This design comes from an exercise in tuning for small area and a short achievable clock period on the open sky130 flow, not from production work.
Only simulation tests tie the RTL to the original design; equivalence was not proved.
Not every run is shown, and edits may drop behaviour that the tests do not exercise.

==> run_1/final_clocks.png <==
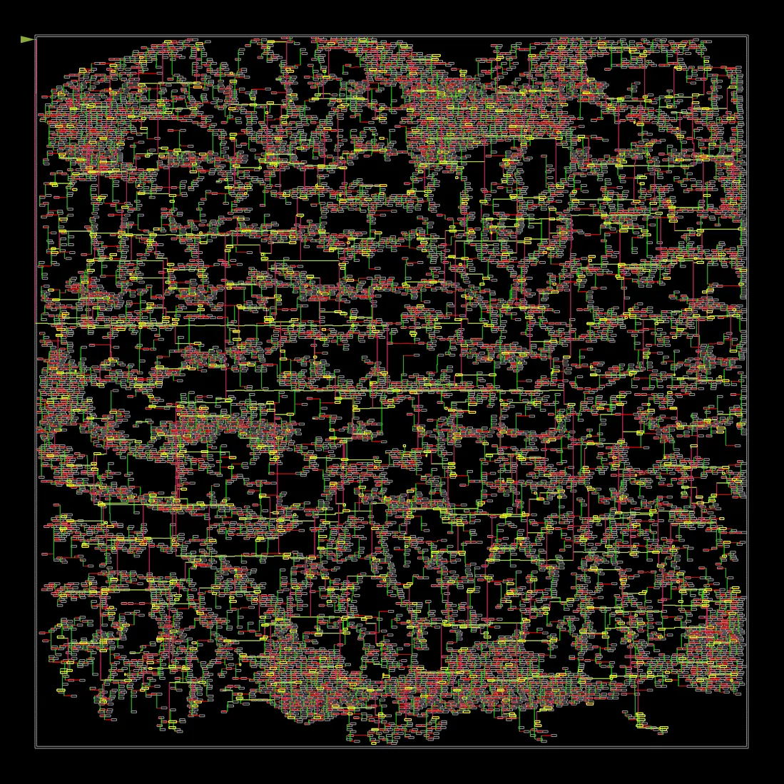
==> run_1/port_nets.png <==
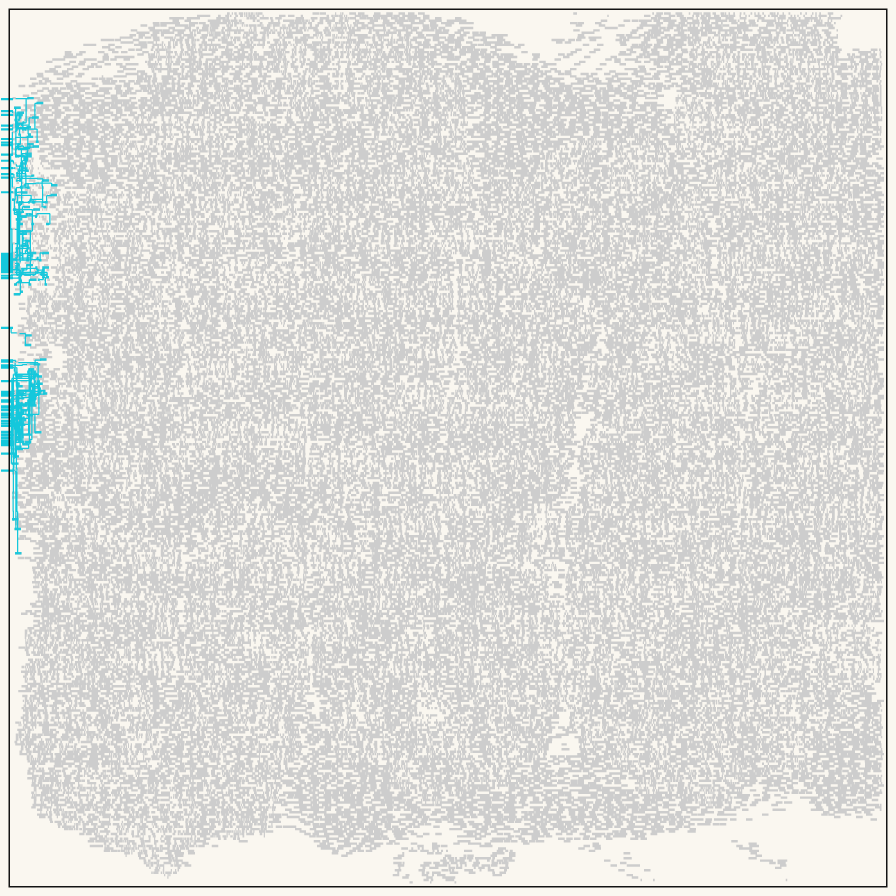
==> run_1/met3.png <==
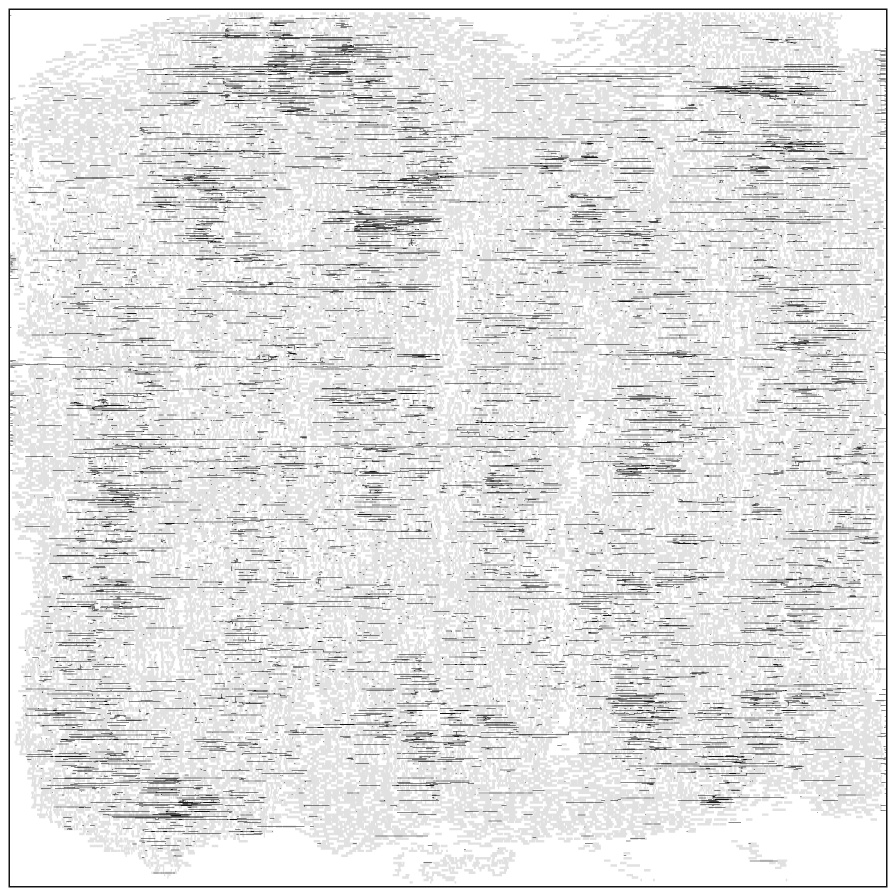
--- flow/design.v: outline only ---
// module md5: 969 lines
// module md5_rnd0: 305 lines
// module md5_tadd0: 6 lines
// module md5_rnd1: 294 lines
// module md5_rnd2: 298 lines
// module md5_rnd3: 295 lines
// module md5_tadd3: 6 lines
// module md5_rnd4: 308 lines
// module md5_tadd4: 6 lines
// module md5_rnd5: 296 lines
// module md5_tadd5: 6 lines
// module md5_rnd6: 300 lines
// module md5_tadd6: 6 lines
// module md5_rnd7: 296 lines
// module md5_tadd7: 6 lines
// module md5_rnd8: 308 lines
// module md5_tadd8: 6 lines
// module md5_rnd9: 296 lines
// module md5_tadd9: 6 lines
// module md5_rnd10: 300 lines
// module md5_tadd10: 6 lines
// module md5_rnd11: 296 lines
// module md5_tadd11: 6 lines
// module md5_rnd12: 308 lines
// module md5_tadd12: 6 lines
// module md5_rnd13: 296 lines
// module md5_tadd13: 6 lines
// module md5_rnd14: 300 lines
// module md5_tadd14: 6 lines
// module md5_rnd15: 296 lines
// module md5_tadd15: 7 lines
// module md5_rnd16: 316 lines
// module md5_tadd16: 6 lines
// module md5_rnd17: 300 lines
// module md5_tadd17: 6 lines
// module md5_rnd18: 296 lines
// module md5_tadd18: 7 lines
// module md5_rnd19: 296 lines
// module md5_tadd19: 6 lines
// module md5_rnd20: 316 lines
// module md5_tadd20: 6 lines
// module md5_rnd21: 300 lines
// module md5_tadd21: 6 lines
// module md5_rnd22: 296 lines
// module md5_tadd22: 6 lines
// module md5_rnd23: 296 lines
// module md5_tadd23: 6 lines
// module md5_rnd24: 316 lines
// module md5_tadd24: 6 lines
// module md5_rnd25: 300 lines
// module md5_tadd25: 6 lines
// module md5_rnd26: 296 lines
// module md5_tadd26: 6 lines
// module md5_rnd27: 296 lines
// module md5_tadd27: 6 lines
// module md5_rnd28: 316 lines
// module md5_tadd28: 6 lines
// module md5_rnd29: 300 lines
// module md5_tadd29: 6 lines
// module md5_rnd30: 296 lines
// ... 67 more modules
module md5_pipe(
  input          clk,
  input          rst,
  input          in_valid,
  input  [0:63]  in_txt,
  output         out_valid,
  output [0:127] hash,
  output [0:63]  out_txt
);
  // ...
==> flow/flow/run.sh <==
#!/bin/bash
# Own layout flow: map the MD5 round modules by hand (flow/premap.py), then
# run the standard flow (standard.sh: ORFS synthesis, floorplan, place,
# CTS, route, finish) on the design with those modules pre-mapped. The
# registers and all other logic go through the standard synthesis unchanged.
set -euo pipefail
W=$PWD
# premap.py settings: prefix network of the round adders, carry-save style
export PREMAP_PREFIX=sklansky PREMAP_CSA=xm
python3 flow/premap.py design.v design_pm.v > premap.log 2>&1
sed "s#^export VERILOG_FILES = .*#export VERILOG_FILES = $W/design_pm.v#" config.mk > config_pm.mk
grep -q "design_pm.v" config_pm.mk
sed "s#DESIGN_CONFIG=[^ ]*#DESIGN_CONFIG=$W/config_pm.mk#" standard.sh > standard_pm.sh
grep -q "config_pm.mk" standard_pm.sh
bash standard_pm.sh "$@" > orfs.log 2>&1
[[ $# -gt 0 ]] || test -f out/final.def
==> flow/standard.sh <==
#!/bin/bash
# synth_recipe.tcl (not shown) runs the flow's synth.tcl, then flattens the netlist and writes it again
# the make line also repeats each setting of config.mk as NAME=value (left out here)
make -C /OpenROAD-flow-scripts/flow DESIGN_CONFIG=/design/flow/config.mk WORK_HOME=/design/flow/orfs CLKGATE_MAP_FILE= SYNTH_SCRIPT=/design/flow/synth_recipe.tcl "${@:-finish}"
==> flow/config.mk <==
export PLATFORM = sky130hd
export DESIGN_NAME = md5_pipe
export DESIGN_NICKNAME = md5_pipe
export VERILOG_FILES = /design/flow/design.v
export SDC_FILE = /design/flow/constraint.sdc
export NUM_CORES = 8
export LEC_CHECK = 0
export CAP_MARGIN = 20
export CORE_MARGIN = 2
export CORE_UTILIZATION = 55
export CTS_CLUSTER_DIAMETER = 80
export CTS_CLUSTER_SIZE = 30
export PLACE_DENSITY = 0.68
export SETUP_SLACK_MARGIN = 4.35
export SLEW_MARGIN = 20
export SYNTH_HIERARCHICAL = 1
==> flow/constraint.sdc <==
create_clock -name core_clock -period 7.5 [get_ports {clk}]
set_input_delay 1.5000 -clock core_clock [delete_from_list [all_inputs] [get_ports {clk}]]
set_output_delay 1.5000 -clock core_clock [all_outputs]
set_load 0.01 [all_outputs]
Not shown: flow/flow/premap.py
==> summary.md, run 1 <==
The flow ran to the end and the layout has no timing, DRC or antenna violations. Of the total synthesized cell area, the portion taken by AND, OR, NAND and NOR gates is 13.4%. Clock tree synthesis selected as its root buffer the cell clkbuf_16. Setup violations remaining at the end of the flow were counted as 0.

The worst hold path belongs to the class flip-flop to flip-flop. The register with the most flip-flops in the layout has 4160 of them. Residual antenna-violating net count after detailed routing: 0. Subtracting the final worst setup slack from the clock period gives 3.12 ns. The run gives 83700 as the number of filler instances in the final layout.

Multi-input combinational cells in the finished layout were counted as 42100. For this run, design rule violations remaining after detail routing come to 0. STA classifies the critical path endpoint as a flip-flop. Summing every instance area after synthesis gives 529000 sq um. The start-to-end type of the worst setup path is flip-flop to flip-flop. In this run, synthesis produced a sequential element count of 12400.

The number of nets in the synthesized netlist is 60900. For the number of standard cells after synthesis, the log shows 60800. Data on the critical path is required at its endpoint by 8.51 ns. Type of origin of the critical path: a flip-flop. After floorplanning, the core was divided into 360 placement rows. The count of flip-flops with a built-in enable after synthesis was 0. For the number of inserted diodes, the log shows 94. Of all the cell area in the finished design, the clock network holds 3.62%. The run gives 1.02 as the final weighted congestion in routability-driven placement. For this run the aggregate overflow at the end of global routing stands at 0. STA puts the critical path data arrival time at 4.13 ns.

In the final layout, the share of cells above drive strength 1 is 6.38%. Counting buffers and inverters, the worst setup path is 12 cells deep. Setup slack of the most critical reg-to-reg path: 4.38 ns. TritonCTS built the clock tree. The logs give 0 for the final-report max-slew violation count and 31.7% for the overall fraction of global-route tracks in use. Number of antenna violations at the first check in global routing: 148.

In the post-synthesis netlist, the biggest area contributors are dfxtp_1 (47%), xnor2_1 (14%), nor2_1 (6.3%), mux2_1 (6.0%), nand2_1 (5.1%). Static timing analysis puts the maximum clock frequency at 321 MHz. Counting every sink on the clock net gives 12400. The number of iterations in the first detailed-routing pass is 9, and the count of maximum capacitance violations is 0. The XOR/XNOR share of the synthesized area is 19.6%. For the number of global-route vias before repair, the log shows 356000. In the final layout, the multi-input gates occupy 266000 sq um. Setup repair after global routing could not meet its margin everywhere.

The floorplan step defined a die boundary enclosing 969000 sq um. The average instance in the mapped netlist occupies 8.69 sq um. The number of hold buffers added after CTS was 0.

The die is 984 microns tall. Commonest register cell after synthesis: dfxtp_1.

Cell type with the largest total area after synthesis: dfxtp_1. After synthesis, flip-flops and latches occupy 46.9% of the total area. Summing all flip-flop and latch instances after layout gives 249000 sq um. The area of the placeable core was 959000 sq um.

The main combinational cell family by area after synthesis is XOR/XNOR gates. Non-clock inverters in the final layout number 6325. Family with the most delay on the worst path: compound AO/OA/AOI/OAI gates.

For the layout net count, the log shows 62200. The number of cells on the worst reg-to-reg path came out at 12. The plain and repair buffers instantiated in the layout total 677. Post-route fraction of the period consumed by the critical path: 41.6%. Clock-pin slew was measured on the worst setup and hold paths at 0.11 ns.

The die is 984 microns wide. Detailed placement finished with a half-perimeter wire length of 1310 mm. The detailed-route via count is 388000, and the growth of design area from synthesis to finish is 10.2%.

The source-to-sink clock delay at the later pin of the worst-skew pair came out at 1.15 ns. The share of the core filled with cells in the final layout is 60.7%, and the worst slack at placement is 3.19 ns. The number of hold violations in the final report is 0, and the stage delay of the slowest cell on the critical path is 0.42 ns.

In the synthesized netlist the async set-or-reset flop fraction comes to 0%. The setup TNS is 0 ns. The H-tree generated during clock tree synthesis spans 6 levels. The starting utilization of the core area is 55.1%. Dividing the detail-routed via count by the number of cells gives 5.16. Ranked by total area, the top cell class in this layout is multi-input combinational cells. The number of cells traversed by the worst hold path was 0.

The critical path goes through mux2_1 > or2_1 > nor2_1 > o21ai_1 > a21oi_4 > o21ai_1 > buf_4 > a21oi_1 > a21boi_4 > inv_2 > a21oi_1 > xor2_1. Once routing completed, OpenROAD measured the worst setup slack at 4.38 ns. The finished cells cover 582000 sq um.
## Picture notes: final_clocks.png
number of sequential cells in the layout: 12400
total clock buffers created by CTS: 617

## Picture notes: port_nets.png
| colour | port | bits | direction | end cells | buffers | wire |
|---|---|---|---|---|---|---|
| cyan | in_txt | 64 | input | 245 | 64 | 4810 microns |
Top-Level Pins: 260
number of I/O port buffers: 259

## Picture notes: met3.png
main direction: horizontal
share of all routed wire: 5.6%

## run 1: per-layer routing
| layer | part of all wire (%) | GRT usage [%] | routed length, microns |
|---|---|---|---|
| met4 | 9.1 | 23.6 | 146000 |
| met1 | 38 | 36.3 | 613000 |
| met2 | 47 | 54.5 | 754000 |
| met3 | 5.6 | 3.84 | 89100 |
| met5 | 0.028 | 0 | 452 |
## run 1: cell usage in the layout (no fill, tap or decap), types with 279 or more instances in the layout
master | netlist | final
dfxtp_1 | 12400 | 11500
a21oi_1 | 4141 | 3869
inv_1 | 6300 | 6244
buf_4 | 50 | 321
xnor2_1 | 8726 | 8314
dfxtp_2 | 0 | 801
clkbuf_16 | 0 | 636
nand2_1 | 7253 | 7181
o21bai_1 | 293 | 280
nor2_1 | 8826 | 8713
xnor2_2 | 0 | 395
mux2_1 | 2812 | 2717
o21ai_1 | 4790 | 4662
xor2_1 | 3103 | 2902
a21boi_0 | 350 | 279
nand2b_1 | 1457 | 1427
## run 1: metrics by stage
step	std cells	hold WS [ns]
floorplan	60800	0.310
global route	75200	0.313
detailed placement	73900	0.312
global placement	73900	0.310
CTS	75000	0.304
finish	75200	0.305
## run 1: what timing repair did
item                       4_1_cts  5_1_grt
pin swaps                       37      141
buffers inserted                85      164
setup endpoints to repair     1483     1255
resized for setup             1822     1826
cloned                          29       22
## run 1: Yosys cell counts (5+ instances only)
cell / instances
a21oi_1: 4141
o31ai_1: 5
xor2_1: 3103
o21ai_0: 34
nor2b_2: 30
or2_2: 5
nor3_1: 16
nand2b_1: 1457
o21ai_1: 4790
nor2_1: 8826
o21bai_1: 293
nor2b_1: 40
buf_6: 6
mux2_1: 2812
clkbuf_1: 7
dfxtp_1: 12400
xnor2_1: 8726
and3_1: 5
nand2_1: 7253
a211oi_1: 7
o21a_1: 6
or3_1: 8
inv_1: 6300
a21boi_0: 350
or2_1: 37
nand3_1: 24
and2_1: 40
buf_4: 50
==> run_1/pins.png <==
(0.5 px per micron) Pins as bars across the die edge, other pins in grey.
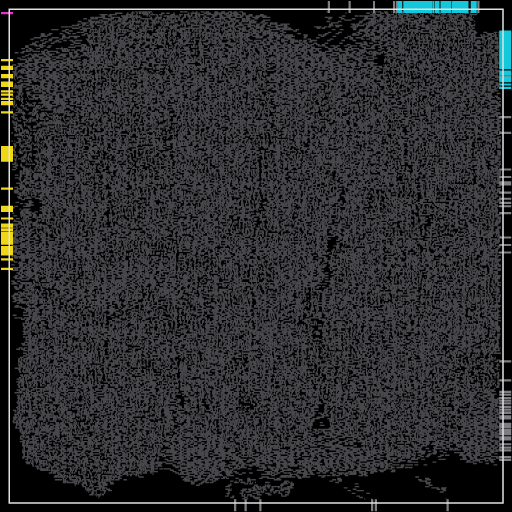

==> run 2: changes to the inputs <==
--- a/flow/config.mk
+++ b/flow/config.mk
@@ -11,6 +11,6 @@
 export CTS_CLUSTER_DIAMETER = 80
 export CTS_CLUSTER_SIZE = 30
 export PLACE_DENSITY = 0.68
-export SETUP_SLACK_MARGIN = 4.35
+export SETUP_SLACK_MARGIN = 4.2
 export SLEW_MARGIN = 20
 export SYNTH_HIERARCHICAL = 1
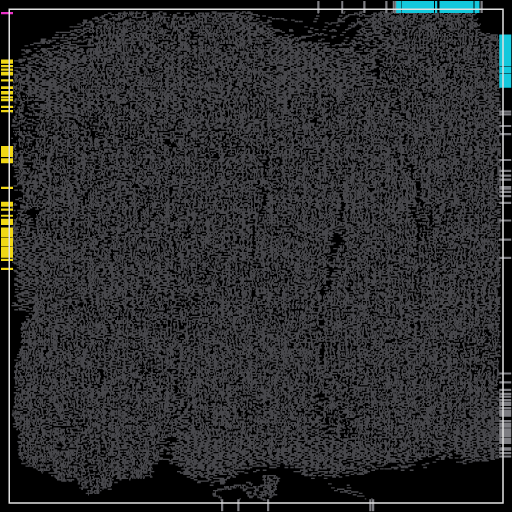
(run_2/pins.png)
(0.5 px per micron) Pins as bars across the die edge, other pins in grey.
| colour | port | pins | direction | edge |
|---|---|---|---|---|
| cyan | hash | 128 | output | 78 top, 50 right |
| magenta | clk | 1 | input | left |
| yellow | in_txt | 64 | input | left |
die span in y: 984 microns
die width: 984 microns

==> run 2 against run 1 <==
  * Wire length fell by 0.74%
  * Still clean
  * Sequential share of layout area grew 0.30 points
  * Sequential cell count unchanged
  * Synthesized cell count unchanged
  * Highest routed layer unchanged
  * Core utilization down 0.60 points
  * First-iteration DRC count fell by 0.69%
==> summary.md, run 2 <==
The run gives 529000 sq um (unchanged) as the combined area of all synthesized cells. The clock period minus worst slack is 3.29 ns (was 3.12 ns). CTS root buffer: clkbuf_16 (unchanged).

The family with the most delay on the worst path was compound AO/OA/AOI/OAI gates (unchanged). The final weighted congestion in routability-driven placement came out at 1.01 (was 1.02). The run gives 0 (unchanged) as the residual antenna-violating net count after detailed routing. Class of the tightest hold or removal check: flip-flop to flip-flop (unchanged). The start-to-end type of the worst setup path is flip-flop to flip-flop (unchanged). The worst slack at placement was 2.80 ns (was 3.19 ns); the worst hold slack after final layout was 0.294 ns (was 0.305 ns).

The setup slack of the critical path after layout was 4.21 ns (was 4.38 ns). The cell type with the largest total area after synthesis is dfxtp_1 (unchanged). The run gives 1310 mm (about the same) as the placed wire-length estimate. For the number of filler instances in the final layout, the log shows 84500 (was 83700). The number of cells in the finished layout apart from fillers was 75100 (was 75200); the starting utilization of the core area was 55.1% (unchanged).

The tools report the count of maximum capacitance violations as 0 (unchanged). The most common cell after layout, fill and taps aside was dfxtp_1 (unchanged). The data required time at the worst endpoint is 8.55 ns (was 8.51 ns). The number of cells traversed by the worst hold path was 0 (unchanged); the post-route fraction of the period consumed by the critical path was 43.8% (was 41.6%). The run gives 0 (unchanged) as the number of DRC violations after detailed routing.

Chain of cells forming the critical path: xnor2_1 > xnor2_2 > mux2_1 > nor2_1 > o21ai_1 > a21oi_1 > inv_1 > a21oi_2 > o21ai_1 > a21oi_4 > clkinvlp_4 > buf_4 > a21oi_1 > xor2_1 (was mux2_1 > or2_1 > nor2_1 > o21ai_1 > a21oi_4 > o21ai_1 > buf_4 > a21oi_1 > a21boi_4 > inv_2 > a21oi_1 > xor2_1). The tools report the final-report max-slew violation count as 0 (unchanged). Setup repair after global routing could not meet its margin everywhere.

The growth of design area from synthesis to finish is 9.06% (was 10.2%). Quantity of I/O buffers inserted on ports: 259 (unchanged). The run finished with no timing, DRC or antenna violations. The proportion of synthesized chip area in sequential cells was 46.9% (unchanged). The source-to-sink clock delay at the later pin of the worst-skew pair is 1.13 ns (was 1.15 ns), and the maximum clock frequency is 304 MHz (was 321 MHz).

The layout net count is 62100 (was 62200), and the number of rows created at floorplan is 360 (unchanged). The register clock-pin slew on the reported worst setup and hold paths works out to 0.11 ns (about the same). The detailed-route via count is 387000 (was 388000), and the number of cells on the worst reg-to-reg path is 14 (was 12). The number of levels the H-tree was split into is 6 (unchanged). Commonest cells in the netlist: dfxtp_1 (12400), nor2_1 (8826), xnor2_1 (8726), nand2_1 (7253), inv_1 (6300) (unchanged). The overall fraction of global-route tracks in use is 31.5% (was 31.7%). Post-synth net total: 60900 (unchanged).

The setup violation total in the final timing report was 0 (unchanged); the ratio of cells with drive above 1 in the final layout was 4.16% (was 6.38%). The per-cell via count in the routed design works out to 5.15 (was 5.16). For the number of iterations in the first detailed-routing pass, the log shows 6 (was 9).

The number of buffers added to fix hold violations after cts is 0 (unchanged), and the number of antenna violations at the first check in global routing is 132 (was 148). The remaining global-route overflow was 0 (unchanged); the number of standard cells after synthesis was 60800 (unchanged). The area of the placeable core was 959000 sq um (unchanged); the setup slack of the most critical reg-to-reg path was 4.21 ns (was 4.38 ns). Largest cells by area after synthesis: dfxtp_1 (47%), xnor2_1 (14%), nor2_1 (6.3%), mux2_1 (6.0%), nand2_1 (5.1%) (unchanged).

Flop and latch count out of synthesis: 12400 (unchanged). The setup TNS is 0 ns (unchanged), and the post-synthesis average cell area is 8.69 sq um (unchanged). For the critical path data arrival time, the log shows 4.33 ns (was 4.13 ns).

The instance count after placement with tap cells included is 73900 (about the same), and the number of global-route vias before repair is 355000 (was 356000). The number of hold violations in the final report was 0 (unchanged); the stage delay of the slowest cell on the critical path was 0.57 ns (was 0.42 ns).

Most frequent cell after synthesis: dfxtp_1 (unchanged). The die footprint came out at 969000 sq um (unchanged). TritonCTS built the clock tree. The logic depth of the worst path, buffers included is 14 (was 12).

The total number of yosys warnings is 9 (unchanged). The commonest register cell after synthesis is dfxtp_1 (unchanged). Number of flip-flops under the largest register name: 4160 (unchanged).
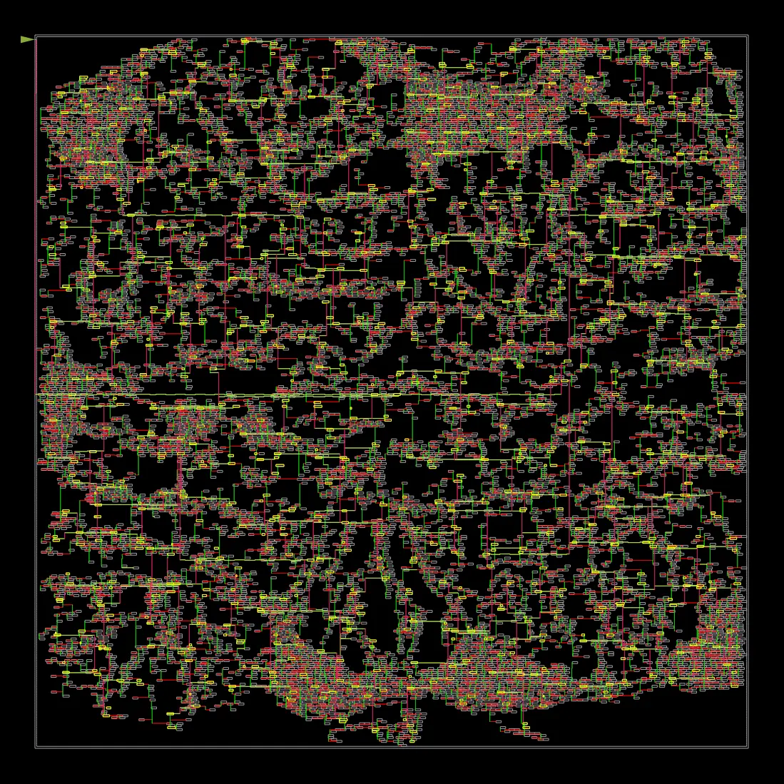
(run_2/final_clocks.png)
CLK BUF: 661
clock tree skew after final layout: 0.0754 ns
number of sinks driven by the clock tree: 12400

## run 2: cell counts after synthesis
No cell type changed its count.
## run 2: per-layer routing
layer / GRT usage [%] / vias up / part of all wire, %
li1: - / 193000 / -
met1: 36.3 / 178000 / 39
met2: 54.3 / 11700 / 47
met3: 3.57 / 4191 / 5.4
met4: 23.1 / 50 / 9.0
met5: 0 / - / 0.020
## run 2: cell families after synthesis
family                   after synthesis  share of synthesized area, %
AO/OA/AOI/OAI                       9670                          9.50
XOR/XNOR                           11800                          19.6
adder cells (fa/ha/maj)                4                       0.00947
buffers and inverters               6364                          4.56
flip-flops                         12400                          46.9
multiplexers                        2812                          5.99
AND/OR/NAND/NOR                    17800                          13.4
## run 2: layout make-up
type,instances,area (sq um),share of cell area [%]
timing repair buffer,590,5340,0.925
clock inverter,325,5000,0.867
sequential,12400,248000,43.1
inverter,6300,23800,4.12
tap,12700,15900,2.75
timing repair inverter,24,178,0.0308
clock buffer,661,15900,2.75
antenna,73,183,0.0317
multi-input combinational,42100,262000,45.4
## run 2: metrics by stage
step	utilization, %	cell area [sq um]
final	60.1	577000
after global routing	60.1	576000
after global placement	57.1	548000
after detailed placement	57.1	548000
after floorplan	-	529000
after CTS	59.5	571000
## run 2: timing repair
action                                   CTS  global route
pin swaps                                 11            61
endpoints found under the setup margin  1428          1224
setup buffers                             55           109
cloned                                    26            10
resized for setup                        748           976
==> run_2/port_nets.png <==
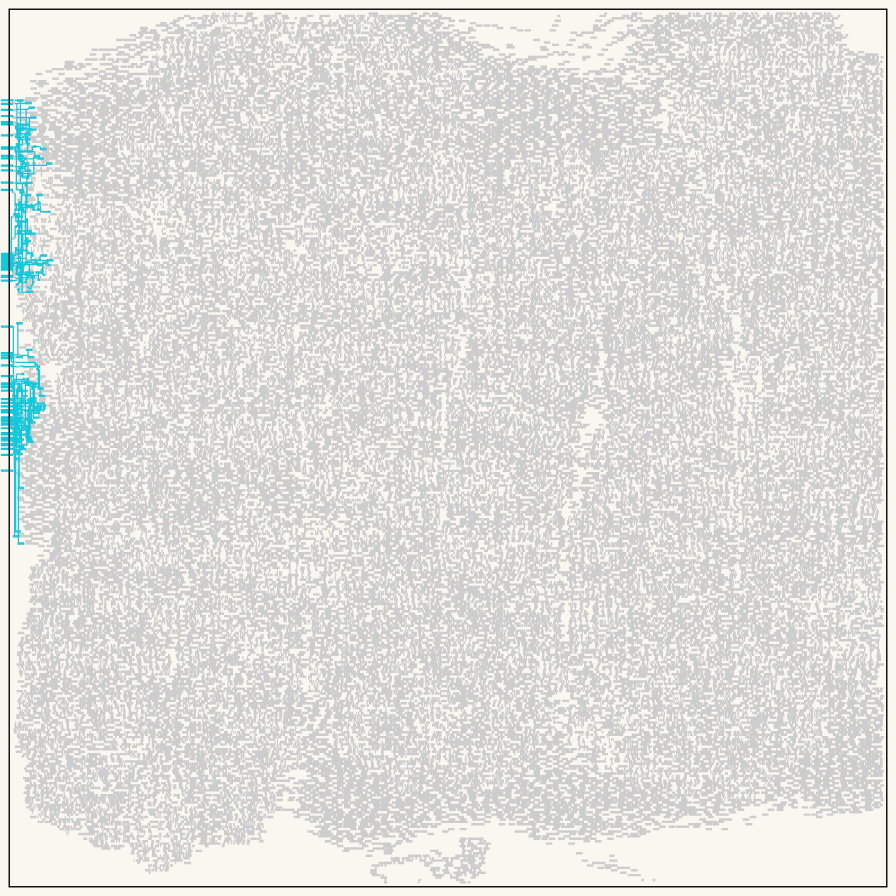

==> run 3: changes to the inputs <==
--- a/flow/flow/run.sh
+++ b/flow/flow/run.sh
@@ -9,6 +9,8 @@
 export PREMAP_PREFIX=sklansky PREMAP_CSA=xm
 python3 flow/premap.py design.v design_pm.v > premap.log 2>&1
 sed "s#^export VERILOG_FILES = .*#export VERILOG_FILES = $W/design_pm.v#" config.mk > config_pm.mk
+# port buffers: a plain buffer rather than the delay cell buffer_ports picks
+echo "export BUFFER_PORTS_ARGS = -buffer_cell sky130_fd_sc_hd__buf_4" >> config_pm.mk
 grep -q "design_pm.v" config_pm.mk
 sed "s#DESIGN_CONFIG=[^ ]*#DESIGN_CONFIG=$W/config_pm.mk#" standard.sh > standard_pm.sh
 grep -q "config_pm.mk" standard_pm.sh
--- a/flow/config.mk
+++ b/flow/config.mk
@@ -11,6 +11,6 @@
 export CTS_CLUSTER_DIAMETER = 80
 export CTS_CLUSTER_SIZE = 30
 export PLACE_DENSITY = 0.68
-export SETUP_SLACK_MARGIN = 4.2
+export SETUP_SLACK_MARGIN = 4.45
 export SLEW_MARGIN = 20
 export SYNTH_HIERARCHICAL = 1
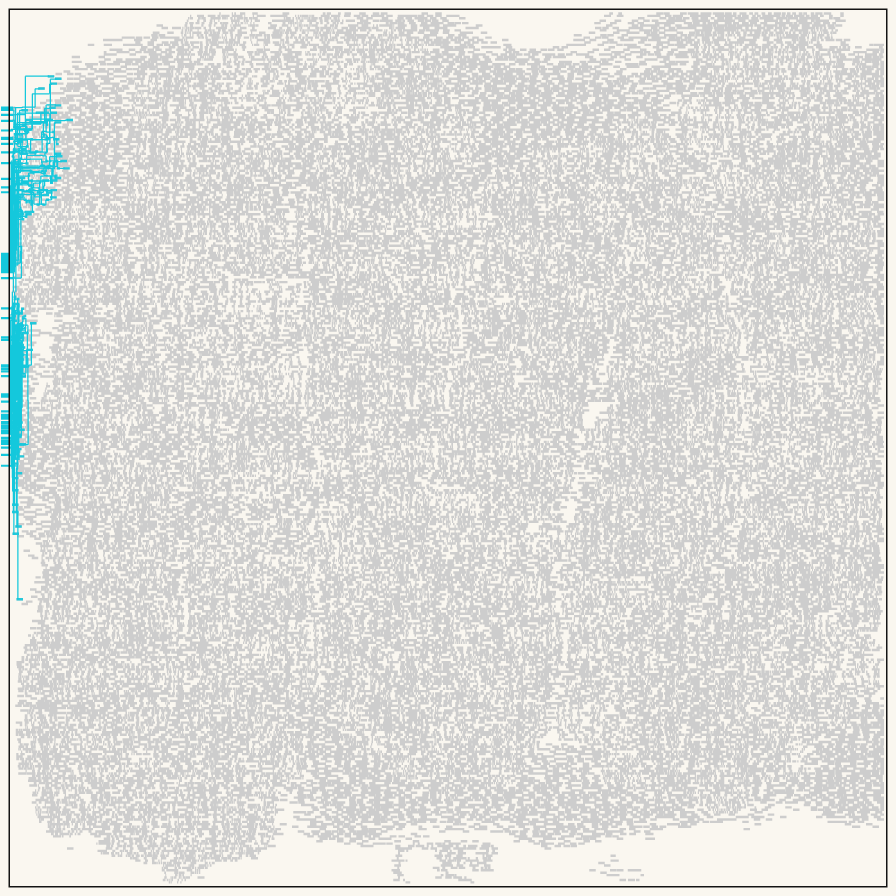
(run_3/port_nets.png)
| colour | port | bits | direction | end cells | buffers | wire |
|---|---|---|---|---|---|---|
| cyan | in_txt | 64 | input | 245 | 64 | 9370 microns |

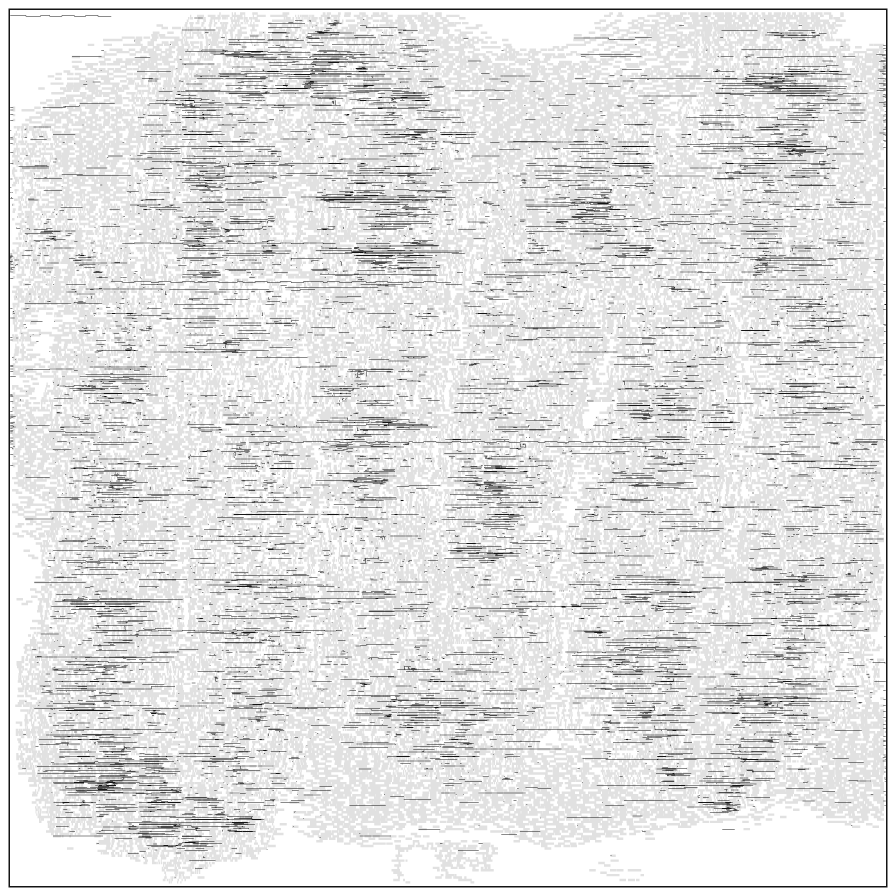
(run_3/met3.png)
wire length on this layer: 91.1 mm
share of all routed wire: 5.6%
longest straight run: 176 microns
met3 track demand over resource: 3.90%
Vias: 391000
Post-Route WL: 1630 mm

==> run 3 against run 2 <==
  * Die area did not move
  * Clock skew fell by 0.016 ns
  * Setup slack improved by 0.19 ns
  * Core utilization rose by 1.4 points
  * Synthesized cell count did not move
  * Largest cell class unchanged
  * Wire length rose by 2.5%
  * Register-to-register slack improved by 0.21 ns
  * First-iteration DRC count rose by 3.1%
==> summary.md, run 3 <==
The post-synthesis average cell area was 8.69 sq um (unchanged). The clock period minus worst slack came out at 3.10 ns (was 3.29 ns). The number of cells on the worst reg-to-reg path was 13 (was 14). The standard cell with the maximum stage delay on the critical path is dfxtp_2 (was dfxtp_1). The run gives 0.305 ns (was 0.294 ns) as the worst hold slack after final layout. The ratio of cells with drive above 1 in the final layout was 8.82% (was 4.16%). The number of filler instances in the final layout is 82600 (was 84500), and the number of flip-flops under the largest register name is 4160 (unchanged).

The worst slew margin relative to its limit was 24.9% (was 27.2%). For the number of global-route vias before repair, the log shows 358000 (was 355000). The stage delay of the slowest cell on the critical path was 0.38 ns (was 0.57 ns). The number of cells traversed by the worst hold path was 0 (unchanged).

The proportion of synthesized chip area in sequential cells is 46.9% (unchanged). For the maximum clock frequency, the log shows 323 MHz (was 304 MHz). Chain of cells forming the critical path: buf_6 (was xnor2_1 > xnor2_2 > mux2_1 > nor2_1 > o21ai_1 > a21oi_1 > inv_1 > a21oi_2 > o21ai_1 > a21oi_4 > clkinvlp_4 > buf_4 > a21oi_1 > xor2_1). For the starting utilization of the core area, the log shows 55.1% (unchanged). The family with the most delay on the worst path was flip-flops (was compound AO/OA/AOI/OAI gates). Commonest non-fill, non-tap cells in the layout: dfxtp_1 (11000), nor2_1 (8626), xnor2_1 (8120) (was dfxtp_1 (12000), nor2_1 (8763), xnor2_1 (8553)). Starting DRC count in detailed routing: 31500 (was 30500). For the post-route clock skew, the log shows 0.0591 ns (was 0.0754 ns). Post-route fraction of the period consumed by the critical path: 41.3% (was 43.8%). The number of buffers and inverters on the critical path was 1 (was 3); the largest net degree at the start of global routing was 66 (unchanged). The number of buffers inserted during clock tree synthesis was 614 (was 613). The tools report the combined area of all synthesized cells as 529000 sq um (unchanged). The tools report the setup slack of the most critical reg-to-reg path as 4.42 ns (was 4.21 ns).

The remaining global-route overflow is 0 (unchanged), and the post-synth net total is 60900 (unchanged). CTS root buffer: clkbuf_16 (unchanged). The logs give 60800 (unchanged) for the number of standard cells after synthesis and 250000 sq um (was 248000 sq um) for the sequential cell area in the final layout.

The TritonCTS sink count is 12400 (unchanged), and the register clock-pin slew on the reported worst setup and hold paths is 0.11 ns (about the same). The per-cell via count in the routed design is 5.18 (was 5.15), and the number of hold violations in the final report is 0 (unchanged). The count of flip-flops with a built-in enable after synthesis is 0 (unchanged), and the number of rows created at floorplan is 360 (unchanged). The routed wirelength normalized by instance count is 21.6 microns (was 21.2 microns). The number of antenna violations at the first check in global routing was 157 (was 132). The number of ports placed on the die boundary is 260 (unchanged).

The flow ran to the end and the layout has no timing, DRC or antenna violations. The data required time at the worst endpoint was 6.00 ns (was 8.55 ns); the maximum root-to-sink buffer count was 5 (unchanged). The number of levels the H-tree was split into was 6 (unchanged).

The die footprint is 969000 sq um (unchanged). The most common cell after layout, fill and taps aside is dfxtp_1 (unchanged). The sort of element at the end of the critical path was an output port (was a flip-flop). The transition at the pin with the smallest max-transition slack was 1.13 ns (was 1.09 ns). The commonest register cell after synthesis was dfxtp_1 (unchanged). Setup repair after global routing could not meet its margin everywhere. Number of iterations in the first detailed-routing pass: 9 (was 6).

The largest fanout on the critical path works out to 1 (was 10). The number of DRC violations after detailed routing came out at 0 (unchanged). The class of the tightest hold or removal check was flip-flop to flip-flop (unchanged). The area used by multi-input combinational logic came out at 270000 sq um (was 262000 sq um). The tools report the final-report max-slew violation count as 0 (unchanged).

The critical path data arrival time is 1.60 ns (was 4.33 ns). The area of the placeable core was 959000 sq um (unchanged). For the first-pass GRT wire length, the log shows 2310 mm (was 2270 mm). The type of origin of the critical path is a flip-flop (unchanged). The post-synthesis cell type count is 73 (unchanged), and the overall die width is 984 microns (unchanged). The fraction of synthesis flops using an asynchronous set or reset pin was 0% (unchanged). The growth of design area from synthesis to finish is 11.6% (was 9.06%), and the quantity of I/O buffers inserted on ports is 259 (unchanged). The setup slack of the critical path after layout is 4.40 ns (was 4.21 ns). The start-to-end type of the worst setup path is flip-flop to output port (was flip-flop to flip-flop). The final weighted congestion in routability-driven placement was 1.02 (was 1.01).

The total number of yosys warnings is 9 (unchanged). The proportion of netlist area held by the largest area contributor came out at 46.9% (unchanged). The logs give 0 (unchanged) for the setup violation total in the final timing report and 0 (unchanged) for the residual antenna-violating net count after detailed routing.

Commonest cells in the netlist: dfxtp_1 (12400), nor2_1 (8826), xnor2_1 (8726), nand2_1 (7253), inv_1 (6300) (unchanged). The vertical die dimension is 984 microns (unchanged). The cell type with the largest total area after synthesis is dfxtp_1 (unchanged).

The placed wire-length estimate was 1320 mm (was 1310 mm); the overall fraction of global-route tracks in use was 32.1% (was 31.5%). TritonCTS built the clock tree. The most frequent cell after synthesis is dfxtp_1 (unchanged). The logic depth of the worst path, buffers included was 1 (was 14). The run gives 0 (unchanged) as the count of maximum capacitance violations.

The setup TNS was 0 ns (unchanged); the number of buffers added to fix hold violations after cts was 0 (unchanged). The tools report the source-to-sink clock delay at the later pin of the worst-skew pair as 1.14 ns (was 1.13 ns). The flop and latch count out of synthesis is 12400 (unchanged). Largest cells by area after synthesis: dfxtp_1 (47%), xnor2_1 (14%), nor2_1 (6.3%), mux2_1 (6.0%), nand2_1 (5.1%) (unchanged). The layout net count is 62400 (was 62100), and the worst slack at placement is 3.35 ns (was 2.80 ns).
-- run 3: changes by cell type in the layout (fill, tap and decap cells not counted), moves of 222 or more --
cell	previous run	this run
buf_4	276	560
a21oi_1	3968	3738
mux2_1	2803	2581
dfxtp_1	12001	10994
xnor2_2	163	581
xnor2_1	8553	8120
dfxtp_2	371	1211
-- run 3: per-stage QoR --
step | instances | instance area, sq um | util (%)
2_1_floorplan | 60800 | 529000 | -
3_3_place_gp | 73900 | 548000 | 57.1
3_5_place_dp | 73900 | 548000 | 57.1
4_1_cts | 75000 | 577000 | 60.1
5_1_grt | 75400 | 590000 | 61.5
6_report | 75400 | 590000 | 61.5
-- run 3: layout make-up --
| cell class | count | share of cell area (%) |
|---|---|---|
| repair inverters | 32 | 0.0399 |
| well taps | 12700 | 2.69 |
| inverters | 6300 | 4.03 |
| multi-input cells | 42100 | 45.8 |
| flip-flops and latches | 12400 | 42.4 |
| clock inverters | 329 | 0.831 |
| clock buffers | 651 | 2.69 |
| diodes | 80 | 0.0339 |
| repair buffers | 897 | 1.51 |
-- run 3: logic make-up after synthesis --
family / Yosys count / share of synthesized area, %
AO/OA/AOI/OAI: 9670 / 9.50
XOR/XNOR: 11800 / 19.6
adder cells (fa/ha/maj): 4 / 0.00947
buffers and inverters: 6364 / 4.56
flip-flops: 12400 / 46.9
multiplexers: 2812 / 5.99
AND/OR/NAND/NOR: 17800 / 13.4
-- run 3: routing by layer --
metal	track usage, %	vias up	routed length [microns]	share of wire [%]
met5	0	-	358	0.022
met4	23.8	46	149000	9.1
met3	3.90	4582	91100	5.6
met2	55.1	12400	767000	47
met1	36.8	180000	623000	38
li1	-	194000	-	-
-- run 3: what timing repair did --
item / in CTS / in global routing
gates resized for setup: 1822 / 2730
gates cloned: 39 / 21
endpoints found under the hold margin: 0 / 0
buffers inserted: 148 / 310
pin swaps: 83 / 228
endpoints found under the setup margin: 1573 / 1453
==> run_3/pins.png <==
(0.5 px per micron) Pins as bars across the die edge, other pins in grey.
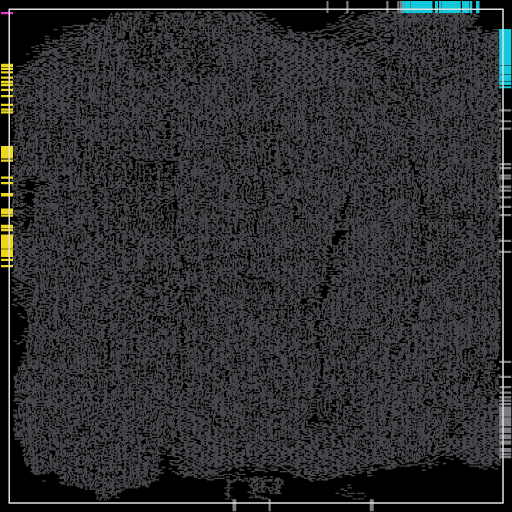

==> run 4: changes to the inputs <==
--- a/flow/flow/run.sh
+++ b/flow/flow/run.sh
@@ -6,7 +6,7 @@
 set -euo pipefail
 W=$PWD
 # premap.py settings: prefix network of the round adders, carry-save style
-export PREMAP_PREFIX=sklansky PREMAP_CSA=xm
+export PREMAP_PREFIX=sklansky PREMAP_CSA=fa
 python3 flow/premap.py design.v design_pm.v > premap.log 2>&1
 sed "s#^export VERILOG_FILES = .*#export VERILOG_FILES = $W/design_pm.v#" config.mk > config_pm.mk
 # port buffers: a plain buffer rather than the delay cell buffer_ports picks
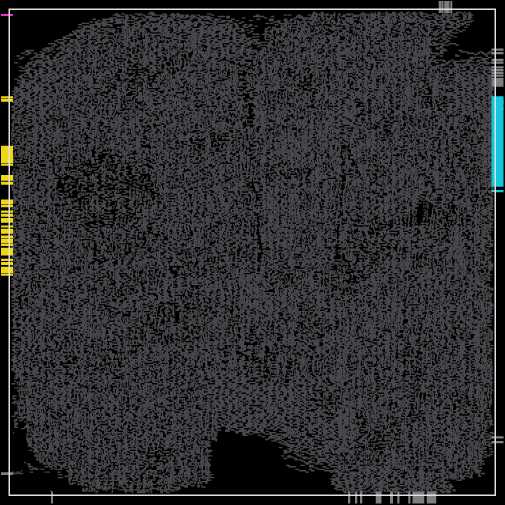
(run_4/pins.png)
(0.5 px per micron) Pins as bars across the die edge, other pins in grey.
| colour | port | pins | direction | edge |
|---|---|---|---|---|
| cyan | hash | 128 | output | right |
| yellow | in_txt | 64 | input | left |
| magenta | clk | 1 | input | left |
all pins by edge: 152 right, 67 left, 31 bottom, 10 top
die span in y: 969 microns
die width: 969 microns

==> run 4 against run 3 <==
  * Global-route usage up 0.36 points
  * Register-to-register slack worse by 0.05 ns
  * Core utilization up 1.5 points
  * Synthesized area down 3.1%
  * Die area down 3.1%
  * Sequential share of layout area up 0.60 points
  * Critical path depth unchanged
  * Critical endpoint is now hash[3]
==> summary.md, run 4 <==
The tools report the total number of yosys warnings as 9 (unchanged). The proportion of synthesized chip area in sequential cells is 48.4% (was 46.9%), and the placed wire-length estimate is 1290 mm (was 1320 mm). For the number of global-route vias before repair, the log shows 342000 (was 358000). The number of antenna violations at the first check in global routing was 142 (was 157); the routed wirelength normalized by instance count was 22.2 microns (was 21.6 microns).

The cell type with the largest total area after synthesis is dfxtp_1 (unchanged). The run finished with no timing, DRC or antenna violations. Class of the tightest hold or removal check: flip-flop to flip-flop (unchanged). For the number of standard cells after synthesis, the log shows 57000 (was 60800).

The stage delay of the slowest cell on the critical path is 0.37 ns (was 0.38 ns). The tools report the number of DRC violations after detailed routing as 0 (unchanged). The number of buffers and inverters on the critical path came out at 1 (unchanged).

The post-synthesis average cell area was 8.98 sq um (was 8.69 sq um). The ratio of cells with drive above 1 in the final layout was 13.4% (was 8.82%); the worst slack at placement was 3.31 ns (was 3.35 ns). The starting DRC count in detailed routing came out at 33300 (was 31500). The number of levels the H-tree was split into is 6 (unchanged).

Chain of cells forming the critical path: buf_6 (unchanged). For the final weighted congestion in routability-driven placement, the log shows 1.01 (was 1.02).

The tools report the combined area of all synthesized cells as 512000 sq um (was 529000 sq um). Commonest cells in the netlist: dfxtp_1 (12400), nor2_1 (8843), nand2_1 (7270), inv_1 (6329), xnor2_1 (4836) (was dfxtp_1 (12400), nor2_1 (8826), xnor2_1 (8726), nand2_1 (7253), inv_1 (6300)). The tools report the overall fraction of global-route tracks in use as 32.4% (was 32.1%).

The standard cell with the maximum stage delay on the critical path was dfxtp_2 (unchanged). The setup slack of the most critical reg-to-reg path was 4.37 ns (was 4.42 ns). The number of rows created at floorplan is 354 (was 360). The post-synth net total was 59100 (was 60900). The number of ports placed on the die boundary came out at 260 (unchanged).

The tools report the TritonCTS sink count as 12400 (unchanged). The count of flip-flops with a built-in enable after synthesis is 0 (unchanged).

The residual antenna-violating net count after detailed routing came out at 0 (unchanged). Commonest register cell after synthesis: dfxtp_1 (unchanged). The family with the most delay on the worst path is flip-flops (unchanged). The tools report the area of the placeable core as 929000 sq um (was 959000 sq um). The start-to-end type of the worst setup path was flip-flop to output port (unchanged). The number of cells on the worst reg-to-reg path is 13 (unchanged), and the worst slew margin relative to its limit is 42.5% (was 24.9%). The number of hold violations in the final report was 0 (unchanged); the share of the core filled with cells in the final layout was 63.0% (was 61.5%).
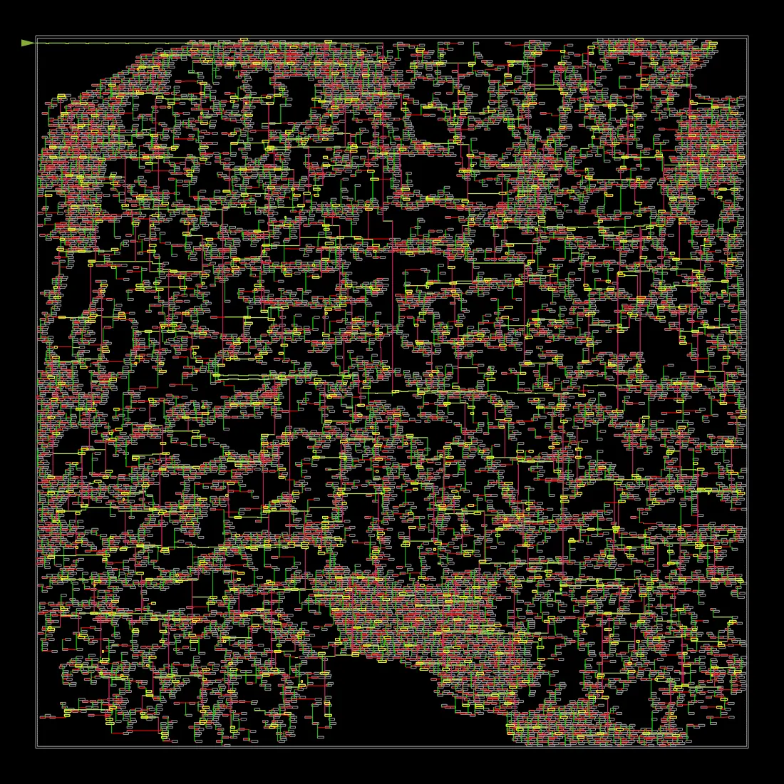
(run_4/final_clocks.png)
clock insertion delay at the later pin of the skew report: 1.18 ns
total clock buffers created by CTS: 623

==> run 4: cell types whose count changed in the layout (fill, tap and decap cells not counted), moves of 306 or more <==
| cell | before | now |
|---|---|---|
| a21oi_1 | 3738 | 3432 |
| nor2_2 | 138 | 468 |
| buf_4 | 560 | 1079 |
| dfxtp_1 | 10994 | 10391 |
| fa_1 | 0 | 1703 |
| mux2_1 | 2581 | 697 |
| nor2_1 | 8626 | 8212 |
| dfxtp_4 | 180 | 492 |
| xnor2_1 | 8120 | 4353 |
==> run 4: cells by family (layout without fill, tap and decap cells) <==
family / Yosys count / count (layout) / synth area share, %
buffers and inverters: 6393 / 8857 / 4.73
flip-flops: 12400 / 12400 / 48.4
AND/OR/NAND/NOR: 17800 / 17800 / 13.8
other: 0 / 74 / 0
XOR/XNOR: 7941 / 7953 / 13.6
multiplexers: 928 / 928 / 2.04
adder cells (fa/ha/maj): 1948 / 1948 / 7.61
AO/OA/AOI/OAI: 9670 / 9688 / 9.81
==> run 4: layout make-up <==
cell class | instances | area, sq um
timing repair inverter | 33 | 248
sequential | 12400 | 252000
antenna | 74 | 185
clock buffer | 671 | 16200
fill | 77500 | 343000
tap | 12300 | 15400
multi-input combinational | 38300 | 259000
clock inverter | 326 | 5010
timing repair buffer | 1498 | 13900
inverter | 6329 | 23900
==> run 4: through the flow <==
step	instances	cell area, sq um
detailed placement	69700	531000
global route	71800	585000
finish	71900	586000
floorplan	57000	513000
CTS	71100	565000
global placement	69600	531000
==> run 4: repair_timing <==
| item | 4_1_cts | 5_1_grt |
|---|---|---|
| setup buffers | 364 | 711 |
| endpoints found under the setup margin | 1688 | 1521 |
| pin swaps | 248 | 790 |
| cloned | 46 | 50 |
| resized for setup | 2741 | 4256 |
==> run 4: routing by layer <==
| layer | wire length [microns] | global-route usage, % |
|---|---|---|
| met1 | 624000 | 40.1 |
| met2 | 753000 | 55.2 |
| met3 | 108000 | 4.13 |
| met4 | 113000 | 18.0 |
| met5 | 423 | 0 |
==> run_4/pdn.png <==
(0.5 px per micron) Pins as bars on the die edge.
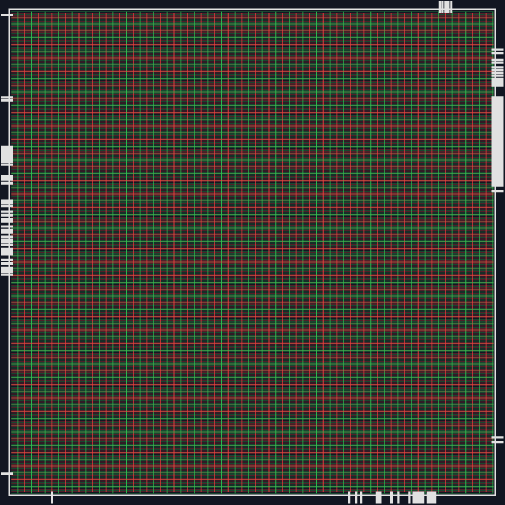

==> run 5: changes to the inputs <==
--- a/flow/config.mk
+++ b/flow/config.mk
@@ -7,10 +7,10 @@
 export LEC_CHECK = 0
 export CAP_MARGIN = 20
 export CORE_MARGIN = 2
-export CORE_UTILIZATION = 55
+export CORE_UTILIZATION = 48
 export CTS_CLUSTER_DIAMETER = 80
 export CTS_CLUSTER_SIZE = 30
-export PLACE_DENSITY = 0.68
-export SETUP_SLACK_MARGIN = 4.45
+export PLACE_DENSITY = 0.62
+export SETUP_SLACK_MARGIN = 4.5
 export SLEW_MARGIN = 20
 export SYNTH_HIERARCHICAL = 1
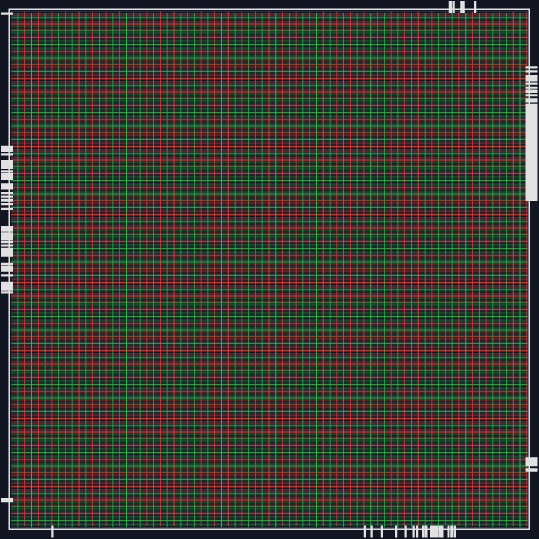
(run_5/pdn.png)
(0.5 px per micron) Pins as bars on the die edge.
| colour | net |
|---|---|
| green | VSS |
| red | VDD |
signal pins: 260
met1 rails: 380
met5 straps: 75

==> run 5 against run 4 <==
  * Synthesized cell count unchanged
  * Die area up 15%
  * Non-clock buffer count up 305
  * Register-to-register slack worse by 0.06 ns
  * Critical path depth up 13
  * Critical path type is now flip-flop to flip-flop
  * Fmax down 1.8%
  * Still clean
  * Critical endpoint is now m0.x5_0[16]
==> summary.md, run 5 <==
The flow ran to the end and the layout has no timing, DRC or antenna violations. The cell type with the largest total area after synthesis was dfxtp_1 (unchanged). The run gives 0 (unchanged) as the final-report max-slew violation count.

Setup repair after global routing could not meet its margin everywhere. The source-to-sink clock delay at the later pin of the worst-skew pair is 1.20 ns (was 1.18 ns), and the number of filler instances in the final layout is 94200 (was 77500). The flop and latch count out of synthesis was 12400 (unchanged). The met3 layer usage reported by global route is 3.57% (was 4.13%). Layer with the highest usage: met2 (unchanged).

The ratio of cells with drive above 1 in the final layout was 15.7% (was 13.4%). The overall fraction of global-route tracks in use was 29.0% (was 32.4%); the TritonCTS sink count was 12400 (unchanged). The vertical die dimension is 1.04 mm (was 969 microns).

The CTS root buffer was clkbuf_16 (unchanged). The post-synthesis average cell area is 8.98 sq um (unchanged), and the number of hold violations in the final report is 0 (unchanged). The starting DRC count in detailed routing is 32100 (was 33300), and the share of the core filled with cells in the final layout is 56.0% (was 63.0%). The wire length after detailed routing is 1640 mm (was 1600 mm), and the number of global-route vias before repair is 344000 (was 342000).

The number of cells traversed by the worst hold path came out at 0 (unchanged). The number of antenna violations at the first check in global routing was 140 (was 142). Commonest cells in the netlist: dfxtp_1 (12400), nor2_1 (8843), nand2_1 (7270), inv_1 (6329), xnor2_1 (4836) (unchanged). The fraction of synthesis flops using an asynchronous set or reset pin is 0% (unchanged), and the post-synthesis cell type count is 74 (unchanged).

The first-pass GRT wire length came out at 2300 mm (was 2250 mm). The proportion of synthesized chip area in sequential cells was 48.4% (unchanged); the residual antenna-violating net count after detailed routing was 0 (unchanged). The met3 wire length is 96.5 mm (was 108 mm), and the number of buffers added to fix hold violations after cts is 0 (unchanged). The routed length on met1 is 656 mm (was 624 mm), and the data required time at the worst endpoint is 8.57 ns (was 6.00 ns). The overall die width is 1.04 mm (was 969 microns), and the met2 layer wire length in the routed design is 780 mm (was 753 mm). Sort of element at the end of the critical path: a flip-flop (was an output port). Commonest register cell after synthesis: dfxtp_1 (unchanged).

The per-cell via count in the routed design works out to 5.04 (was 5.19). Commonest non-fill, non-tap cells in the layout: dfxtp_1 (10100), nor2_1 (8045), nand2_1 (7063) (was dfxtp_1 (10400), nor2_1 (8212), nand2_1 (7088)). The tools report the total number of yosys warnings as 9 (unchanged).

The clock period minus worst slack is 3.19 ns (was 3.13 ns), and the number of cells on the worst reg-to-reg path is 14 (was 13). The post-synth net total is 59100 (unchanged), and the post-route fraction of the period consumed by the critical path is 42.6% (was 41.8%). The register clock-pin slew on the reported worst setup and hold paths was 0.11 ns (about the same); the met1 global-route usage was 35.9% (was 40.1%). The class of the tightest hold or removal check is flip-flop to flip-flop (unchanged). The number of rows created at floorplan is 379 (was 354). The number of iterations in the first detailed-routing pass is 8 (was 14). The proportion of netlist area held by the largest area contributor was 48.4% (unchanged).

The largest net degree at the start of global routing was 50 (was 56). The met2 track utilization from global routing came out at 50.0% (was 55.2%). Uppermost layer routed: met5 (unchanged).

Most common cell after layout, fill and taps aside: dfxtp_1 (unchanged). Largest cells by area after synthesis: dfxtp_1 (48%), xnor2_1 (8.3%), fa_1 (7.6%), nor2_1 (6.5%), nand2_1 (5.3%) (unchanged). The maximum clock frequency was 313 MHz (was 319 MHz); the quantity of I/O buffers inserted on ports was 259 (unchanged). The tools report the number of DRC violations after detailed routing as 0 (unchanged). Type of origin of the critical path: a flip-flop (unchanged). For the post-route cell area, the log shows 596000 sq um (was 586000 sq um). The number of levels the H-tree is split into was 6 (unchanged). The tools report the area of the placeable core as 1060000 sq um (was 929000 sq um). The remaining global-route overflow is 0 (unchanged). Start-to-end type of the worst setup path: flip-flop to flip-flop (was flip-flop to output port). The combined area of all synthesized cells is 512000 sq um (unchanged), and the die footprint is 1080000 sq um (was 939000 sq um). Number of standard cells after synthesis: 57000 (unchanged). The count of maximum capacitance violations was 0 (unchanged); the number of ports placed on the die boundary was 260 (unchanged). The routed wirelength normalized by instance count was 22.1 microns (was 22.2 microns). The tools report the final weighted congestion in routability-driven placement as 0.992 (was 1.01).

The setup TNS is 0 ns (unchanged), and the worst slew margin relative to its limit is 31.1% (was 42.5%). TritonCTS built the clock tree.
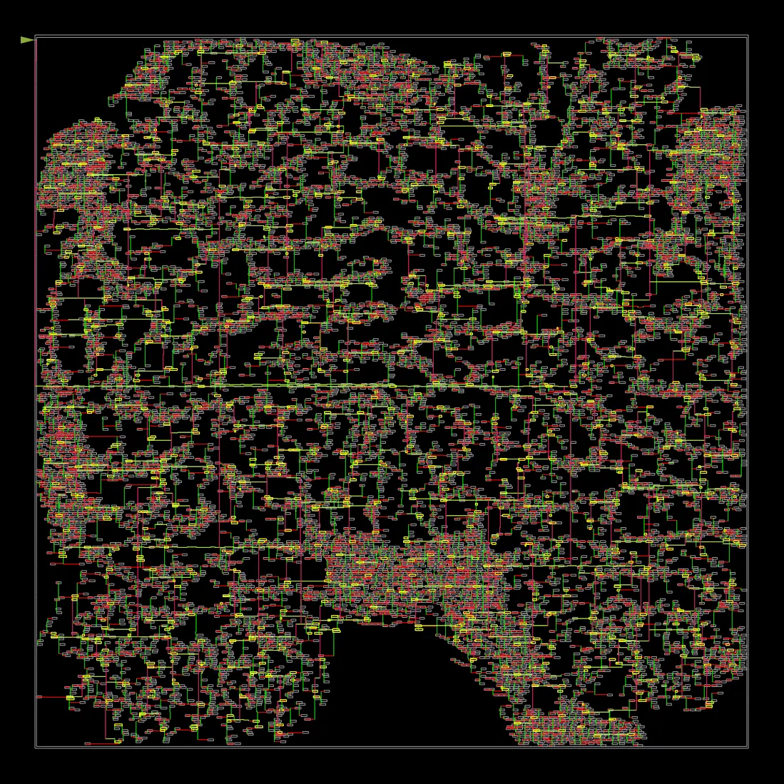
(run_5/final_clocks.png)
CLK BUF: 657
total clock buffers created by CTS: 617
clock tree skew after final layout: 0.0691 ns

-- run 5: cell types whose count changed in the layout (fill, tap and decap cells not counted), moves of 94 or more --
cell     change
a21oi_2    +134
buf_4      +252
nor2_2     +123
a21oi_1    -192
o21ai_1     -94
dfxtp_4    +140
dfxtp_2    +133
xnor2_2    +113
nor2_1     -167
xnor2_1    -122
dfxtp_1    -273
-- run 5: cell families after synthesis --
| group | after synthesis | share of synthesized area [%] |
|---|---|---|
| adders and majority gates | 1948 | 7.61 |
| muxes | 928 | 2.04 |
| AOI/OAI and AO/OA | 9670 | 9.81 |
| xor gates and xnor gates | 7941 | 13.6 |
| and+or+nand+nor | 17800 | 13.8 |
| buffers and inverters | 6393 | 4.73 |
| DFF | 12400 | 48.4 |
-- run 5: worst max-delay path, cell delays in order, from the launching register on --
cell and delay (ns):
dfxtp_4 0.43, mux2_4 0.33, fa_1 0.52, nor2_1 0.11, inv_1 0.06, a21oi_1 0.14, inv_1 0.06, a21oi_2 0.15
o21ai_1 0.10, a21oi_2 0.25, clkinvlp_4 0.23, buf_6 0.16, buf_6 0.11, a21oi_4 0.17, xor2_4 0.24
-- run 5: what timing repair did --
item | CTS | global route
gates resized for setup | 3562 | 4933
buffers inserted | 547 | 843
pin swaps | 426 | 1107
endpoints found under the setup margin | 1786 | 1581
cloned | 51 | 49
-- run 5: area by class of cell --
class / instances / area [sq um] / share of cell area, %
Sequential cell: 12400 / 252000 / 42.3
Clock inverter: 358 / 5470 / 0.918
Timing Repair Buffer: 1803 / 16500 / 2.77
Multi-Input combinational cell: 38300 / 264000 / 44.3
Tap cell: 14100 / 17600 / 2.96
Inverter: 6329 / 23900 / 4.01
Timing Repair inverter: 32 / 239 / 0.0401
Antenna cell: 62 / 155 / 0.0260
Clock buffer: 657 / 16000 / 2.68
-- run 5: stage by stage --
stage	instances	hold slack [ns]	setup WS (ns)
2_1_floorplan	57000	0.310	4.50
3_3_place_gp	71500	0.310	3.13
3_5_place_dp	71500	0.312	3.09
4_1_cts	73100	0.287	4.25
5_1_grt	74000	0.290	4.21
6_report	74000	0.287	4.31
==> run_5/pins.png <==
(0.5 px per micron) Pins as bars across the die edge, other pins in grey.
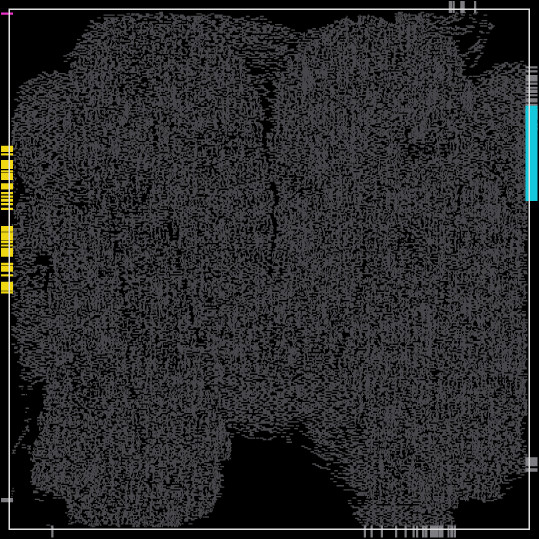

==> run 6: changes to the inputs <==
--- a/flow/flow/run.sh
+++ b/flow/flow/run.sh
@@ -6,7 +6,7 @@
 set -euo pipefail
 W=$PWD
 # premap.py settings: prefix network of the round adders, carry-save style
-export PREMAP_PREFIX=sklansky PREMAP_CSA=fa
+export PREMAP_PREFIX=sklansky PREMAP_CSA=xm
 python3 flow/premap.py design.v design_pm.v > premap.log 2>&1
 sed "s#^export VERILOG_FILES = .*#export VERILOG_FILES = $W/design_pm.v#" config.mk > config_pm.mk
 # port buffers: a plain buffer rather than the delay cell buffer_ports picks
--- a/flow/config.mk
+++ b/flow/config.mk
@@ -7,10 +7,10 @@
 export LEC_CHECK = 0
 export CAP_MARGIN = 20
 export CORE_MARGIN = 2
-export CORE_UTILIZATION = 48
+export CORE_UTILIZATION = 55
 export CTS_CLUSTER_DIAMETER = 80
 export CTS_CLUSTER_SIZE = 30
-export PLACE_DENSITY = 0.62
-export SETUP_SLACK_MARGIN = 4.5
+export PLACE_DENSITY = 0.68
+export SETUP_SLACK_MARGIN = 4.55
 export SLEW_MARGIN = 20
 export SYNTH_HIERARCHICAL = 1
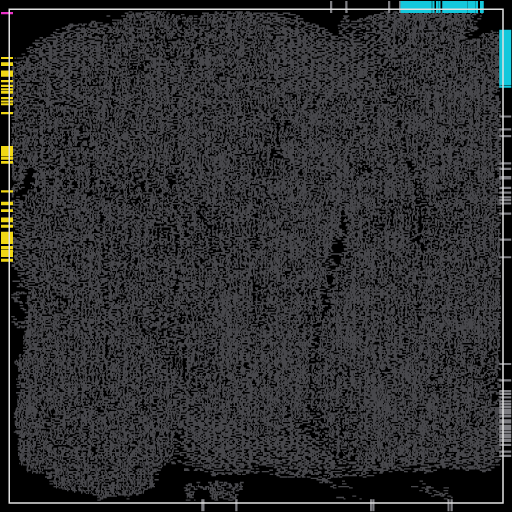
(run_6/pins.png)
(0.5 px per micron) Pins as bars across the die edge, other pins in grey.
| colour | port | pins | direction | edge |
|---|---|---|---|---|
| yellow | in_txt | 64 | input | left |
| cyan | hash | 128 | output | 78 top, 50 right |
| magenta | clk | 1 | input | left |
all pins by edge: 95 right, 93 top, 65 left, 7 bottom

==> run 6 against run 5 <==
  * Cell count is 2.5% higher
  * First-iteration DRC count decreased by 1.8%
  * Core utilization grew 7.0 points
  * Setup slack gained 0.037 ns
  * Non-clock buffer count is 558 lower
  * Fmax is 1.2% higher
  * Critical path depth shrank 13
  * Hold slack better by 0.0091 ns
  * Register-to-register slack improved by 0.20 ns
==> summary.md, run 6 <==
The count of flip-flops with a built-in enable after synthesis was 0 (unchanged); the overall die width was 984 microns (was 1.04 mm). Number of cells on the worst reg-to-reg path: 14 (unchanged). Flop and latch count out of synthesis: 12400 (unchanged).

The logs give 0 (unchanged) for the residual antenna-violating net count after detailed routing and 969000 sq um (was 1080000 sq um) for the die footprint. The transition at the pin with the smallest max-transition slack works out to 1.21 ns (was 1.03 ns). Commonest non-fill, non-tap cells in the layout: dfxtp_1 (10300), nor2_1 (8398), xnor2_1 (7645) (was dfxtp_1 (10100), nor2_1 (8045), nand2_1 (7063)). The class of the tightest hold or removal check is flip-flop to flip-flop (unchanged).

The maximum clock frequency is 317 MHz (was 313 MHz), and the post-route fraction of the period consumed by the critical path is 42.1% (was 42.6%). Layer with the highest usage: met2 (unchanged). The post-synthesis cell type count is 73 (was 74). The largest fanout on the critical path is 1 (was 4). Quantity of I/O buffers inserted on ports: 259 (unchanged).

The flow ran to the end and the layout has no timing, DRC or antenna violations. The logs give 0 ns (unchanged) for the setup TNS and 12400 (unchanged) for the TritonCTS sink count. For the remaining global-route overflow, the log shows 0 (unchanged). The worst slew margin relative to its limit came out at 19.4% (was 31.1%).

The run gives 9 (unchanged) as the total number of yosys warnings. The post-route clock skew is 0.0792 ns (was 0.0691 ns). The routed wirelength normalized by instance count was 21.9 microns (was 22.1 microns); the number of antenna violations at the first check in global routing was 146 (was 140). For the number of rows created at floorplan, the log shows 360 (was 379). Post-synthesis average cell area: 8.69 sq um (was 8.98 sq um). The run gives 5 (unchanged) as the maximum root-to-sink buffer count. Largest cells by area after synthesis: dfxtp_1 (47%), xnor2_1 (14%), nor2_1 (6.3%), mux2_1 (6.0%), nand2_1 (5.1%) (was dfxtp_1 (48%), xnor2_1 (8.3%), fa_1 (7.6%), nor2_1 (6.5%), nand2_1 (5.3%)).

The data required time at the worst endpoint is 6.00 ns (was 8.57 ns), and the starting DRC count in detailed routing is 31500 (was 32100). The run gives 529000 sq um (was 512000 sq um) as the combined area of all synthesized cells. Standard cell with the maximum stage delay on the critical path: dfxtp_4 (was fa_1). The logic depth of the worst path, buffers included was 1 (was 14). Commonest cells in the netlist: dfxtp_1 (12400), nor2_1 (8826), xnor2_1 (8726), nand2_1 (7253), inv_1 (6300) (was dfxtp_1 (12400), nor2_1 (8843), nand2_1 (7270), inv_1 (6329), xnor2_1 (4836)). The layout net count was 62800 (was 61500). The met2 track utilization from global routing is 55.4% (was 50.0%), and the first-pass GRT wire length is 2330 mm (was 2300 mm).

The run gives 0 (unchanged) as the number of DRC violations after detailed routing. Placed wire-length estimate: 1330 mm (about the same). Number of iterations in the first detailed-routing pass: 8 (unchanged). The setup slack of the most critical reg-to-reg path was 4.51 ns (was 4.31 ns). Setup repair after global routing could not meet its margin everywhere. The cell type with the largest total area after synthesis is dfxtp_1 (unchanged). The most frequent cell after synthesis was dfxtp_1 (unchanged). The number of buffers and inverters on the critical path works out to 1 (was 5).
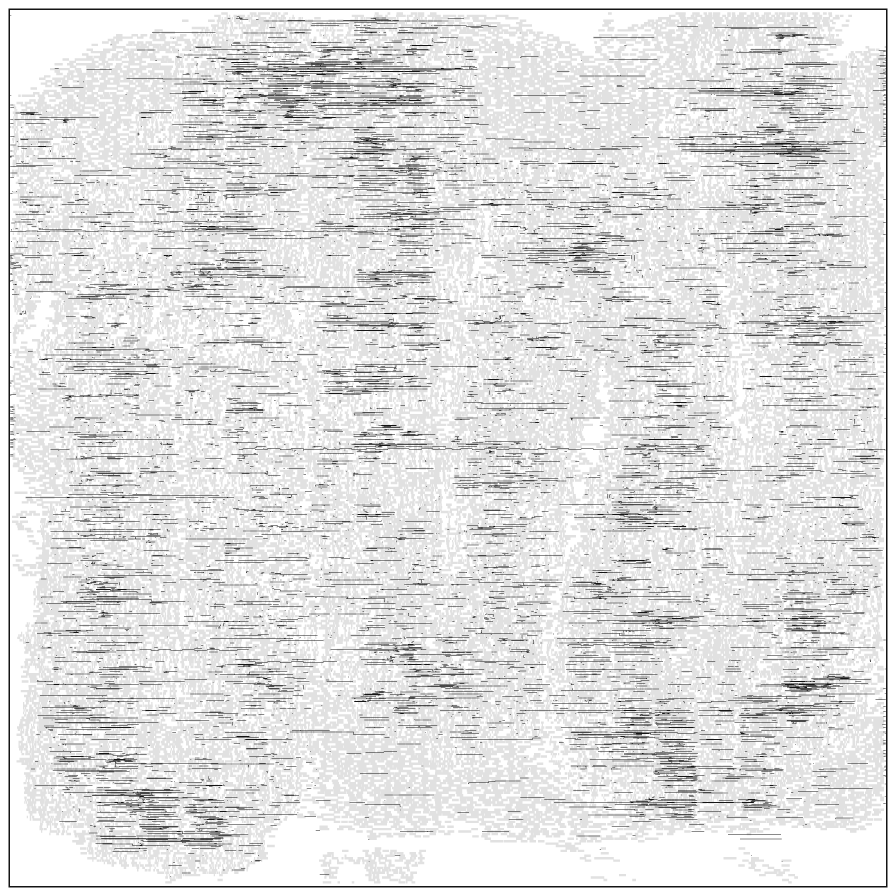
(run_6/met3.png)
share of all routed wire: 6.0%
wire length on this layer: 99.5 mm
nets with wire on the layer: 4969
Vias: 394000
Post-Route WL: 1660 mm
met3 track demand over resource: 4.06%

run 6: layer usage:
| metal | vias up | wire length (microns) |
|---|---|---|
| met5 | - | 276 |
| met4 | 34 | 149000 |
| met3 | 4609 | 99500 |
| met2 | 13000 | 780000 |
| met1 | 182000 | 631000 |
| li1 | 195000 | - |
run 6: timing repair:
item	in CTS	in global routing
hold buffers	0	0
pin swaps	156	455
gates cloned	53	45
endpoints found under the setup margin	1716	1498
setup buffers	274	534
gates resized for setup	2750	4652
run 6: logic make-up (layout without fill, tap and decap cells):
logic type               after synthesis  in the layout  synth area share [%]
adder cells (fa/ha/maj)                4              4               0.00947
AND/OR/NAND/NOR                    17800          17800                  13.4
multiplexers                        2812           2812                  5.99
buffers and inverters               6364           8593                  4.56
AO/OA/AOI/OAI                       9670           9682                  9.50
XOR/XNOR                           11800          11800                  19.6
other                                  0             76                     0
flip-flops                         12400          12400                  46.9
run 6: layout make-up:
class | count | area [sq um]
inverters | 6300 | 23800
repair buffers | 1245 | 12100
well taps | 12700 | 15900
flip-flops and latches | 12400 | 252000
multi-input cells | 42100 | 279000
clock buffers | 669 | 16100
repair inverters | 47 | 345
clock inverters | 332 | 5120
fillers | 81000 | 355000
diodes | 76 | 190
run 6: through the flow:
| stage | setup slack [ns] | hold slack [ns] | area (sq um) | std cells | util, % |
|---|---|---|---|---|---|
| floorplan | 4.52 | 0.310 | 529000 | 60800 | - |
| global placement | 3.21 | 0.309 | 548000 | 73900 | 57.1 |
| detailed placement | 3.21 | 0.312 | 548000 | 73900 | 57.1 |
| CTS | 4.25 | 0.289 | 582000 | 75200 | 60.6 |
| global route | 4.28 | 0.283 | 604000 | 75800 | 63.0 |
| finish | 4.34 | 0.296 | 604000 | 75800 | 63.0 |
==> run_6/final_clocks.png <==
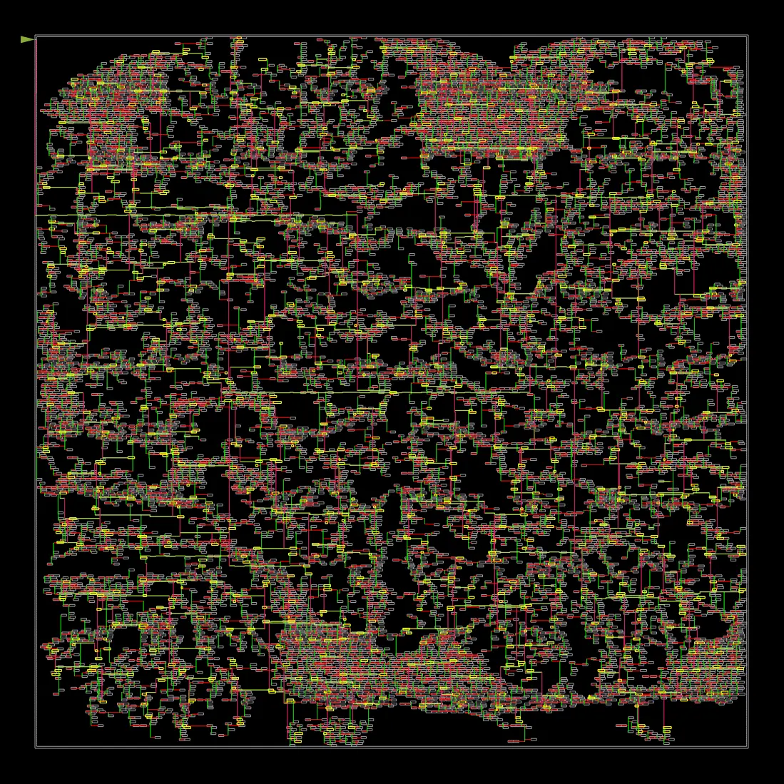

==> run 7: changes to the inputs <==
--- a/flow/flow/run.sh
+++ b/flow/flow/run.sh
@@ -6,11 +6,9 @@
 set -euo pipefail
 W=$PWD
 # premap.py settings: prefix network of the round adders, carry-save style
-export PREMAP_PREFIX=sklansky PREMAP_CSA=xm
+export PREMAP_PREFIX=sklansky PREMAP_CSA=fa
 python3 flow/premap.py design.v design_pm.v > premap.log 2>&1
 sed "s#^export VERILOG_FILES = .*#export VERILOG_FILES = $W/design_pm.v#" config.mk > config_pm.mk
-# port buffers: a plain buffer rather than the delay cell buffer_ports picks
-echo "export BUFFER_PORTS_ARGS = -buffer_cell sky130_fd_sc_hd__buf_4" >> config_pm.mk
 grep -q "design_pm.v" config_pm.mk
 sed "s#DESIGN_CONFIG=[^ ]*#DESIGN_CONFIG=$W/config_pm.mk#" standard.sh > standard_pm.sh
 grep -q "config_pm.mk" standard_pm.sh
--- a/flow/flow/premap.py
+++ b/flow/flow/premap.py
@@ -340,7 +340,6 @@
         out.append(XOR(nl, pp[j], pre[j-1][0], exact=True))
     return out
 
-F_EXACT = os.environ.get("PREMAP_F_EXACT", "1") == "1"
 MATCH_CIN = os.environ.get("PREMAP_MATCH_CIN", "1") == "1"
 TREE_ALIGN = os.environ.get("PREMAP_TREE_ALIGN", "1") == "1"
 
@@ -364,7 +363,7 @@
     else:
         f = []
         for k in range(32):
-            ex = (csa == "fa") or F_EXACT
+            ex = (csa == "fa")
             if i < 16:   f.append(nl.gate(lambda x, y, z: y if x else z, [b[k], c[k], d[k]], ex))
             elif i < 32: f.append(nl.gate(lambda x, y, z: y if x else z, [d[k], b[k], c[k]], ex))
             elif i < 48: f.append(XOR(nl, b[k], XOR(nl, c[k], d[k]), ex))
--- a/flow/config.mk
+++ b/flow/config.mk
@@ -11,6 +11,6 @@
 export CTS_CLUSTER_DIAMETER = 80
 export CTS_CLUSTER_SIZE = 30
 export PLACE_DENSITY = 0.68
-export SETUP_SLACK_MARGIN = 4.55
+export SETUP_SLACK_MARGIN = 4.4
 export SLEW_MARGIN = 20
 export SYNTH_HIERARCHICAL = 1
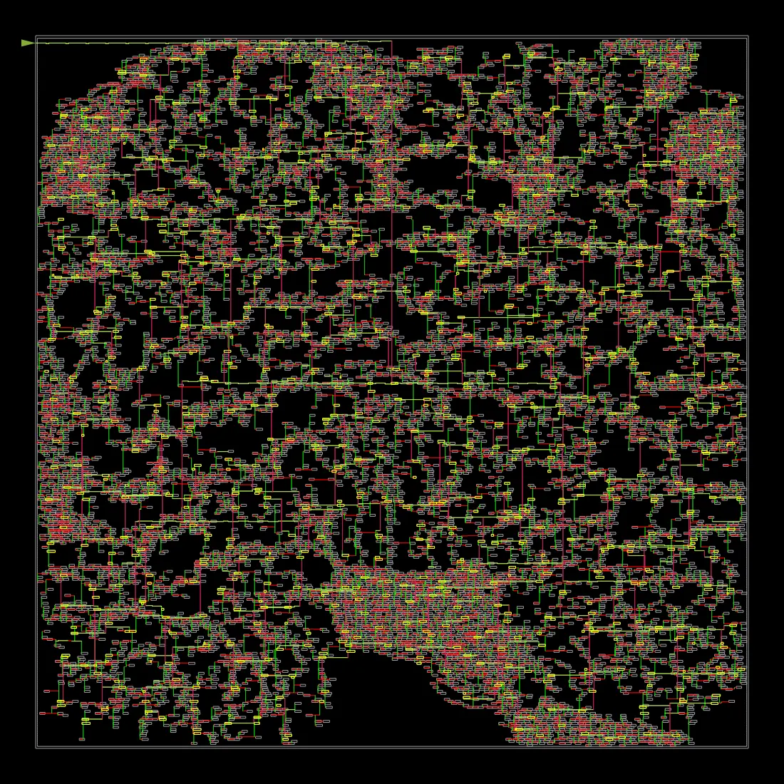
(run_7/final_clocks.png)
clock insertion delay at the later pin of the skew report: 1.17 ns
total clock buffers created by CTS: 613
CLK BUF: 656
clock tree skew after final layout: 0.0927 ns

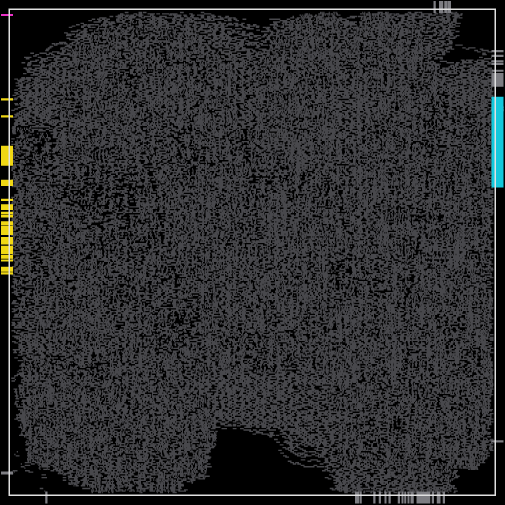
(run_7/pins.png)
(0.5 px per micron) Pins as bars across the die edge, other pins in grey.
| colour | port | pins | direction | edge |
|---|---|---|---|---|
| cyan | hash | 128 | output | right |
| magenta | clk | 1 | input | left |
| yellow | in_txt | 64 | input | left |

==> run 7 against run 6 <==
  * Cell count is 5.6% lower
  * Die area shrank 3.1%
  * Synthesized cell count is 6.2% lower
  * First-iteration DRC count up 8.7%
  * Highest routed layer unchanged
  * Synthesized area is 3.1% lower
  * Via count decreased by 5.4%
  * Still clean
  * Register-to-register slack got worse by 0.12 ns
==> summary.md, run 7 <==
The residual antenna-violating net count after detailed routing is 0 (unchanged), and the flop and latch count out of synthesis is 12400 (unchanged). The count of maximum capacitance violations came out at 0 (unchanged). The uppermost layer routed was met5 (unchanged). Chain of cells forming the critical path: nand2b_1 > xor2_2 > fa_1 > nor2_2 > o21ai_2 > a21oi_2 > o21ai_1 > inv_1 > o21ai_1 > a21oi_4 > buf_4 > buf_6 > clkinvlp_4 > a21oi_2 > xor2_1 (was buf_6).

Number of buffers added to fix hold violations after cts: 0 (unchanged). Count of flip-flops with a built-in enable after synthesis: 0 (unchanged). Ratio of cells with drive above 1 in the final layout: 11.5% (was 12.9%). Per-cell via count in the routed design: 5.21 (was 5.20).

The logs give 512000 sq um (was 529000 sq um) for the combined area of all synthesized cells and 1580 mm (was 1660 mm) for the wire length after detailed routing. The vertical die dimension came out at 969 microns (was 984 microns). The run gives 322 MHz (was 317 MHz) as the maximum clock frequency. The growth of design area from synthesis to finish was 13.1% (was 14.3%); the largest fanout on the critical path was 5 (was 1).

The logs give 78100 (was 81000) for the number of filler instances in the final layout and 1280 mm (was 1330 mm) for the placed wire-length estimate. The run gives 0 (unchanged) as the remaining global-route overflow.

The post-synthesis average cell area came out at 8.98 sq um (was 8.69 sq um). The routed wirelength normalized by instance count is 22.1 microns (was 21.9 microns), and the TritonCTS sink count is 12400 (unchanged). Total number of yosys warnings: 9 (unchanged). The number of iterations in the first detailed-routing pass was 10 (was 8).

The standard cell with the maximum stage delay on the critical path was fa_1 (was dfxtp_4). The overall fraction of global-route tracks in use came out at 32.2% (was 32.4%). The met2 layer wire length in the routed design is 744 mm (was 780 mm). The setup slack of the most critical reg-to-reg path was 4.39 ns (was 4.51 ns).

The tools report the number of hold violations in the final report as 0 (unchanged). Routed length on met1: 621 mm (was 631 mm). Setup TNS: 0 ns (unchanged). The sequential cell area in the final layout was 251000 sq um (was 252000 sq um). The final weighted congestion in routability-driven placement is 1.01 (about the same). The number of DRC violations after detailed routing was 0 (unchanged). Number of global-route vias before repair: 342000 (was 358000).

The tools report the type of origin of the critical path as a flip-flop (unchanged). Fraction of synthesis flops using an asynchronous set or reset pin: 0% (unchanged). The number of cells traversed by the worst hold path is 0 (unchanged), and the quantity of I/O buffers inserted on ports is 259 (unchanged). The met3 wire length is 108 mm (was 99.5 mm). Instance count after placement with tap cells included: 69600 (was 73900).

The run finished with no timing, DRC or antenna violations. The run gives 0 (unchanged) as the setup violation total in the final timing report. The run gives 112 (was 146) as the number of antenna violations at the first check in global routing. Sort of element at the end of the critical path: a flip-flop (was an output port).

The first-pass GRT wire length is 2240 mm (was 2330 mm), and the stage delay of the slowest cell on the critical path is 0.51 ns (was 0.38 ns). Critical path data arrival time: 4.18 ns (was 1.66 ns). For the area used by multi-input combinational logic, the log shows 256000 sq um (was 279000 sq um).

Most frequent cell after synthesis: dfxtp_1 (unchanged). The run gives 59 (was 66) as the largest net degree at the start of global routing. TritonCTS built the clock tree.

The starting utilization of the core area is 55.2% (was 55.1%). The number of ports placed on the die boundary is 260 (unchanged). The worst slew margin relative to its limit was 26.0% (was 19.4%); the share of the core filled with cells in the final layout was 62.4% (was 63.0%). The tools report the CTS root buffer as clkbuf_16 (unchanged). Register clock-pin slew on the reported worst setup and hold paths: 0.11 ns (was 0.10 ns).
## run 7: cell count changes after synthesis, moves of 5 or more
cell      delta
nand2_1     +17
nand2b_1    +28
fa_1      +1944
inv_1       +29
xnor2_1   -3890
mux2_1    -1884
nor2_1      +17
or2_1       -36
and2_1      -26
o21ai_1      -5
## run 7: repair_timing
action                      CTS  global route
setup endpoints to repair  1626          1463
pin swaps                   183           625
setup buffers               311           565
gates cloned                 50            40
hold endpoints to repair      0             0
gates resized for setup    2941          3637
## run 7: metrics by stage
stage | area (sq um) | setup WS (ns)
finish | 580000 | 4.39
global route | 580000 | 4.29
CTS | 562000 | 4.20
detailed placement | 531000 | 3.30
global placement | 531000 | 3.17
floorplan | 513000 | 4.44
## run 7: worst max-delay path, delay by kind of cell, from the launching register on
family / cells / cell delay [ns]
flops: 1 / 0.35
compound gates: 6 / 0.87
simple gates: 2 / 0.31
buf+inv: 4 / 0.55
fa+ha+maj: 1 / 0.51
xor+xnor: 2 / 0.43
## run 7: cell families (layout without fill, tap and decap cells)
group	Yosys count	count (layout)	share of synthesized area (%)
other	0	47	0
multiplexers	928	928	2.04
AND/OR/NAND/NOR	17800	17800	13.8
XOR/XNOR	7941	7956	13.6
adder cells (fa/ha/maj)	1948	1948	7.61
buffers and inverters	6393	8618	4.73
flip-flops	12400	12400	48.4
AO/OA/AOI/OAI	9670	9684	9.81
## run 7: per-layer routing
layer  up-vias  global-route usage (%)
li1     181000                       -
met1    174000                    39.8
met2     13700                    54.5
met3      4142                    4.28
met4        58                    18.5
met5         -                       0
## run 7: final cells by class
cell class / instances / area share, %
clock buffer: 656 / 2.75
timing repair inverter: 32 / 0.0408
sequential: 12400 / 43.3
timing repair buffer: 1285 / 2.03
antenna: 47 / 0.0203
inverter: 6329 / 4.12
multi-input combinational: 38300 / 44.2
clock inverter: 316 / 0.849
tap: 12300 / 2.65
==> run_7/port_nets.png <==
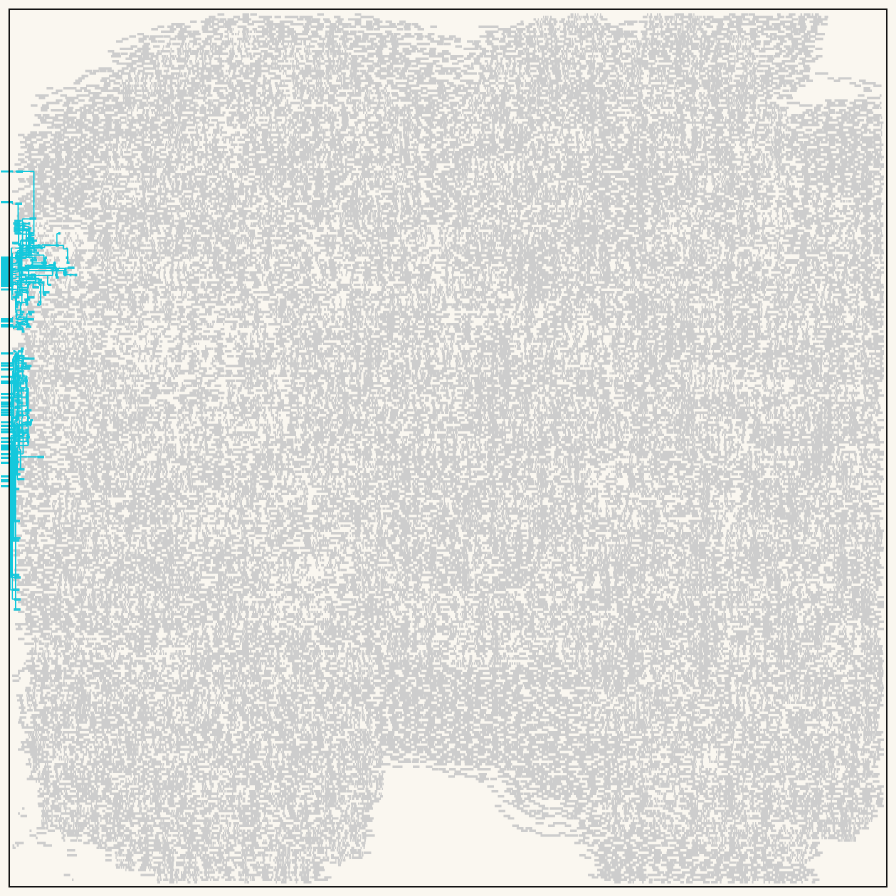

==> run 8: changes to the inputs <==
--- a/flow/flow/run.sh
+++ b/flow/flow/run.sh
@@ -9,6 +9,8 @@
 export PREMAP_PREFIX=sklansky PREMAP_CSA=fa
 python3 flow/premap.py design.v design_pm.v > premap.log 2>&1
 sed "s#^export VERILOG_FILES = .*#export VERILOG_FILES = $W/design_pm.v#" config.mk > config_pm.mk
+# clock tree: as the standard flow's settings, without dummy loads
+echo "export CTS_ARGS = -sink_clustering_enable -repair_clock_nets -sink_clustering_size 30 -sink_clustering_max_diameter 80 -dont_use_dummy_load" >> config_pm.mk
 grep -q "design_pm.v" config_pm.mk
 sed "s#DESIGN_CONFIG=[^ ]*#DESIGN_CONFIG=$W/config_pm.mk#" standard.sh > standard_pm.sh
 grep -q "config_pm.mk" standard_pm.sh
--- a/flow/flow/premap.py
+++ b/flow/flow/premap.py
@@ -355,9 +355,6 @@
     """b, c, d, t: lists of 32 Sigs (bit 0 first). Returns 32 Sigs of X_i
     (positive nets)."""
     s = S[i]; p = 32 - s
-    if csa == "auto":
-        # rounds 32..63 have a two-level F: keep it off the full adder's slow path
-        csa = "xm" if i >= 32 else "fa"
     if fconst is not None:
         f = [ONE if (fconst >> k) & 1 else ZERO for k in range(32)]
     else:
@@ -377,7 +374,7 @@
         else:
             x = XOR(nl, b[j], u[j])
             s0[j] = XOR(nl, x, v[j])
-            c0[j] = nl.gate(lambda x_, y, z: y if x_ else z, [x, v[j], b[j]], exact=True, late=(1,))
+            c0[j] = nl.gate(lambda x_, y, z: y if x_ else z, [x, v[j], b[j]], late=(1,))
     # carries of t + f into bit p (c1) and out of bit 31 (c2)
     tf = [(AND(nl, t[k], f[k]), OR(nl, t[k], f[k])) for k in range(32)]
     G1, _ = reduce_tree(nl, tf[:p])
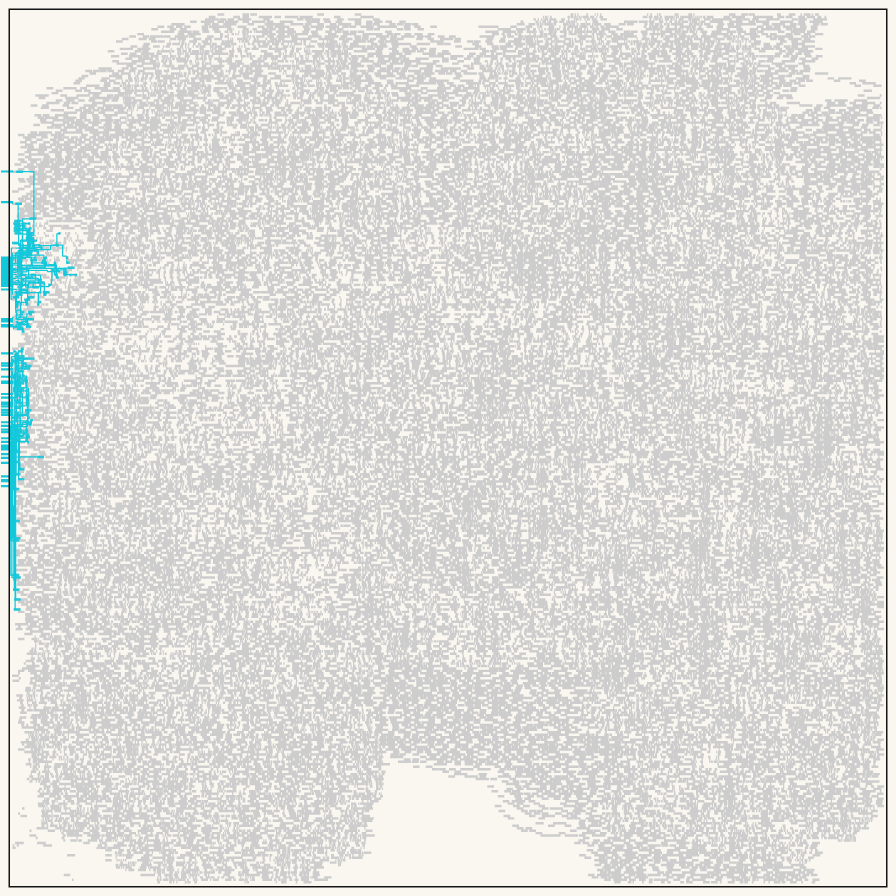
(run_8/port_nets.png)
| colour | port | bits | direction | end cells | buffers | wire |
|---|---|---|---|---|---|---|
| cyan | in_txt | 64 | input | 245 | 64 | 5340 microns |

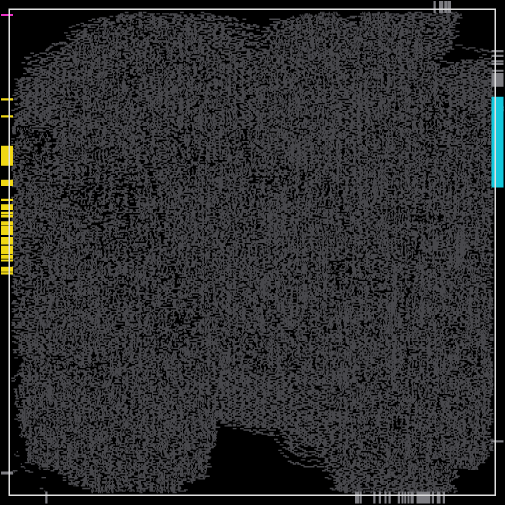
(run_8/pins.png)
(0.5 px per micron) Pins as bars across the die edge, other pins in grey.
| colour | port | pins | direction | edge |
|---|---|---|---|---|
| cyan | hash | 128 | output | right |
| magenta | clk | 1 | input | left |
| yellow | in_txt | 64 | input | left |
all pins by edge: 151 right, 67 left, 32 bottom, 10 top

==> run 8 against run 7 <==
  * Die area did not move
  * Critical path depth did not move
  * Design area fell by 0.80%
  * Synthesized cell count did not move
  * First-iteration DRC count fell by 0.70%
  * Clock-buffer cell count fell by 43
  * Sequential cell count did not move
  * Fmax fell by 2.0%
  * Synthesized area did not move
==> summary.md, run 8 <==
Register clock-pin slew on the reported worst setup and hold paths: 0.10 ns (was 0.11 ns). The most common cell after layout, fill and taps aside is dfxtp_1 (unchanged). The count of flip-flops with a built-in enable after synthesis works out to 0 (unchanged). TritonCTS built the clock tree. The die footprint was 939000 sq um (unchanged); the maximum root-to-sink buffer count was 5 (unchanged).

The commonest register cell after synthesis is dfxtp_1 (unchanged). For the number of DRC violations after detailed routing, the log shows 0 (unchanged).

The proportion of synthesized chip area in sequential cells was 48.4% (unchanged); the growth of design area from synthesis to finish was 12.2% (was 13.1%). The run gives 1.01 (unchanged) as the final weighted congestion in routability-driven placement. The number of iterations in the first detailed-routing pass was 7 (was 10). The TritonCTS sink count came out at 12400 (unchanged). The tools report the type of origin of the critical path as a flip-flop (unchanged). The proportion of netlist area held by the largest area contributor is 48.4% (unchanged).

Main combinational cell family by area after synthesis: simple AND/OR/NAND/NOR gates (unchanged). The number of hold violations in the final report was 0 (unchanged); the XOR/XNOR share of the synthesized area was 13.6% (unchanged). The arithmetic-cell share of the synthesized area counting full adders, half adders and majority gates was 7.61% (unchanged). The tools report the sort of element at the end of the critical path as a flip-flop (unchanged). The logs give 57000 (unchanged) for the number of standard cells after synthesis and 354 (unchanged) for the number of rows created at floorplan. The simple-gate portion of the synthesized area is 13.8% (unchanged). For the source-to-sink clock delay at the later pin of the worst-skew pair, the log shows 1.18 ns (was 1.17 ns). The run gives 34000 (was 34200) as the starting DRC count in detailed routing. The run finished with no timing, DRC or antenna violations.

The overall fraction of global-route tracks in use is 32.2% (about the same), and the overall die width is 969 microns (unchanged). The maximum clock frequency came out at 315 MHz (was 322 MHz). For the remaining global-route overflow, the log shows 0 (unchanged).

The worst hold slack after final layout is 0.258 ns (was 0.294 ns), and the per-cell via count in the routed design is 5.21 (about the same). The ratio of cells with drive above 1 in the final layout is 11.3% (was 11.5%). Setup violation total in the final timing report: 0 (unchanged).

Number of filler instances in the final layout: 78600 (was 78100). The run gives 4.16 ns (was 4.18 ns) as the critical path data arrival time. Chain of cells forming the critical path: nand2b_4 > xor2_4 > fa_1 > nor2_2 > nor2_1 > nand2_1 > nor2_1 > inv_1 > o21ai_1 > buf_6 > a21oi_4 > o21ai_4 > buf_4 > a21oi_2 > xor2_2 (was nand2b_1 > xor2_2 > fa_1 > nor2_2 > o21ai_2 > a21oi_2 > o21ai_1 > inv_1 > o21ai_1 > a21oi_4 > buf_4 > buf_6 > clkinvlp_4 > a21oi_2 > xor2_1). The share of the synthesized area in compound gates (AO/OA/AOI/OAI) was 9.81% (unchanged). The quantity of I/O buffers inserted on ports is 259 (unchanged), and the vertical die dimension is 969 microns (unchanged). The combined area of all synthesized cells was 512000 sq um (unchanged). The routed wirelength normalized by instance count is 22.2 microns (was 22.1 microns).

Setup repair after global routing could not meet its margin everywhere. Class of the tightest hold or removal check: flip-flop to flip-flop (unchanged). For the wire length after detailed routing, the log shows 1580 mm (about the same).

The setup TNS is 0 ns (unchanged). The data required time at the worst endpoint is 8.49 ns (was 8.57 ns), and the number of levels the H-tree was split into is 6 (unchanged). Start-to-end type of the worst setup path: flip-flop to flip-flop (unchanged). The largest net degree at the start of global routing is 59 (unchanged), and the starting utilization of the core area is 55.2% (unchanged). Largest cells by area after synthesis: dfxtp_1 (48%), xnor2_1 (8.3%), fa_1 (7.6%), nor2_1 (6.5%), nand2_1 (5.3%) (unchanged).

The first-pass GRT wire length is 2230 mm (was 2240 mm), and the logic depth of the worst path, buffers included is 15 (unchanged). The stage delay of the slowest cell on the critical path is 0.51 ns (about the same). The number of buffers inserted during clock tree synthesis was 613 (unchanged); the flop and latch count out of synthesis was 12400 (unchanged). The family with the most delay on the worst path is compound AO/OA/AOI/OAI gates (unchanged). The tools report the placed wire-length estimate as 1280 mm (unchanged). The run gives 0 (unchanged) as the final-report max-slew violation count.
[run 8: cell count changes in the layout (fill, tap and decap cells not counted), sizes merged, moves of 2 or more]
| cell | previous run | this run |
|---|---|---|
| clkbuf | 660 | 616 |
| o21ai | 4833 | 4835 |
| inv | 6469 | 6301 |
| nor2 | 8852 | 8850 |
| buf | 1216 | 1260 |
| bufinv | 23 | 0 |
| clkinv | 111 | 3 |
| clkinvlp | 74 | 59 |
[run 8: cells by family (layout without fill, tap and decap cells)]
group | after synthesis | in the layout
xor+xnor | 7941 | 7957
flops | 12400 | 12400
simple gates | 17800 | 17800
other cells | 0 | 48
fa+ha+maj | 1948 | 1948
mux | 928 | 928
buf+inv | 6393 | 8304
compound gates | 9670 | 9686
[run 8: layer usage]
| metal | GRT usage [%] | part of all wire (%) | up-vias |
|---|---|---|---|
| li1 | - | - | 181000 |
| met1 | 39.8 | 39 | 173000 |
| met3 | 4.18 | 6.7 | 4185 |
| met4 | 18.5 | 7.1 | 70 |
| met5 | 0 | 0.027 | - |
| met2 | 54.4 | 47 | 13500 |
[run 8: repair_timing]
item,in CTS,in global routing
hold buffers,0,0
gates cloned,54,32
pin swaps,209,628
resized for setup,3025,3704
setup buffers,316,611
endpoints found under the setup margin,1640,1384
[run 8: area by class of cell]
type	count	area, sq um	area share, %
flip-flops and latches	12400	251000	43.6
multi-input cells	38300	257000	44.7
well taps	12300	15400	2.67
repair buffers	1328	11900	2.07
clock buffers	613	15300	2.67
repair inverters	34	249	0.0433
diodes	48	120	0.0209
inverters	6329	23900	4.16
[run 8: through the flow]
stage	cells	util (%)	instance area [sq um]	setup slack (ns)
after floorplan	57000	-	513000	4.44
after global placement	69600	57.2	531000	3.17
after detailed placement	69600	57.2	531000	3.30
after CTS	70600	60.0	557000	4.32
after global routing	71300	61.9	575000	4.22
final	71300	61.9	575000	4.33
==> run_8/pdn.png <==
(0.5 px per micron) Pins as bars on the die edge.
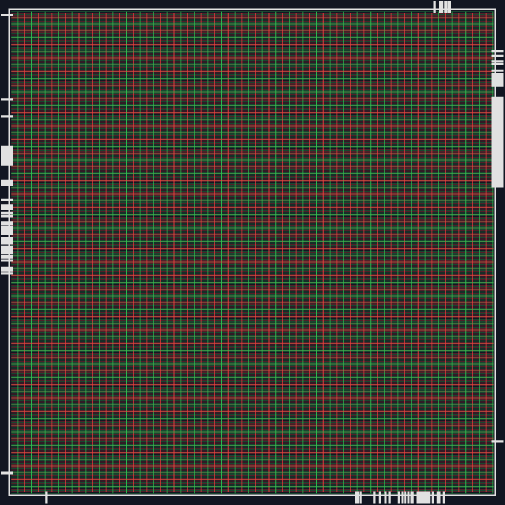

==> run 9: changes to the inputs <==
--- a/flow/flow/run.sh
+++ b/flow/flow/run.sh
@@ -9,10 +9,14 @@
 export PREMAP_PREFIX=sklansky PREMAP_CSA=fa
 python3 flow/premap.py design.v design_pm.v > premap.log 2>&1
 sed "s#^export VERILOG_FILES = .*#export VERILOG_FILES = $W/design_pm.v#" config.mk > config_pm.mk
-# clock tree: as the standard flow's settings, without dummy loads
-echo "export CTS_ARGS = -sink_clustering_enable -repair_clock_nets -sink_clustering_size 30 -sink_clustering_max_diameter 80 -dont_use_dummy_load" >> config_pm.mk
 grep -q "design_pm.v" config_pm.mk
 sed "s#DESIGN_CONFIG=[^ ]*#DESIGN_CONFIG=$W/config_pm.mk#" standard.sh > standard_pm.sh
 grep -q "config_pm.mk" standard_pm.sh
-bash standard_pm.sh "$@" > orfs.log 2>&1
+if [[ $# -gt 0 ]]; then
+  bash standard_pm.sh "$@" > orfs.log 2>&1
+else
+  # timing repair aims higher up to CTS, lower after global routing
+  bash standard_pm.sh SETUP_SLACK_MARGIN=4.5 cts > orfs_cts.log 2>&1
+  bash standard_pm.sh SETUP_SLACK_MARGIN=4.3 finish > orfs.log 2>&1
+fi
 [[ $# -gt 0 ]] || test -f out/final.def
--- a/flow/config.mk
+++ b/flow/config.mk
@@ -10,7 +10,7 @@
 export CORE_UTILIZATION = 55
 export CTS_CLUSTER_DIAMETER = 80
 export CTS_CLUSTER_SIZE = 30
-export PLACE_DENSITY = 0.68
+export PLACE_DENSITY = 0.75
 export SETUP_SLACK_MARGIN = 4.4
 export SLEW_MARGIN = 20
 export SYNTH_HIERARCHICAL = 1
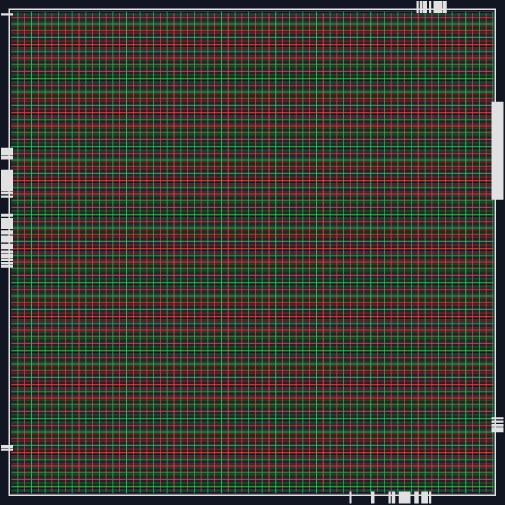
(run_9/pdn.png)
(0.5 px per micron) Pins as bars on the die edge.
| colour | net |
|---|---|
| red | VDD |
| green | VSS |
met4 straps: 71
met5 straps: 70
signal pins: 260
met1 rails: 355
rows: 354
Core ar.: 929000 sq um

==> run 9 against run 8 <==
  * Sequential cell count stayed put
  * Via count rose by 0.67%
  * Synthesized cell count is the same
  * Design area down 0.95%
  * Clock-buffer cell count is 33 higher
  * Hold slack better by 0.017 ns
  * Fmax rose by 0.36%
  * First-iteration DRC count is essentially flat
  * Synthesized area unchanged
==> summary.md, run 9 <==
The run finished with no timing, DRC or antenna violations. Setup slack of the critical path after layout: 4.34 ns (was 4.33 ns). Setup repair after global routing could not meet its margin everywhere.

The setup violation total in the final timing report was 0 (unchanged). The die footprint came out at 939000 sq um (unchanged). The number of cells on the worst reg-to-reg path is 14 (was 15).

Largest cells by area after synthesis: dfxtp_1 (48%), xnor2_1 (8.3%), fa_1 (7.6%), nor2_1 (6.5%), nand2_1 (5.3%) (unchanged). The clock period minus worst slack is 3.16 ns (was 3.17 ns). The total number of yosys warnings is 9 (unchanged), and the first-pass GRT wire length is 2230 mm (about the same). The commonest register cell after synthesis was dfxtp_1 (unchanged). The post-synthesis cell type count is 74 (unchanged).

The final weighted congestion in routability-driven placement is 1.03 (was 1.01). The number of levels the H-tree was split into was 6 (unchanged); the number of antenna violations at the first check in global routing was 153 (was 125). The count of flip-flops with a built-in enable after synthesis is 0 (unchanged), and the largest net degree at the start of global routing is 66 (was 59).

The final-report max-slew violation count came out at 0 (unchanged). The register clock-pin slew on the reported worst setup and hold paths is 0.11 ns (was 0.10 ns), and the ratio of cells with drive above 1 in the final layout is 8.16% (was 11.3%). The combined area of all synthesized cells is 512000 sq um (unchanged), and the placed wire-length estimate is 1250 mm (was 1280 mm).

The remaining global-route overflow is 0 (unchanged), and the maximum clock frequency is 316 MHz (was 315 MHz). The post-synth net total is 59100 (unchanged), and the number of buffers inserted during clock tree synthesis is 605 (was 613). The number of rows created at floorplan was 354 (unchanged); the number of iterations in the first detailed-routing pass was 9 (was 7). The type of origin of the critical path is a flip-flop (unchanged). Commonest cells in the netlist: dfxtp_1 (12400), nor2_1 (8843), nand2_1 (7270), inv_1 (6329), xnor2_1 (4836) (unchanged). The tools report the proportion of synthesized chip area in sequential cells as 48.4% (unchanged). The post-route clock skew came out at 0.0856 ns (was 0.147 ns).

The most frequent cell after synthesis is dfxtp_1 (unchanged). The proportion of netlist area held by the largest area contributor works out to 48.4% (unchanged). The run gives 351000 (was 341000) as the number of global-route vias before repair.

Routed wirelength normalized by instance count: 21.7 microns (was 22.2 microns). The source-to-sink clock delay at the later pin of the worst-skew pair is 1.17 ns (was 1.18 ns).

The post-route fraction of the period consumed by the critical path was 42.1% (was 42.3%). The wire length after detailed routing was 1550 mm (was 1580 mm); the setup slack of the most critical reg-to-reg path was 4.34 ns (was 4.33 ns). Cell type with the largest total area after synthesis: dfxtp_1 (unchanged). The growth of design area from synthesis to finish came out at 11.2% (was 12.2%). The vertical die dimension was 969 microns (unchanged).

The layout net count was 60600 (was 61000); the worst hold slack after final layout was 0.275 ns (was 0.258 ns). For the residual antenna-violating net count after detailed routing, the log shows 0 (unchanged). The quantity of I/O buffers inserted on ports came out at 259 (unchanged). The run gives 34000 (about the same) as the starting DRC count in detailed routing. The CTS root buffer is clkbuf_16 (unchanged). Start-to-end type of the worst setup path: flip-flop to flip-flop (unchanged).

Data required time at the worst endpoint: 8.51 ns (was 8.49 ns). Transition at the pin with the smallest max-transition slack: 1.03 ns (was 1.15 ns). The largest fanout on the critical path was 14 (was 11); the TritonCTS sink count was 12400 (unchanged). The fraction of synthesis flops using an asynchronous set or reset pin is 0% (unchanged). The starting utilization of the core area is 55.2% (unchanged). The tools report the sort of element at the end of the critical path as a flip-flop (unchanged). The run gives 30.9% (was 22.9%) as the worst slew margin relative to its limit. Class of the tightest hold or removal check: flip-flop to flip-flop (unchanged).

The post-synthesis average cell area was 8.98 sq um (unchanged). TritonCTS built the clock tree. The number of standard cells after synthesis came out at 57000 (unchanged). The number of DRC violations after detailed routing is 0 (unchanged), and the setup TNS is 0 ns (unchanged). The overall die width came out at 969 microns (unchanged). The run gives 4.17 ns (was 4.16 ns) as the critical path data arrival time. Commonest non-fill, non-tap cells in the layout: dfxtp_1 (11200), nor2_1 (8612), nand2_1 (7153) (was dfxtp_1 (10700), nor2_1 (8304), nand2_1 (7109)). The overall fraction of global-route tracks in use came out at 31.8% (was 32.2%). Count of maximum capacitance violations: 0 (unchanged). The worst slack at placement was 3.19 ns (was 3.30 ns). The number of flip-flops under the largest register name is 4160 (unchanged). The most common cell after layout, fill and taps aside is dfxtp_1 (unchanged). The per-cell via count in the routed design was 5.25 (was 5.21).

Detailed-route via count: 374000 (was 372000). The run gives 260 (unchanged) as the number of ports placed on the die boundary. The maximum root-to-sink buffer count is 5 (unchanged), and the number of hold violations in the final report is 0 (unchanged). The flop and latch count out of synthesis is 12400 (unchanged). The number of cells traversed by the worst hold path is 0 (unchanged).
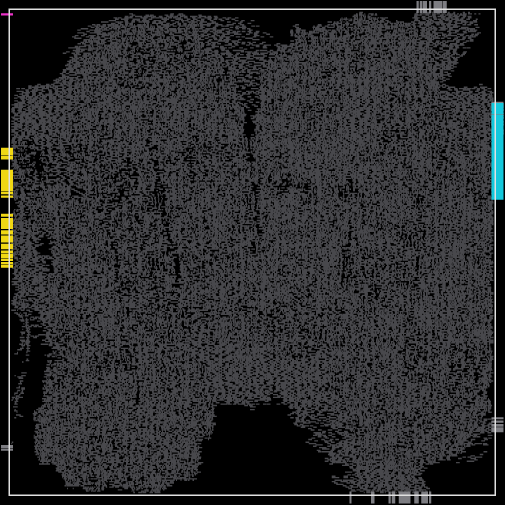
(run_9/pins.png)
(0.5 px per micron) Pins as bars across the die edge, other pins in grey.
| colour | port | pins | direction | edge |
|---|---|---|---|---|
| cyan | hash | 128 | output | right |
| magenta | clk | 1 | input | left |
| yellow | in_txt | 64 | input | left |
all pins by edge: 148 right, 68 left, 25 bottom, 19 top

run 9: cell counts after synthesis:
Identical to the previous run, type by type.
run 9: area by class of cell:
class / instances / area (sq um)
repair buffers: 945 / 8660
well taps: 12300 / 15400
repair inverters: 29 / 218
fillers: 77500 / 359000
diodes: 83 / 208
multi-input cells: 38300 / 251000
flip-flops and latches: 12400 / 250000
clock inverters: 301 / 4650
clock buffers: 646 / 15800
inverters: 6329 / 23900
run 9: logic make-up after synthesis:
logic type	Yosys count	synth area share [%]
AND/OR/NAND/NOR	17800	13.8
flip-flops	12400	48.4
AO/OA/AOI/OAI	9670	9.81
XOR/XNOR	7941	13.6
buffers and inverters	6393	4.73
adder cells (fa/ha/maj)	1948	7.61
multiplexers	928	2.04
run 9: metrics by stage:
stage / instance area [sq um] / instances / util [%]
floorplan: 513000 / 57000 / -
global placement: 531000 / 69600 / 57.2
detailed placement: 531000 / 69600 / 57.2
CTS: 566000 / 71100 / 60.9
global route: 569000 / 71200 / 61.3
finish: 570000 / 71300 / 61.3
run 9: routing by layer:
layer  wire (microns)  share of wire (%)  track usage, %
met2           707000                 46            52.6
met1           587000                 38            38.2
met3           120000                7.8            5.42
met5              684              0.044               0
met4           130000                8.4            21.6
run 9: repair_timing:
| action | in CTS | in global routing |
|---|---|---|
| pin swaps | 350 | 152 |
| hold buffers | 0 | 0 |
| cloned | 57 | 3 |
| endpoints found under the setup margin | 1749 | 804 |
| hold endpoints to repair | 0 | 0 |
| setup buffers | 455 | 119 |
| gates resized for setup | 3798 | 637 |
run 9: worst max-delay path, cell delays in order, from the launching register on:
cell and delay, ns:
dfxtp_1 0.44, xnor2_2 0.12, xnor2_2 0.17, nor2_1 0.17
o21ai_1 0.11, a21oi_2 0.18, o21ai_1 0.11, a21oi_2 0.28
o21ai_4 0.16, buf_12 0.16, a21oi_4 0.24, clkinvlp_4 0.12
buf_4 0.21, a21oi_1 0.20, xor2_1 0.34

[what the ideal ports hide]
How much do the figures lean on ideal ports? The routed layouts below were timed once more, with nothing changed but the port constraints.
Step 1 assumes that a clkbuf_16 drives the clock port and a buf_2 every other input.
Step 2 also shifts input and output timing later by t, the mid clock arrival at the registers, as if the neighbouring blocks saw the same clock.
Slacks: ideal ports / drivers / drivers and shift; pairs: ideal ports / drivers.
run	t, ns	setup WS [ns]	hold slack, ns	slew at the worst register clock pin (ns)
run 1	1.278	4.382 / 4.231 / 3.385	0.305 / 0.305 / 0.305	0.11 / 0.11
run 2	1.259	4.212 / 4.119 / 3.278	0.294 / 0.294 / 0.294	0.12 / 0.12
run 3	1.274	4.403 / 4.230 / 3.719	0.305 / 0.305 / 0.305	0.12 / 0.12
run 4	1.280	4.367 / 4.210 / 3.694	0.263 / 0.263 / 0.263	0.12 / 0.12
run 5	1.325	4.308 / 4.181 / 3.857	0.287 / 0.287 / 0.287	0.12 / 0.12
run 6	1.300	4.345 / 4.163 / 3.888	0.296 / 0.296 / 0.296	0.12 / 0.12
run 7	1.278	4.390 / 4.239 / 3.470	0.294 / 0.294 / 0.294	0.12 / 0.12
run 8	1.260	4.328 / 4.231 / 3.462	0.258 / 0.258 / 0.258	0.12 / 0.12
run 9	1.275	4.339 / 4.198 / 3.377	0.275 / 0.275 / 0.275	0.12 / 0.12
After both steps every run listed still meets setup and hold. For run 1, which loses most, drivers alone change the setup slack by -0.151 ns; drivers and shift together by -0.997 ns.
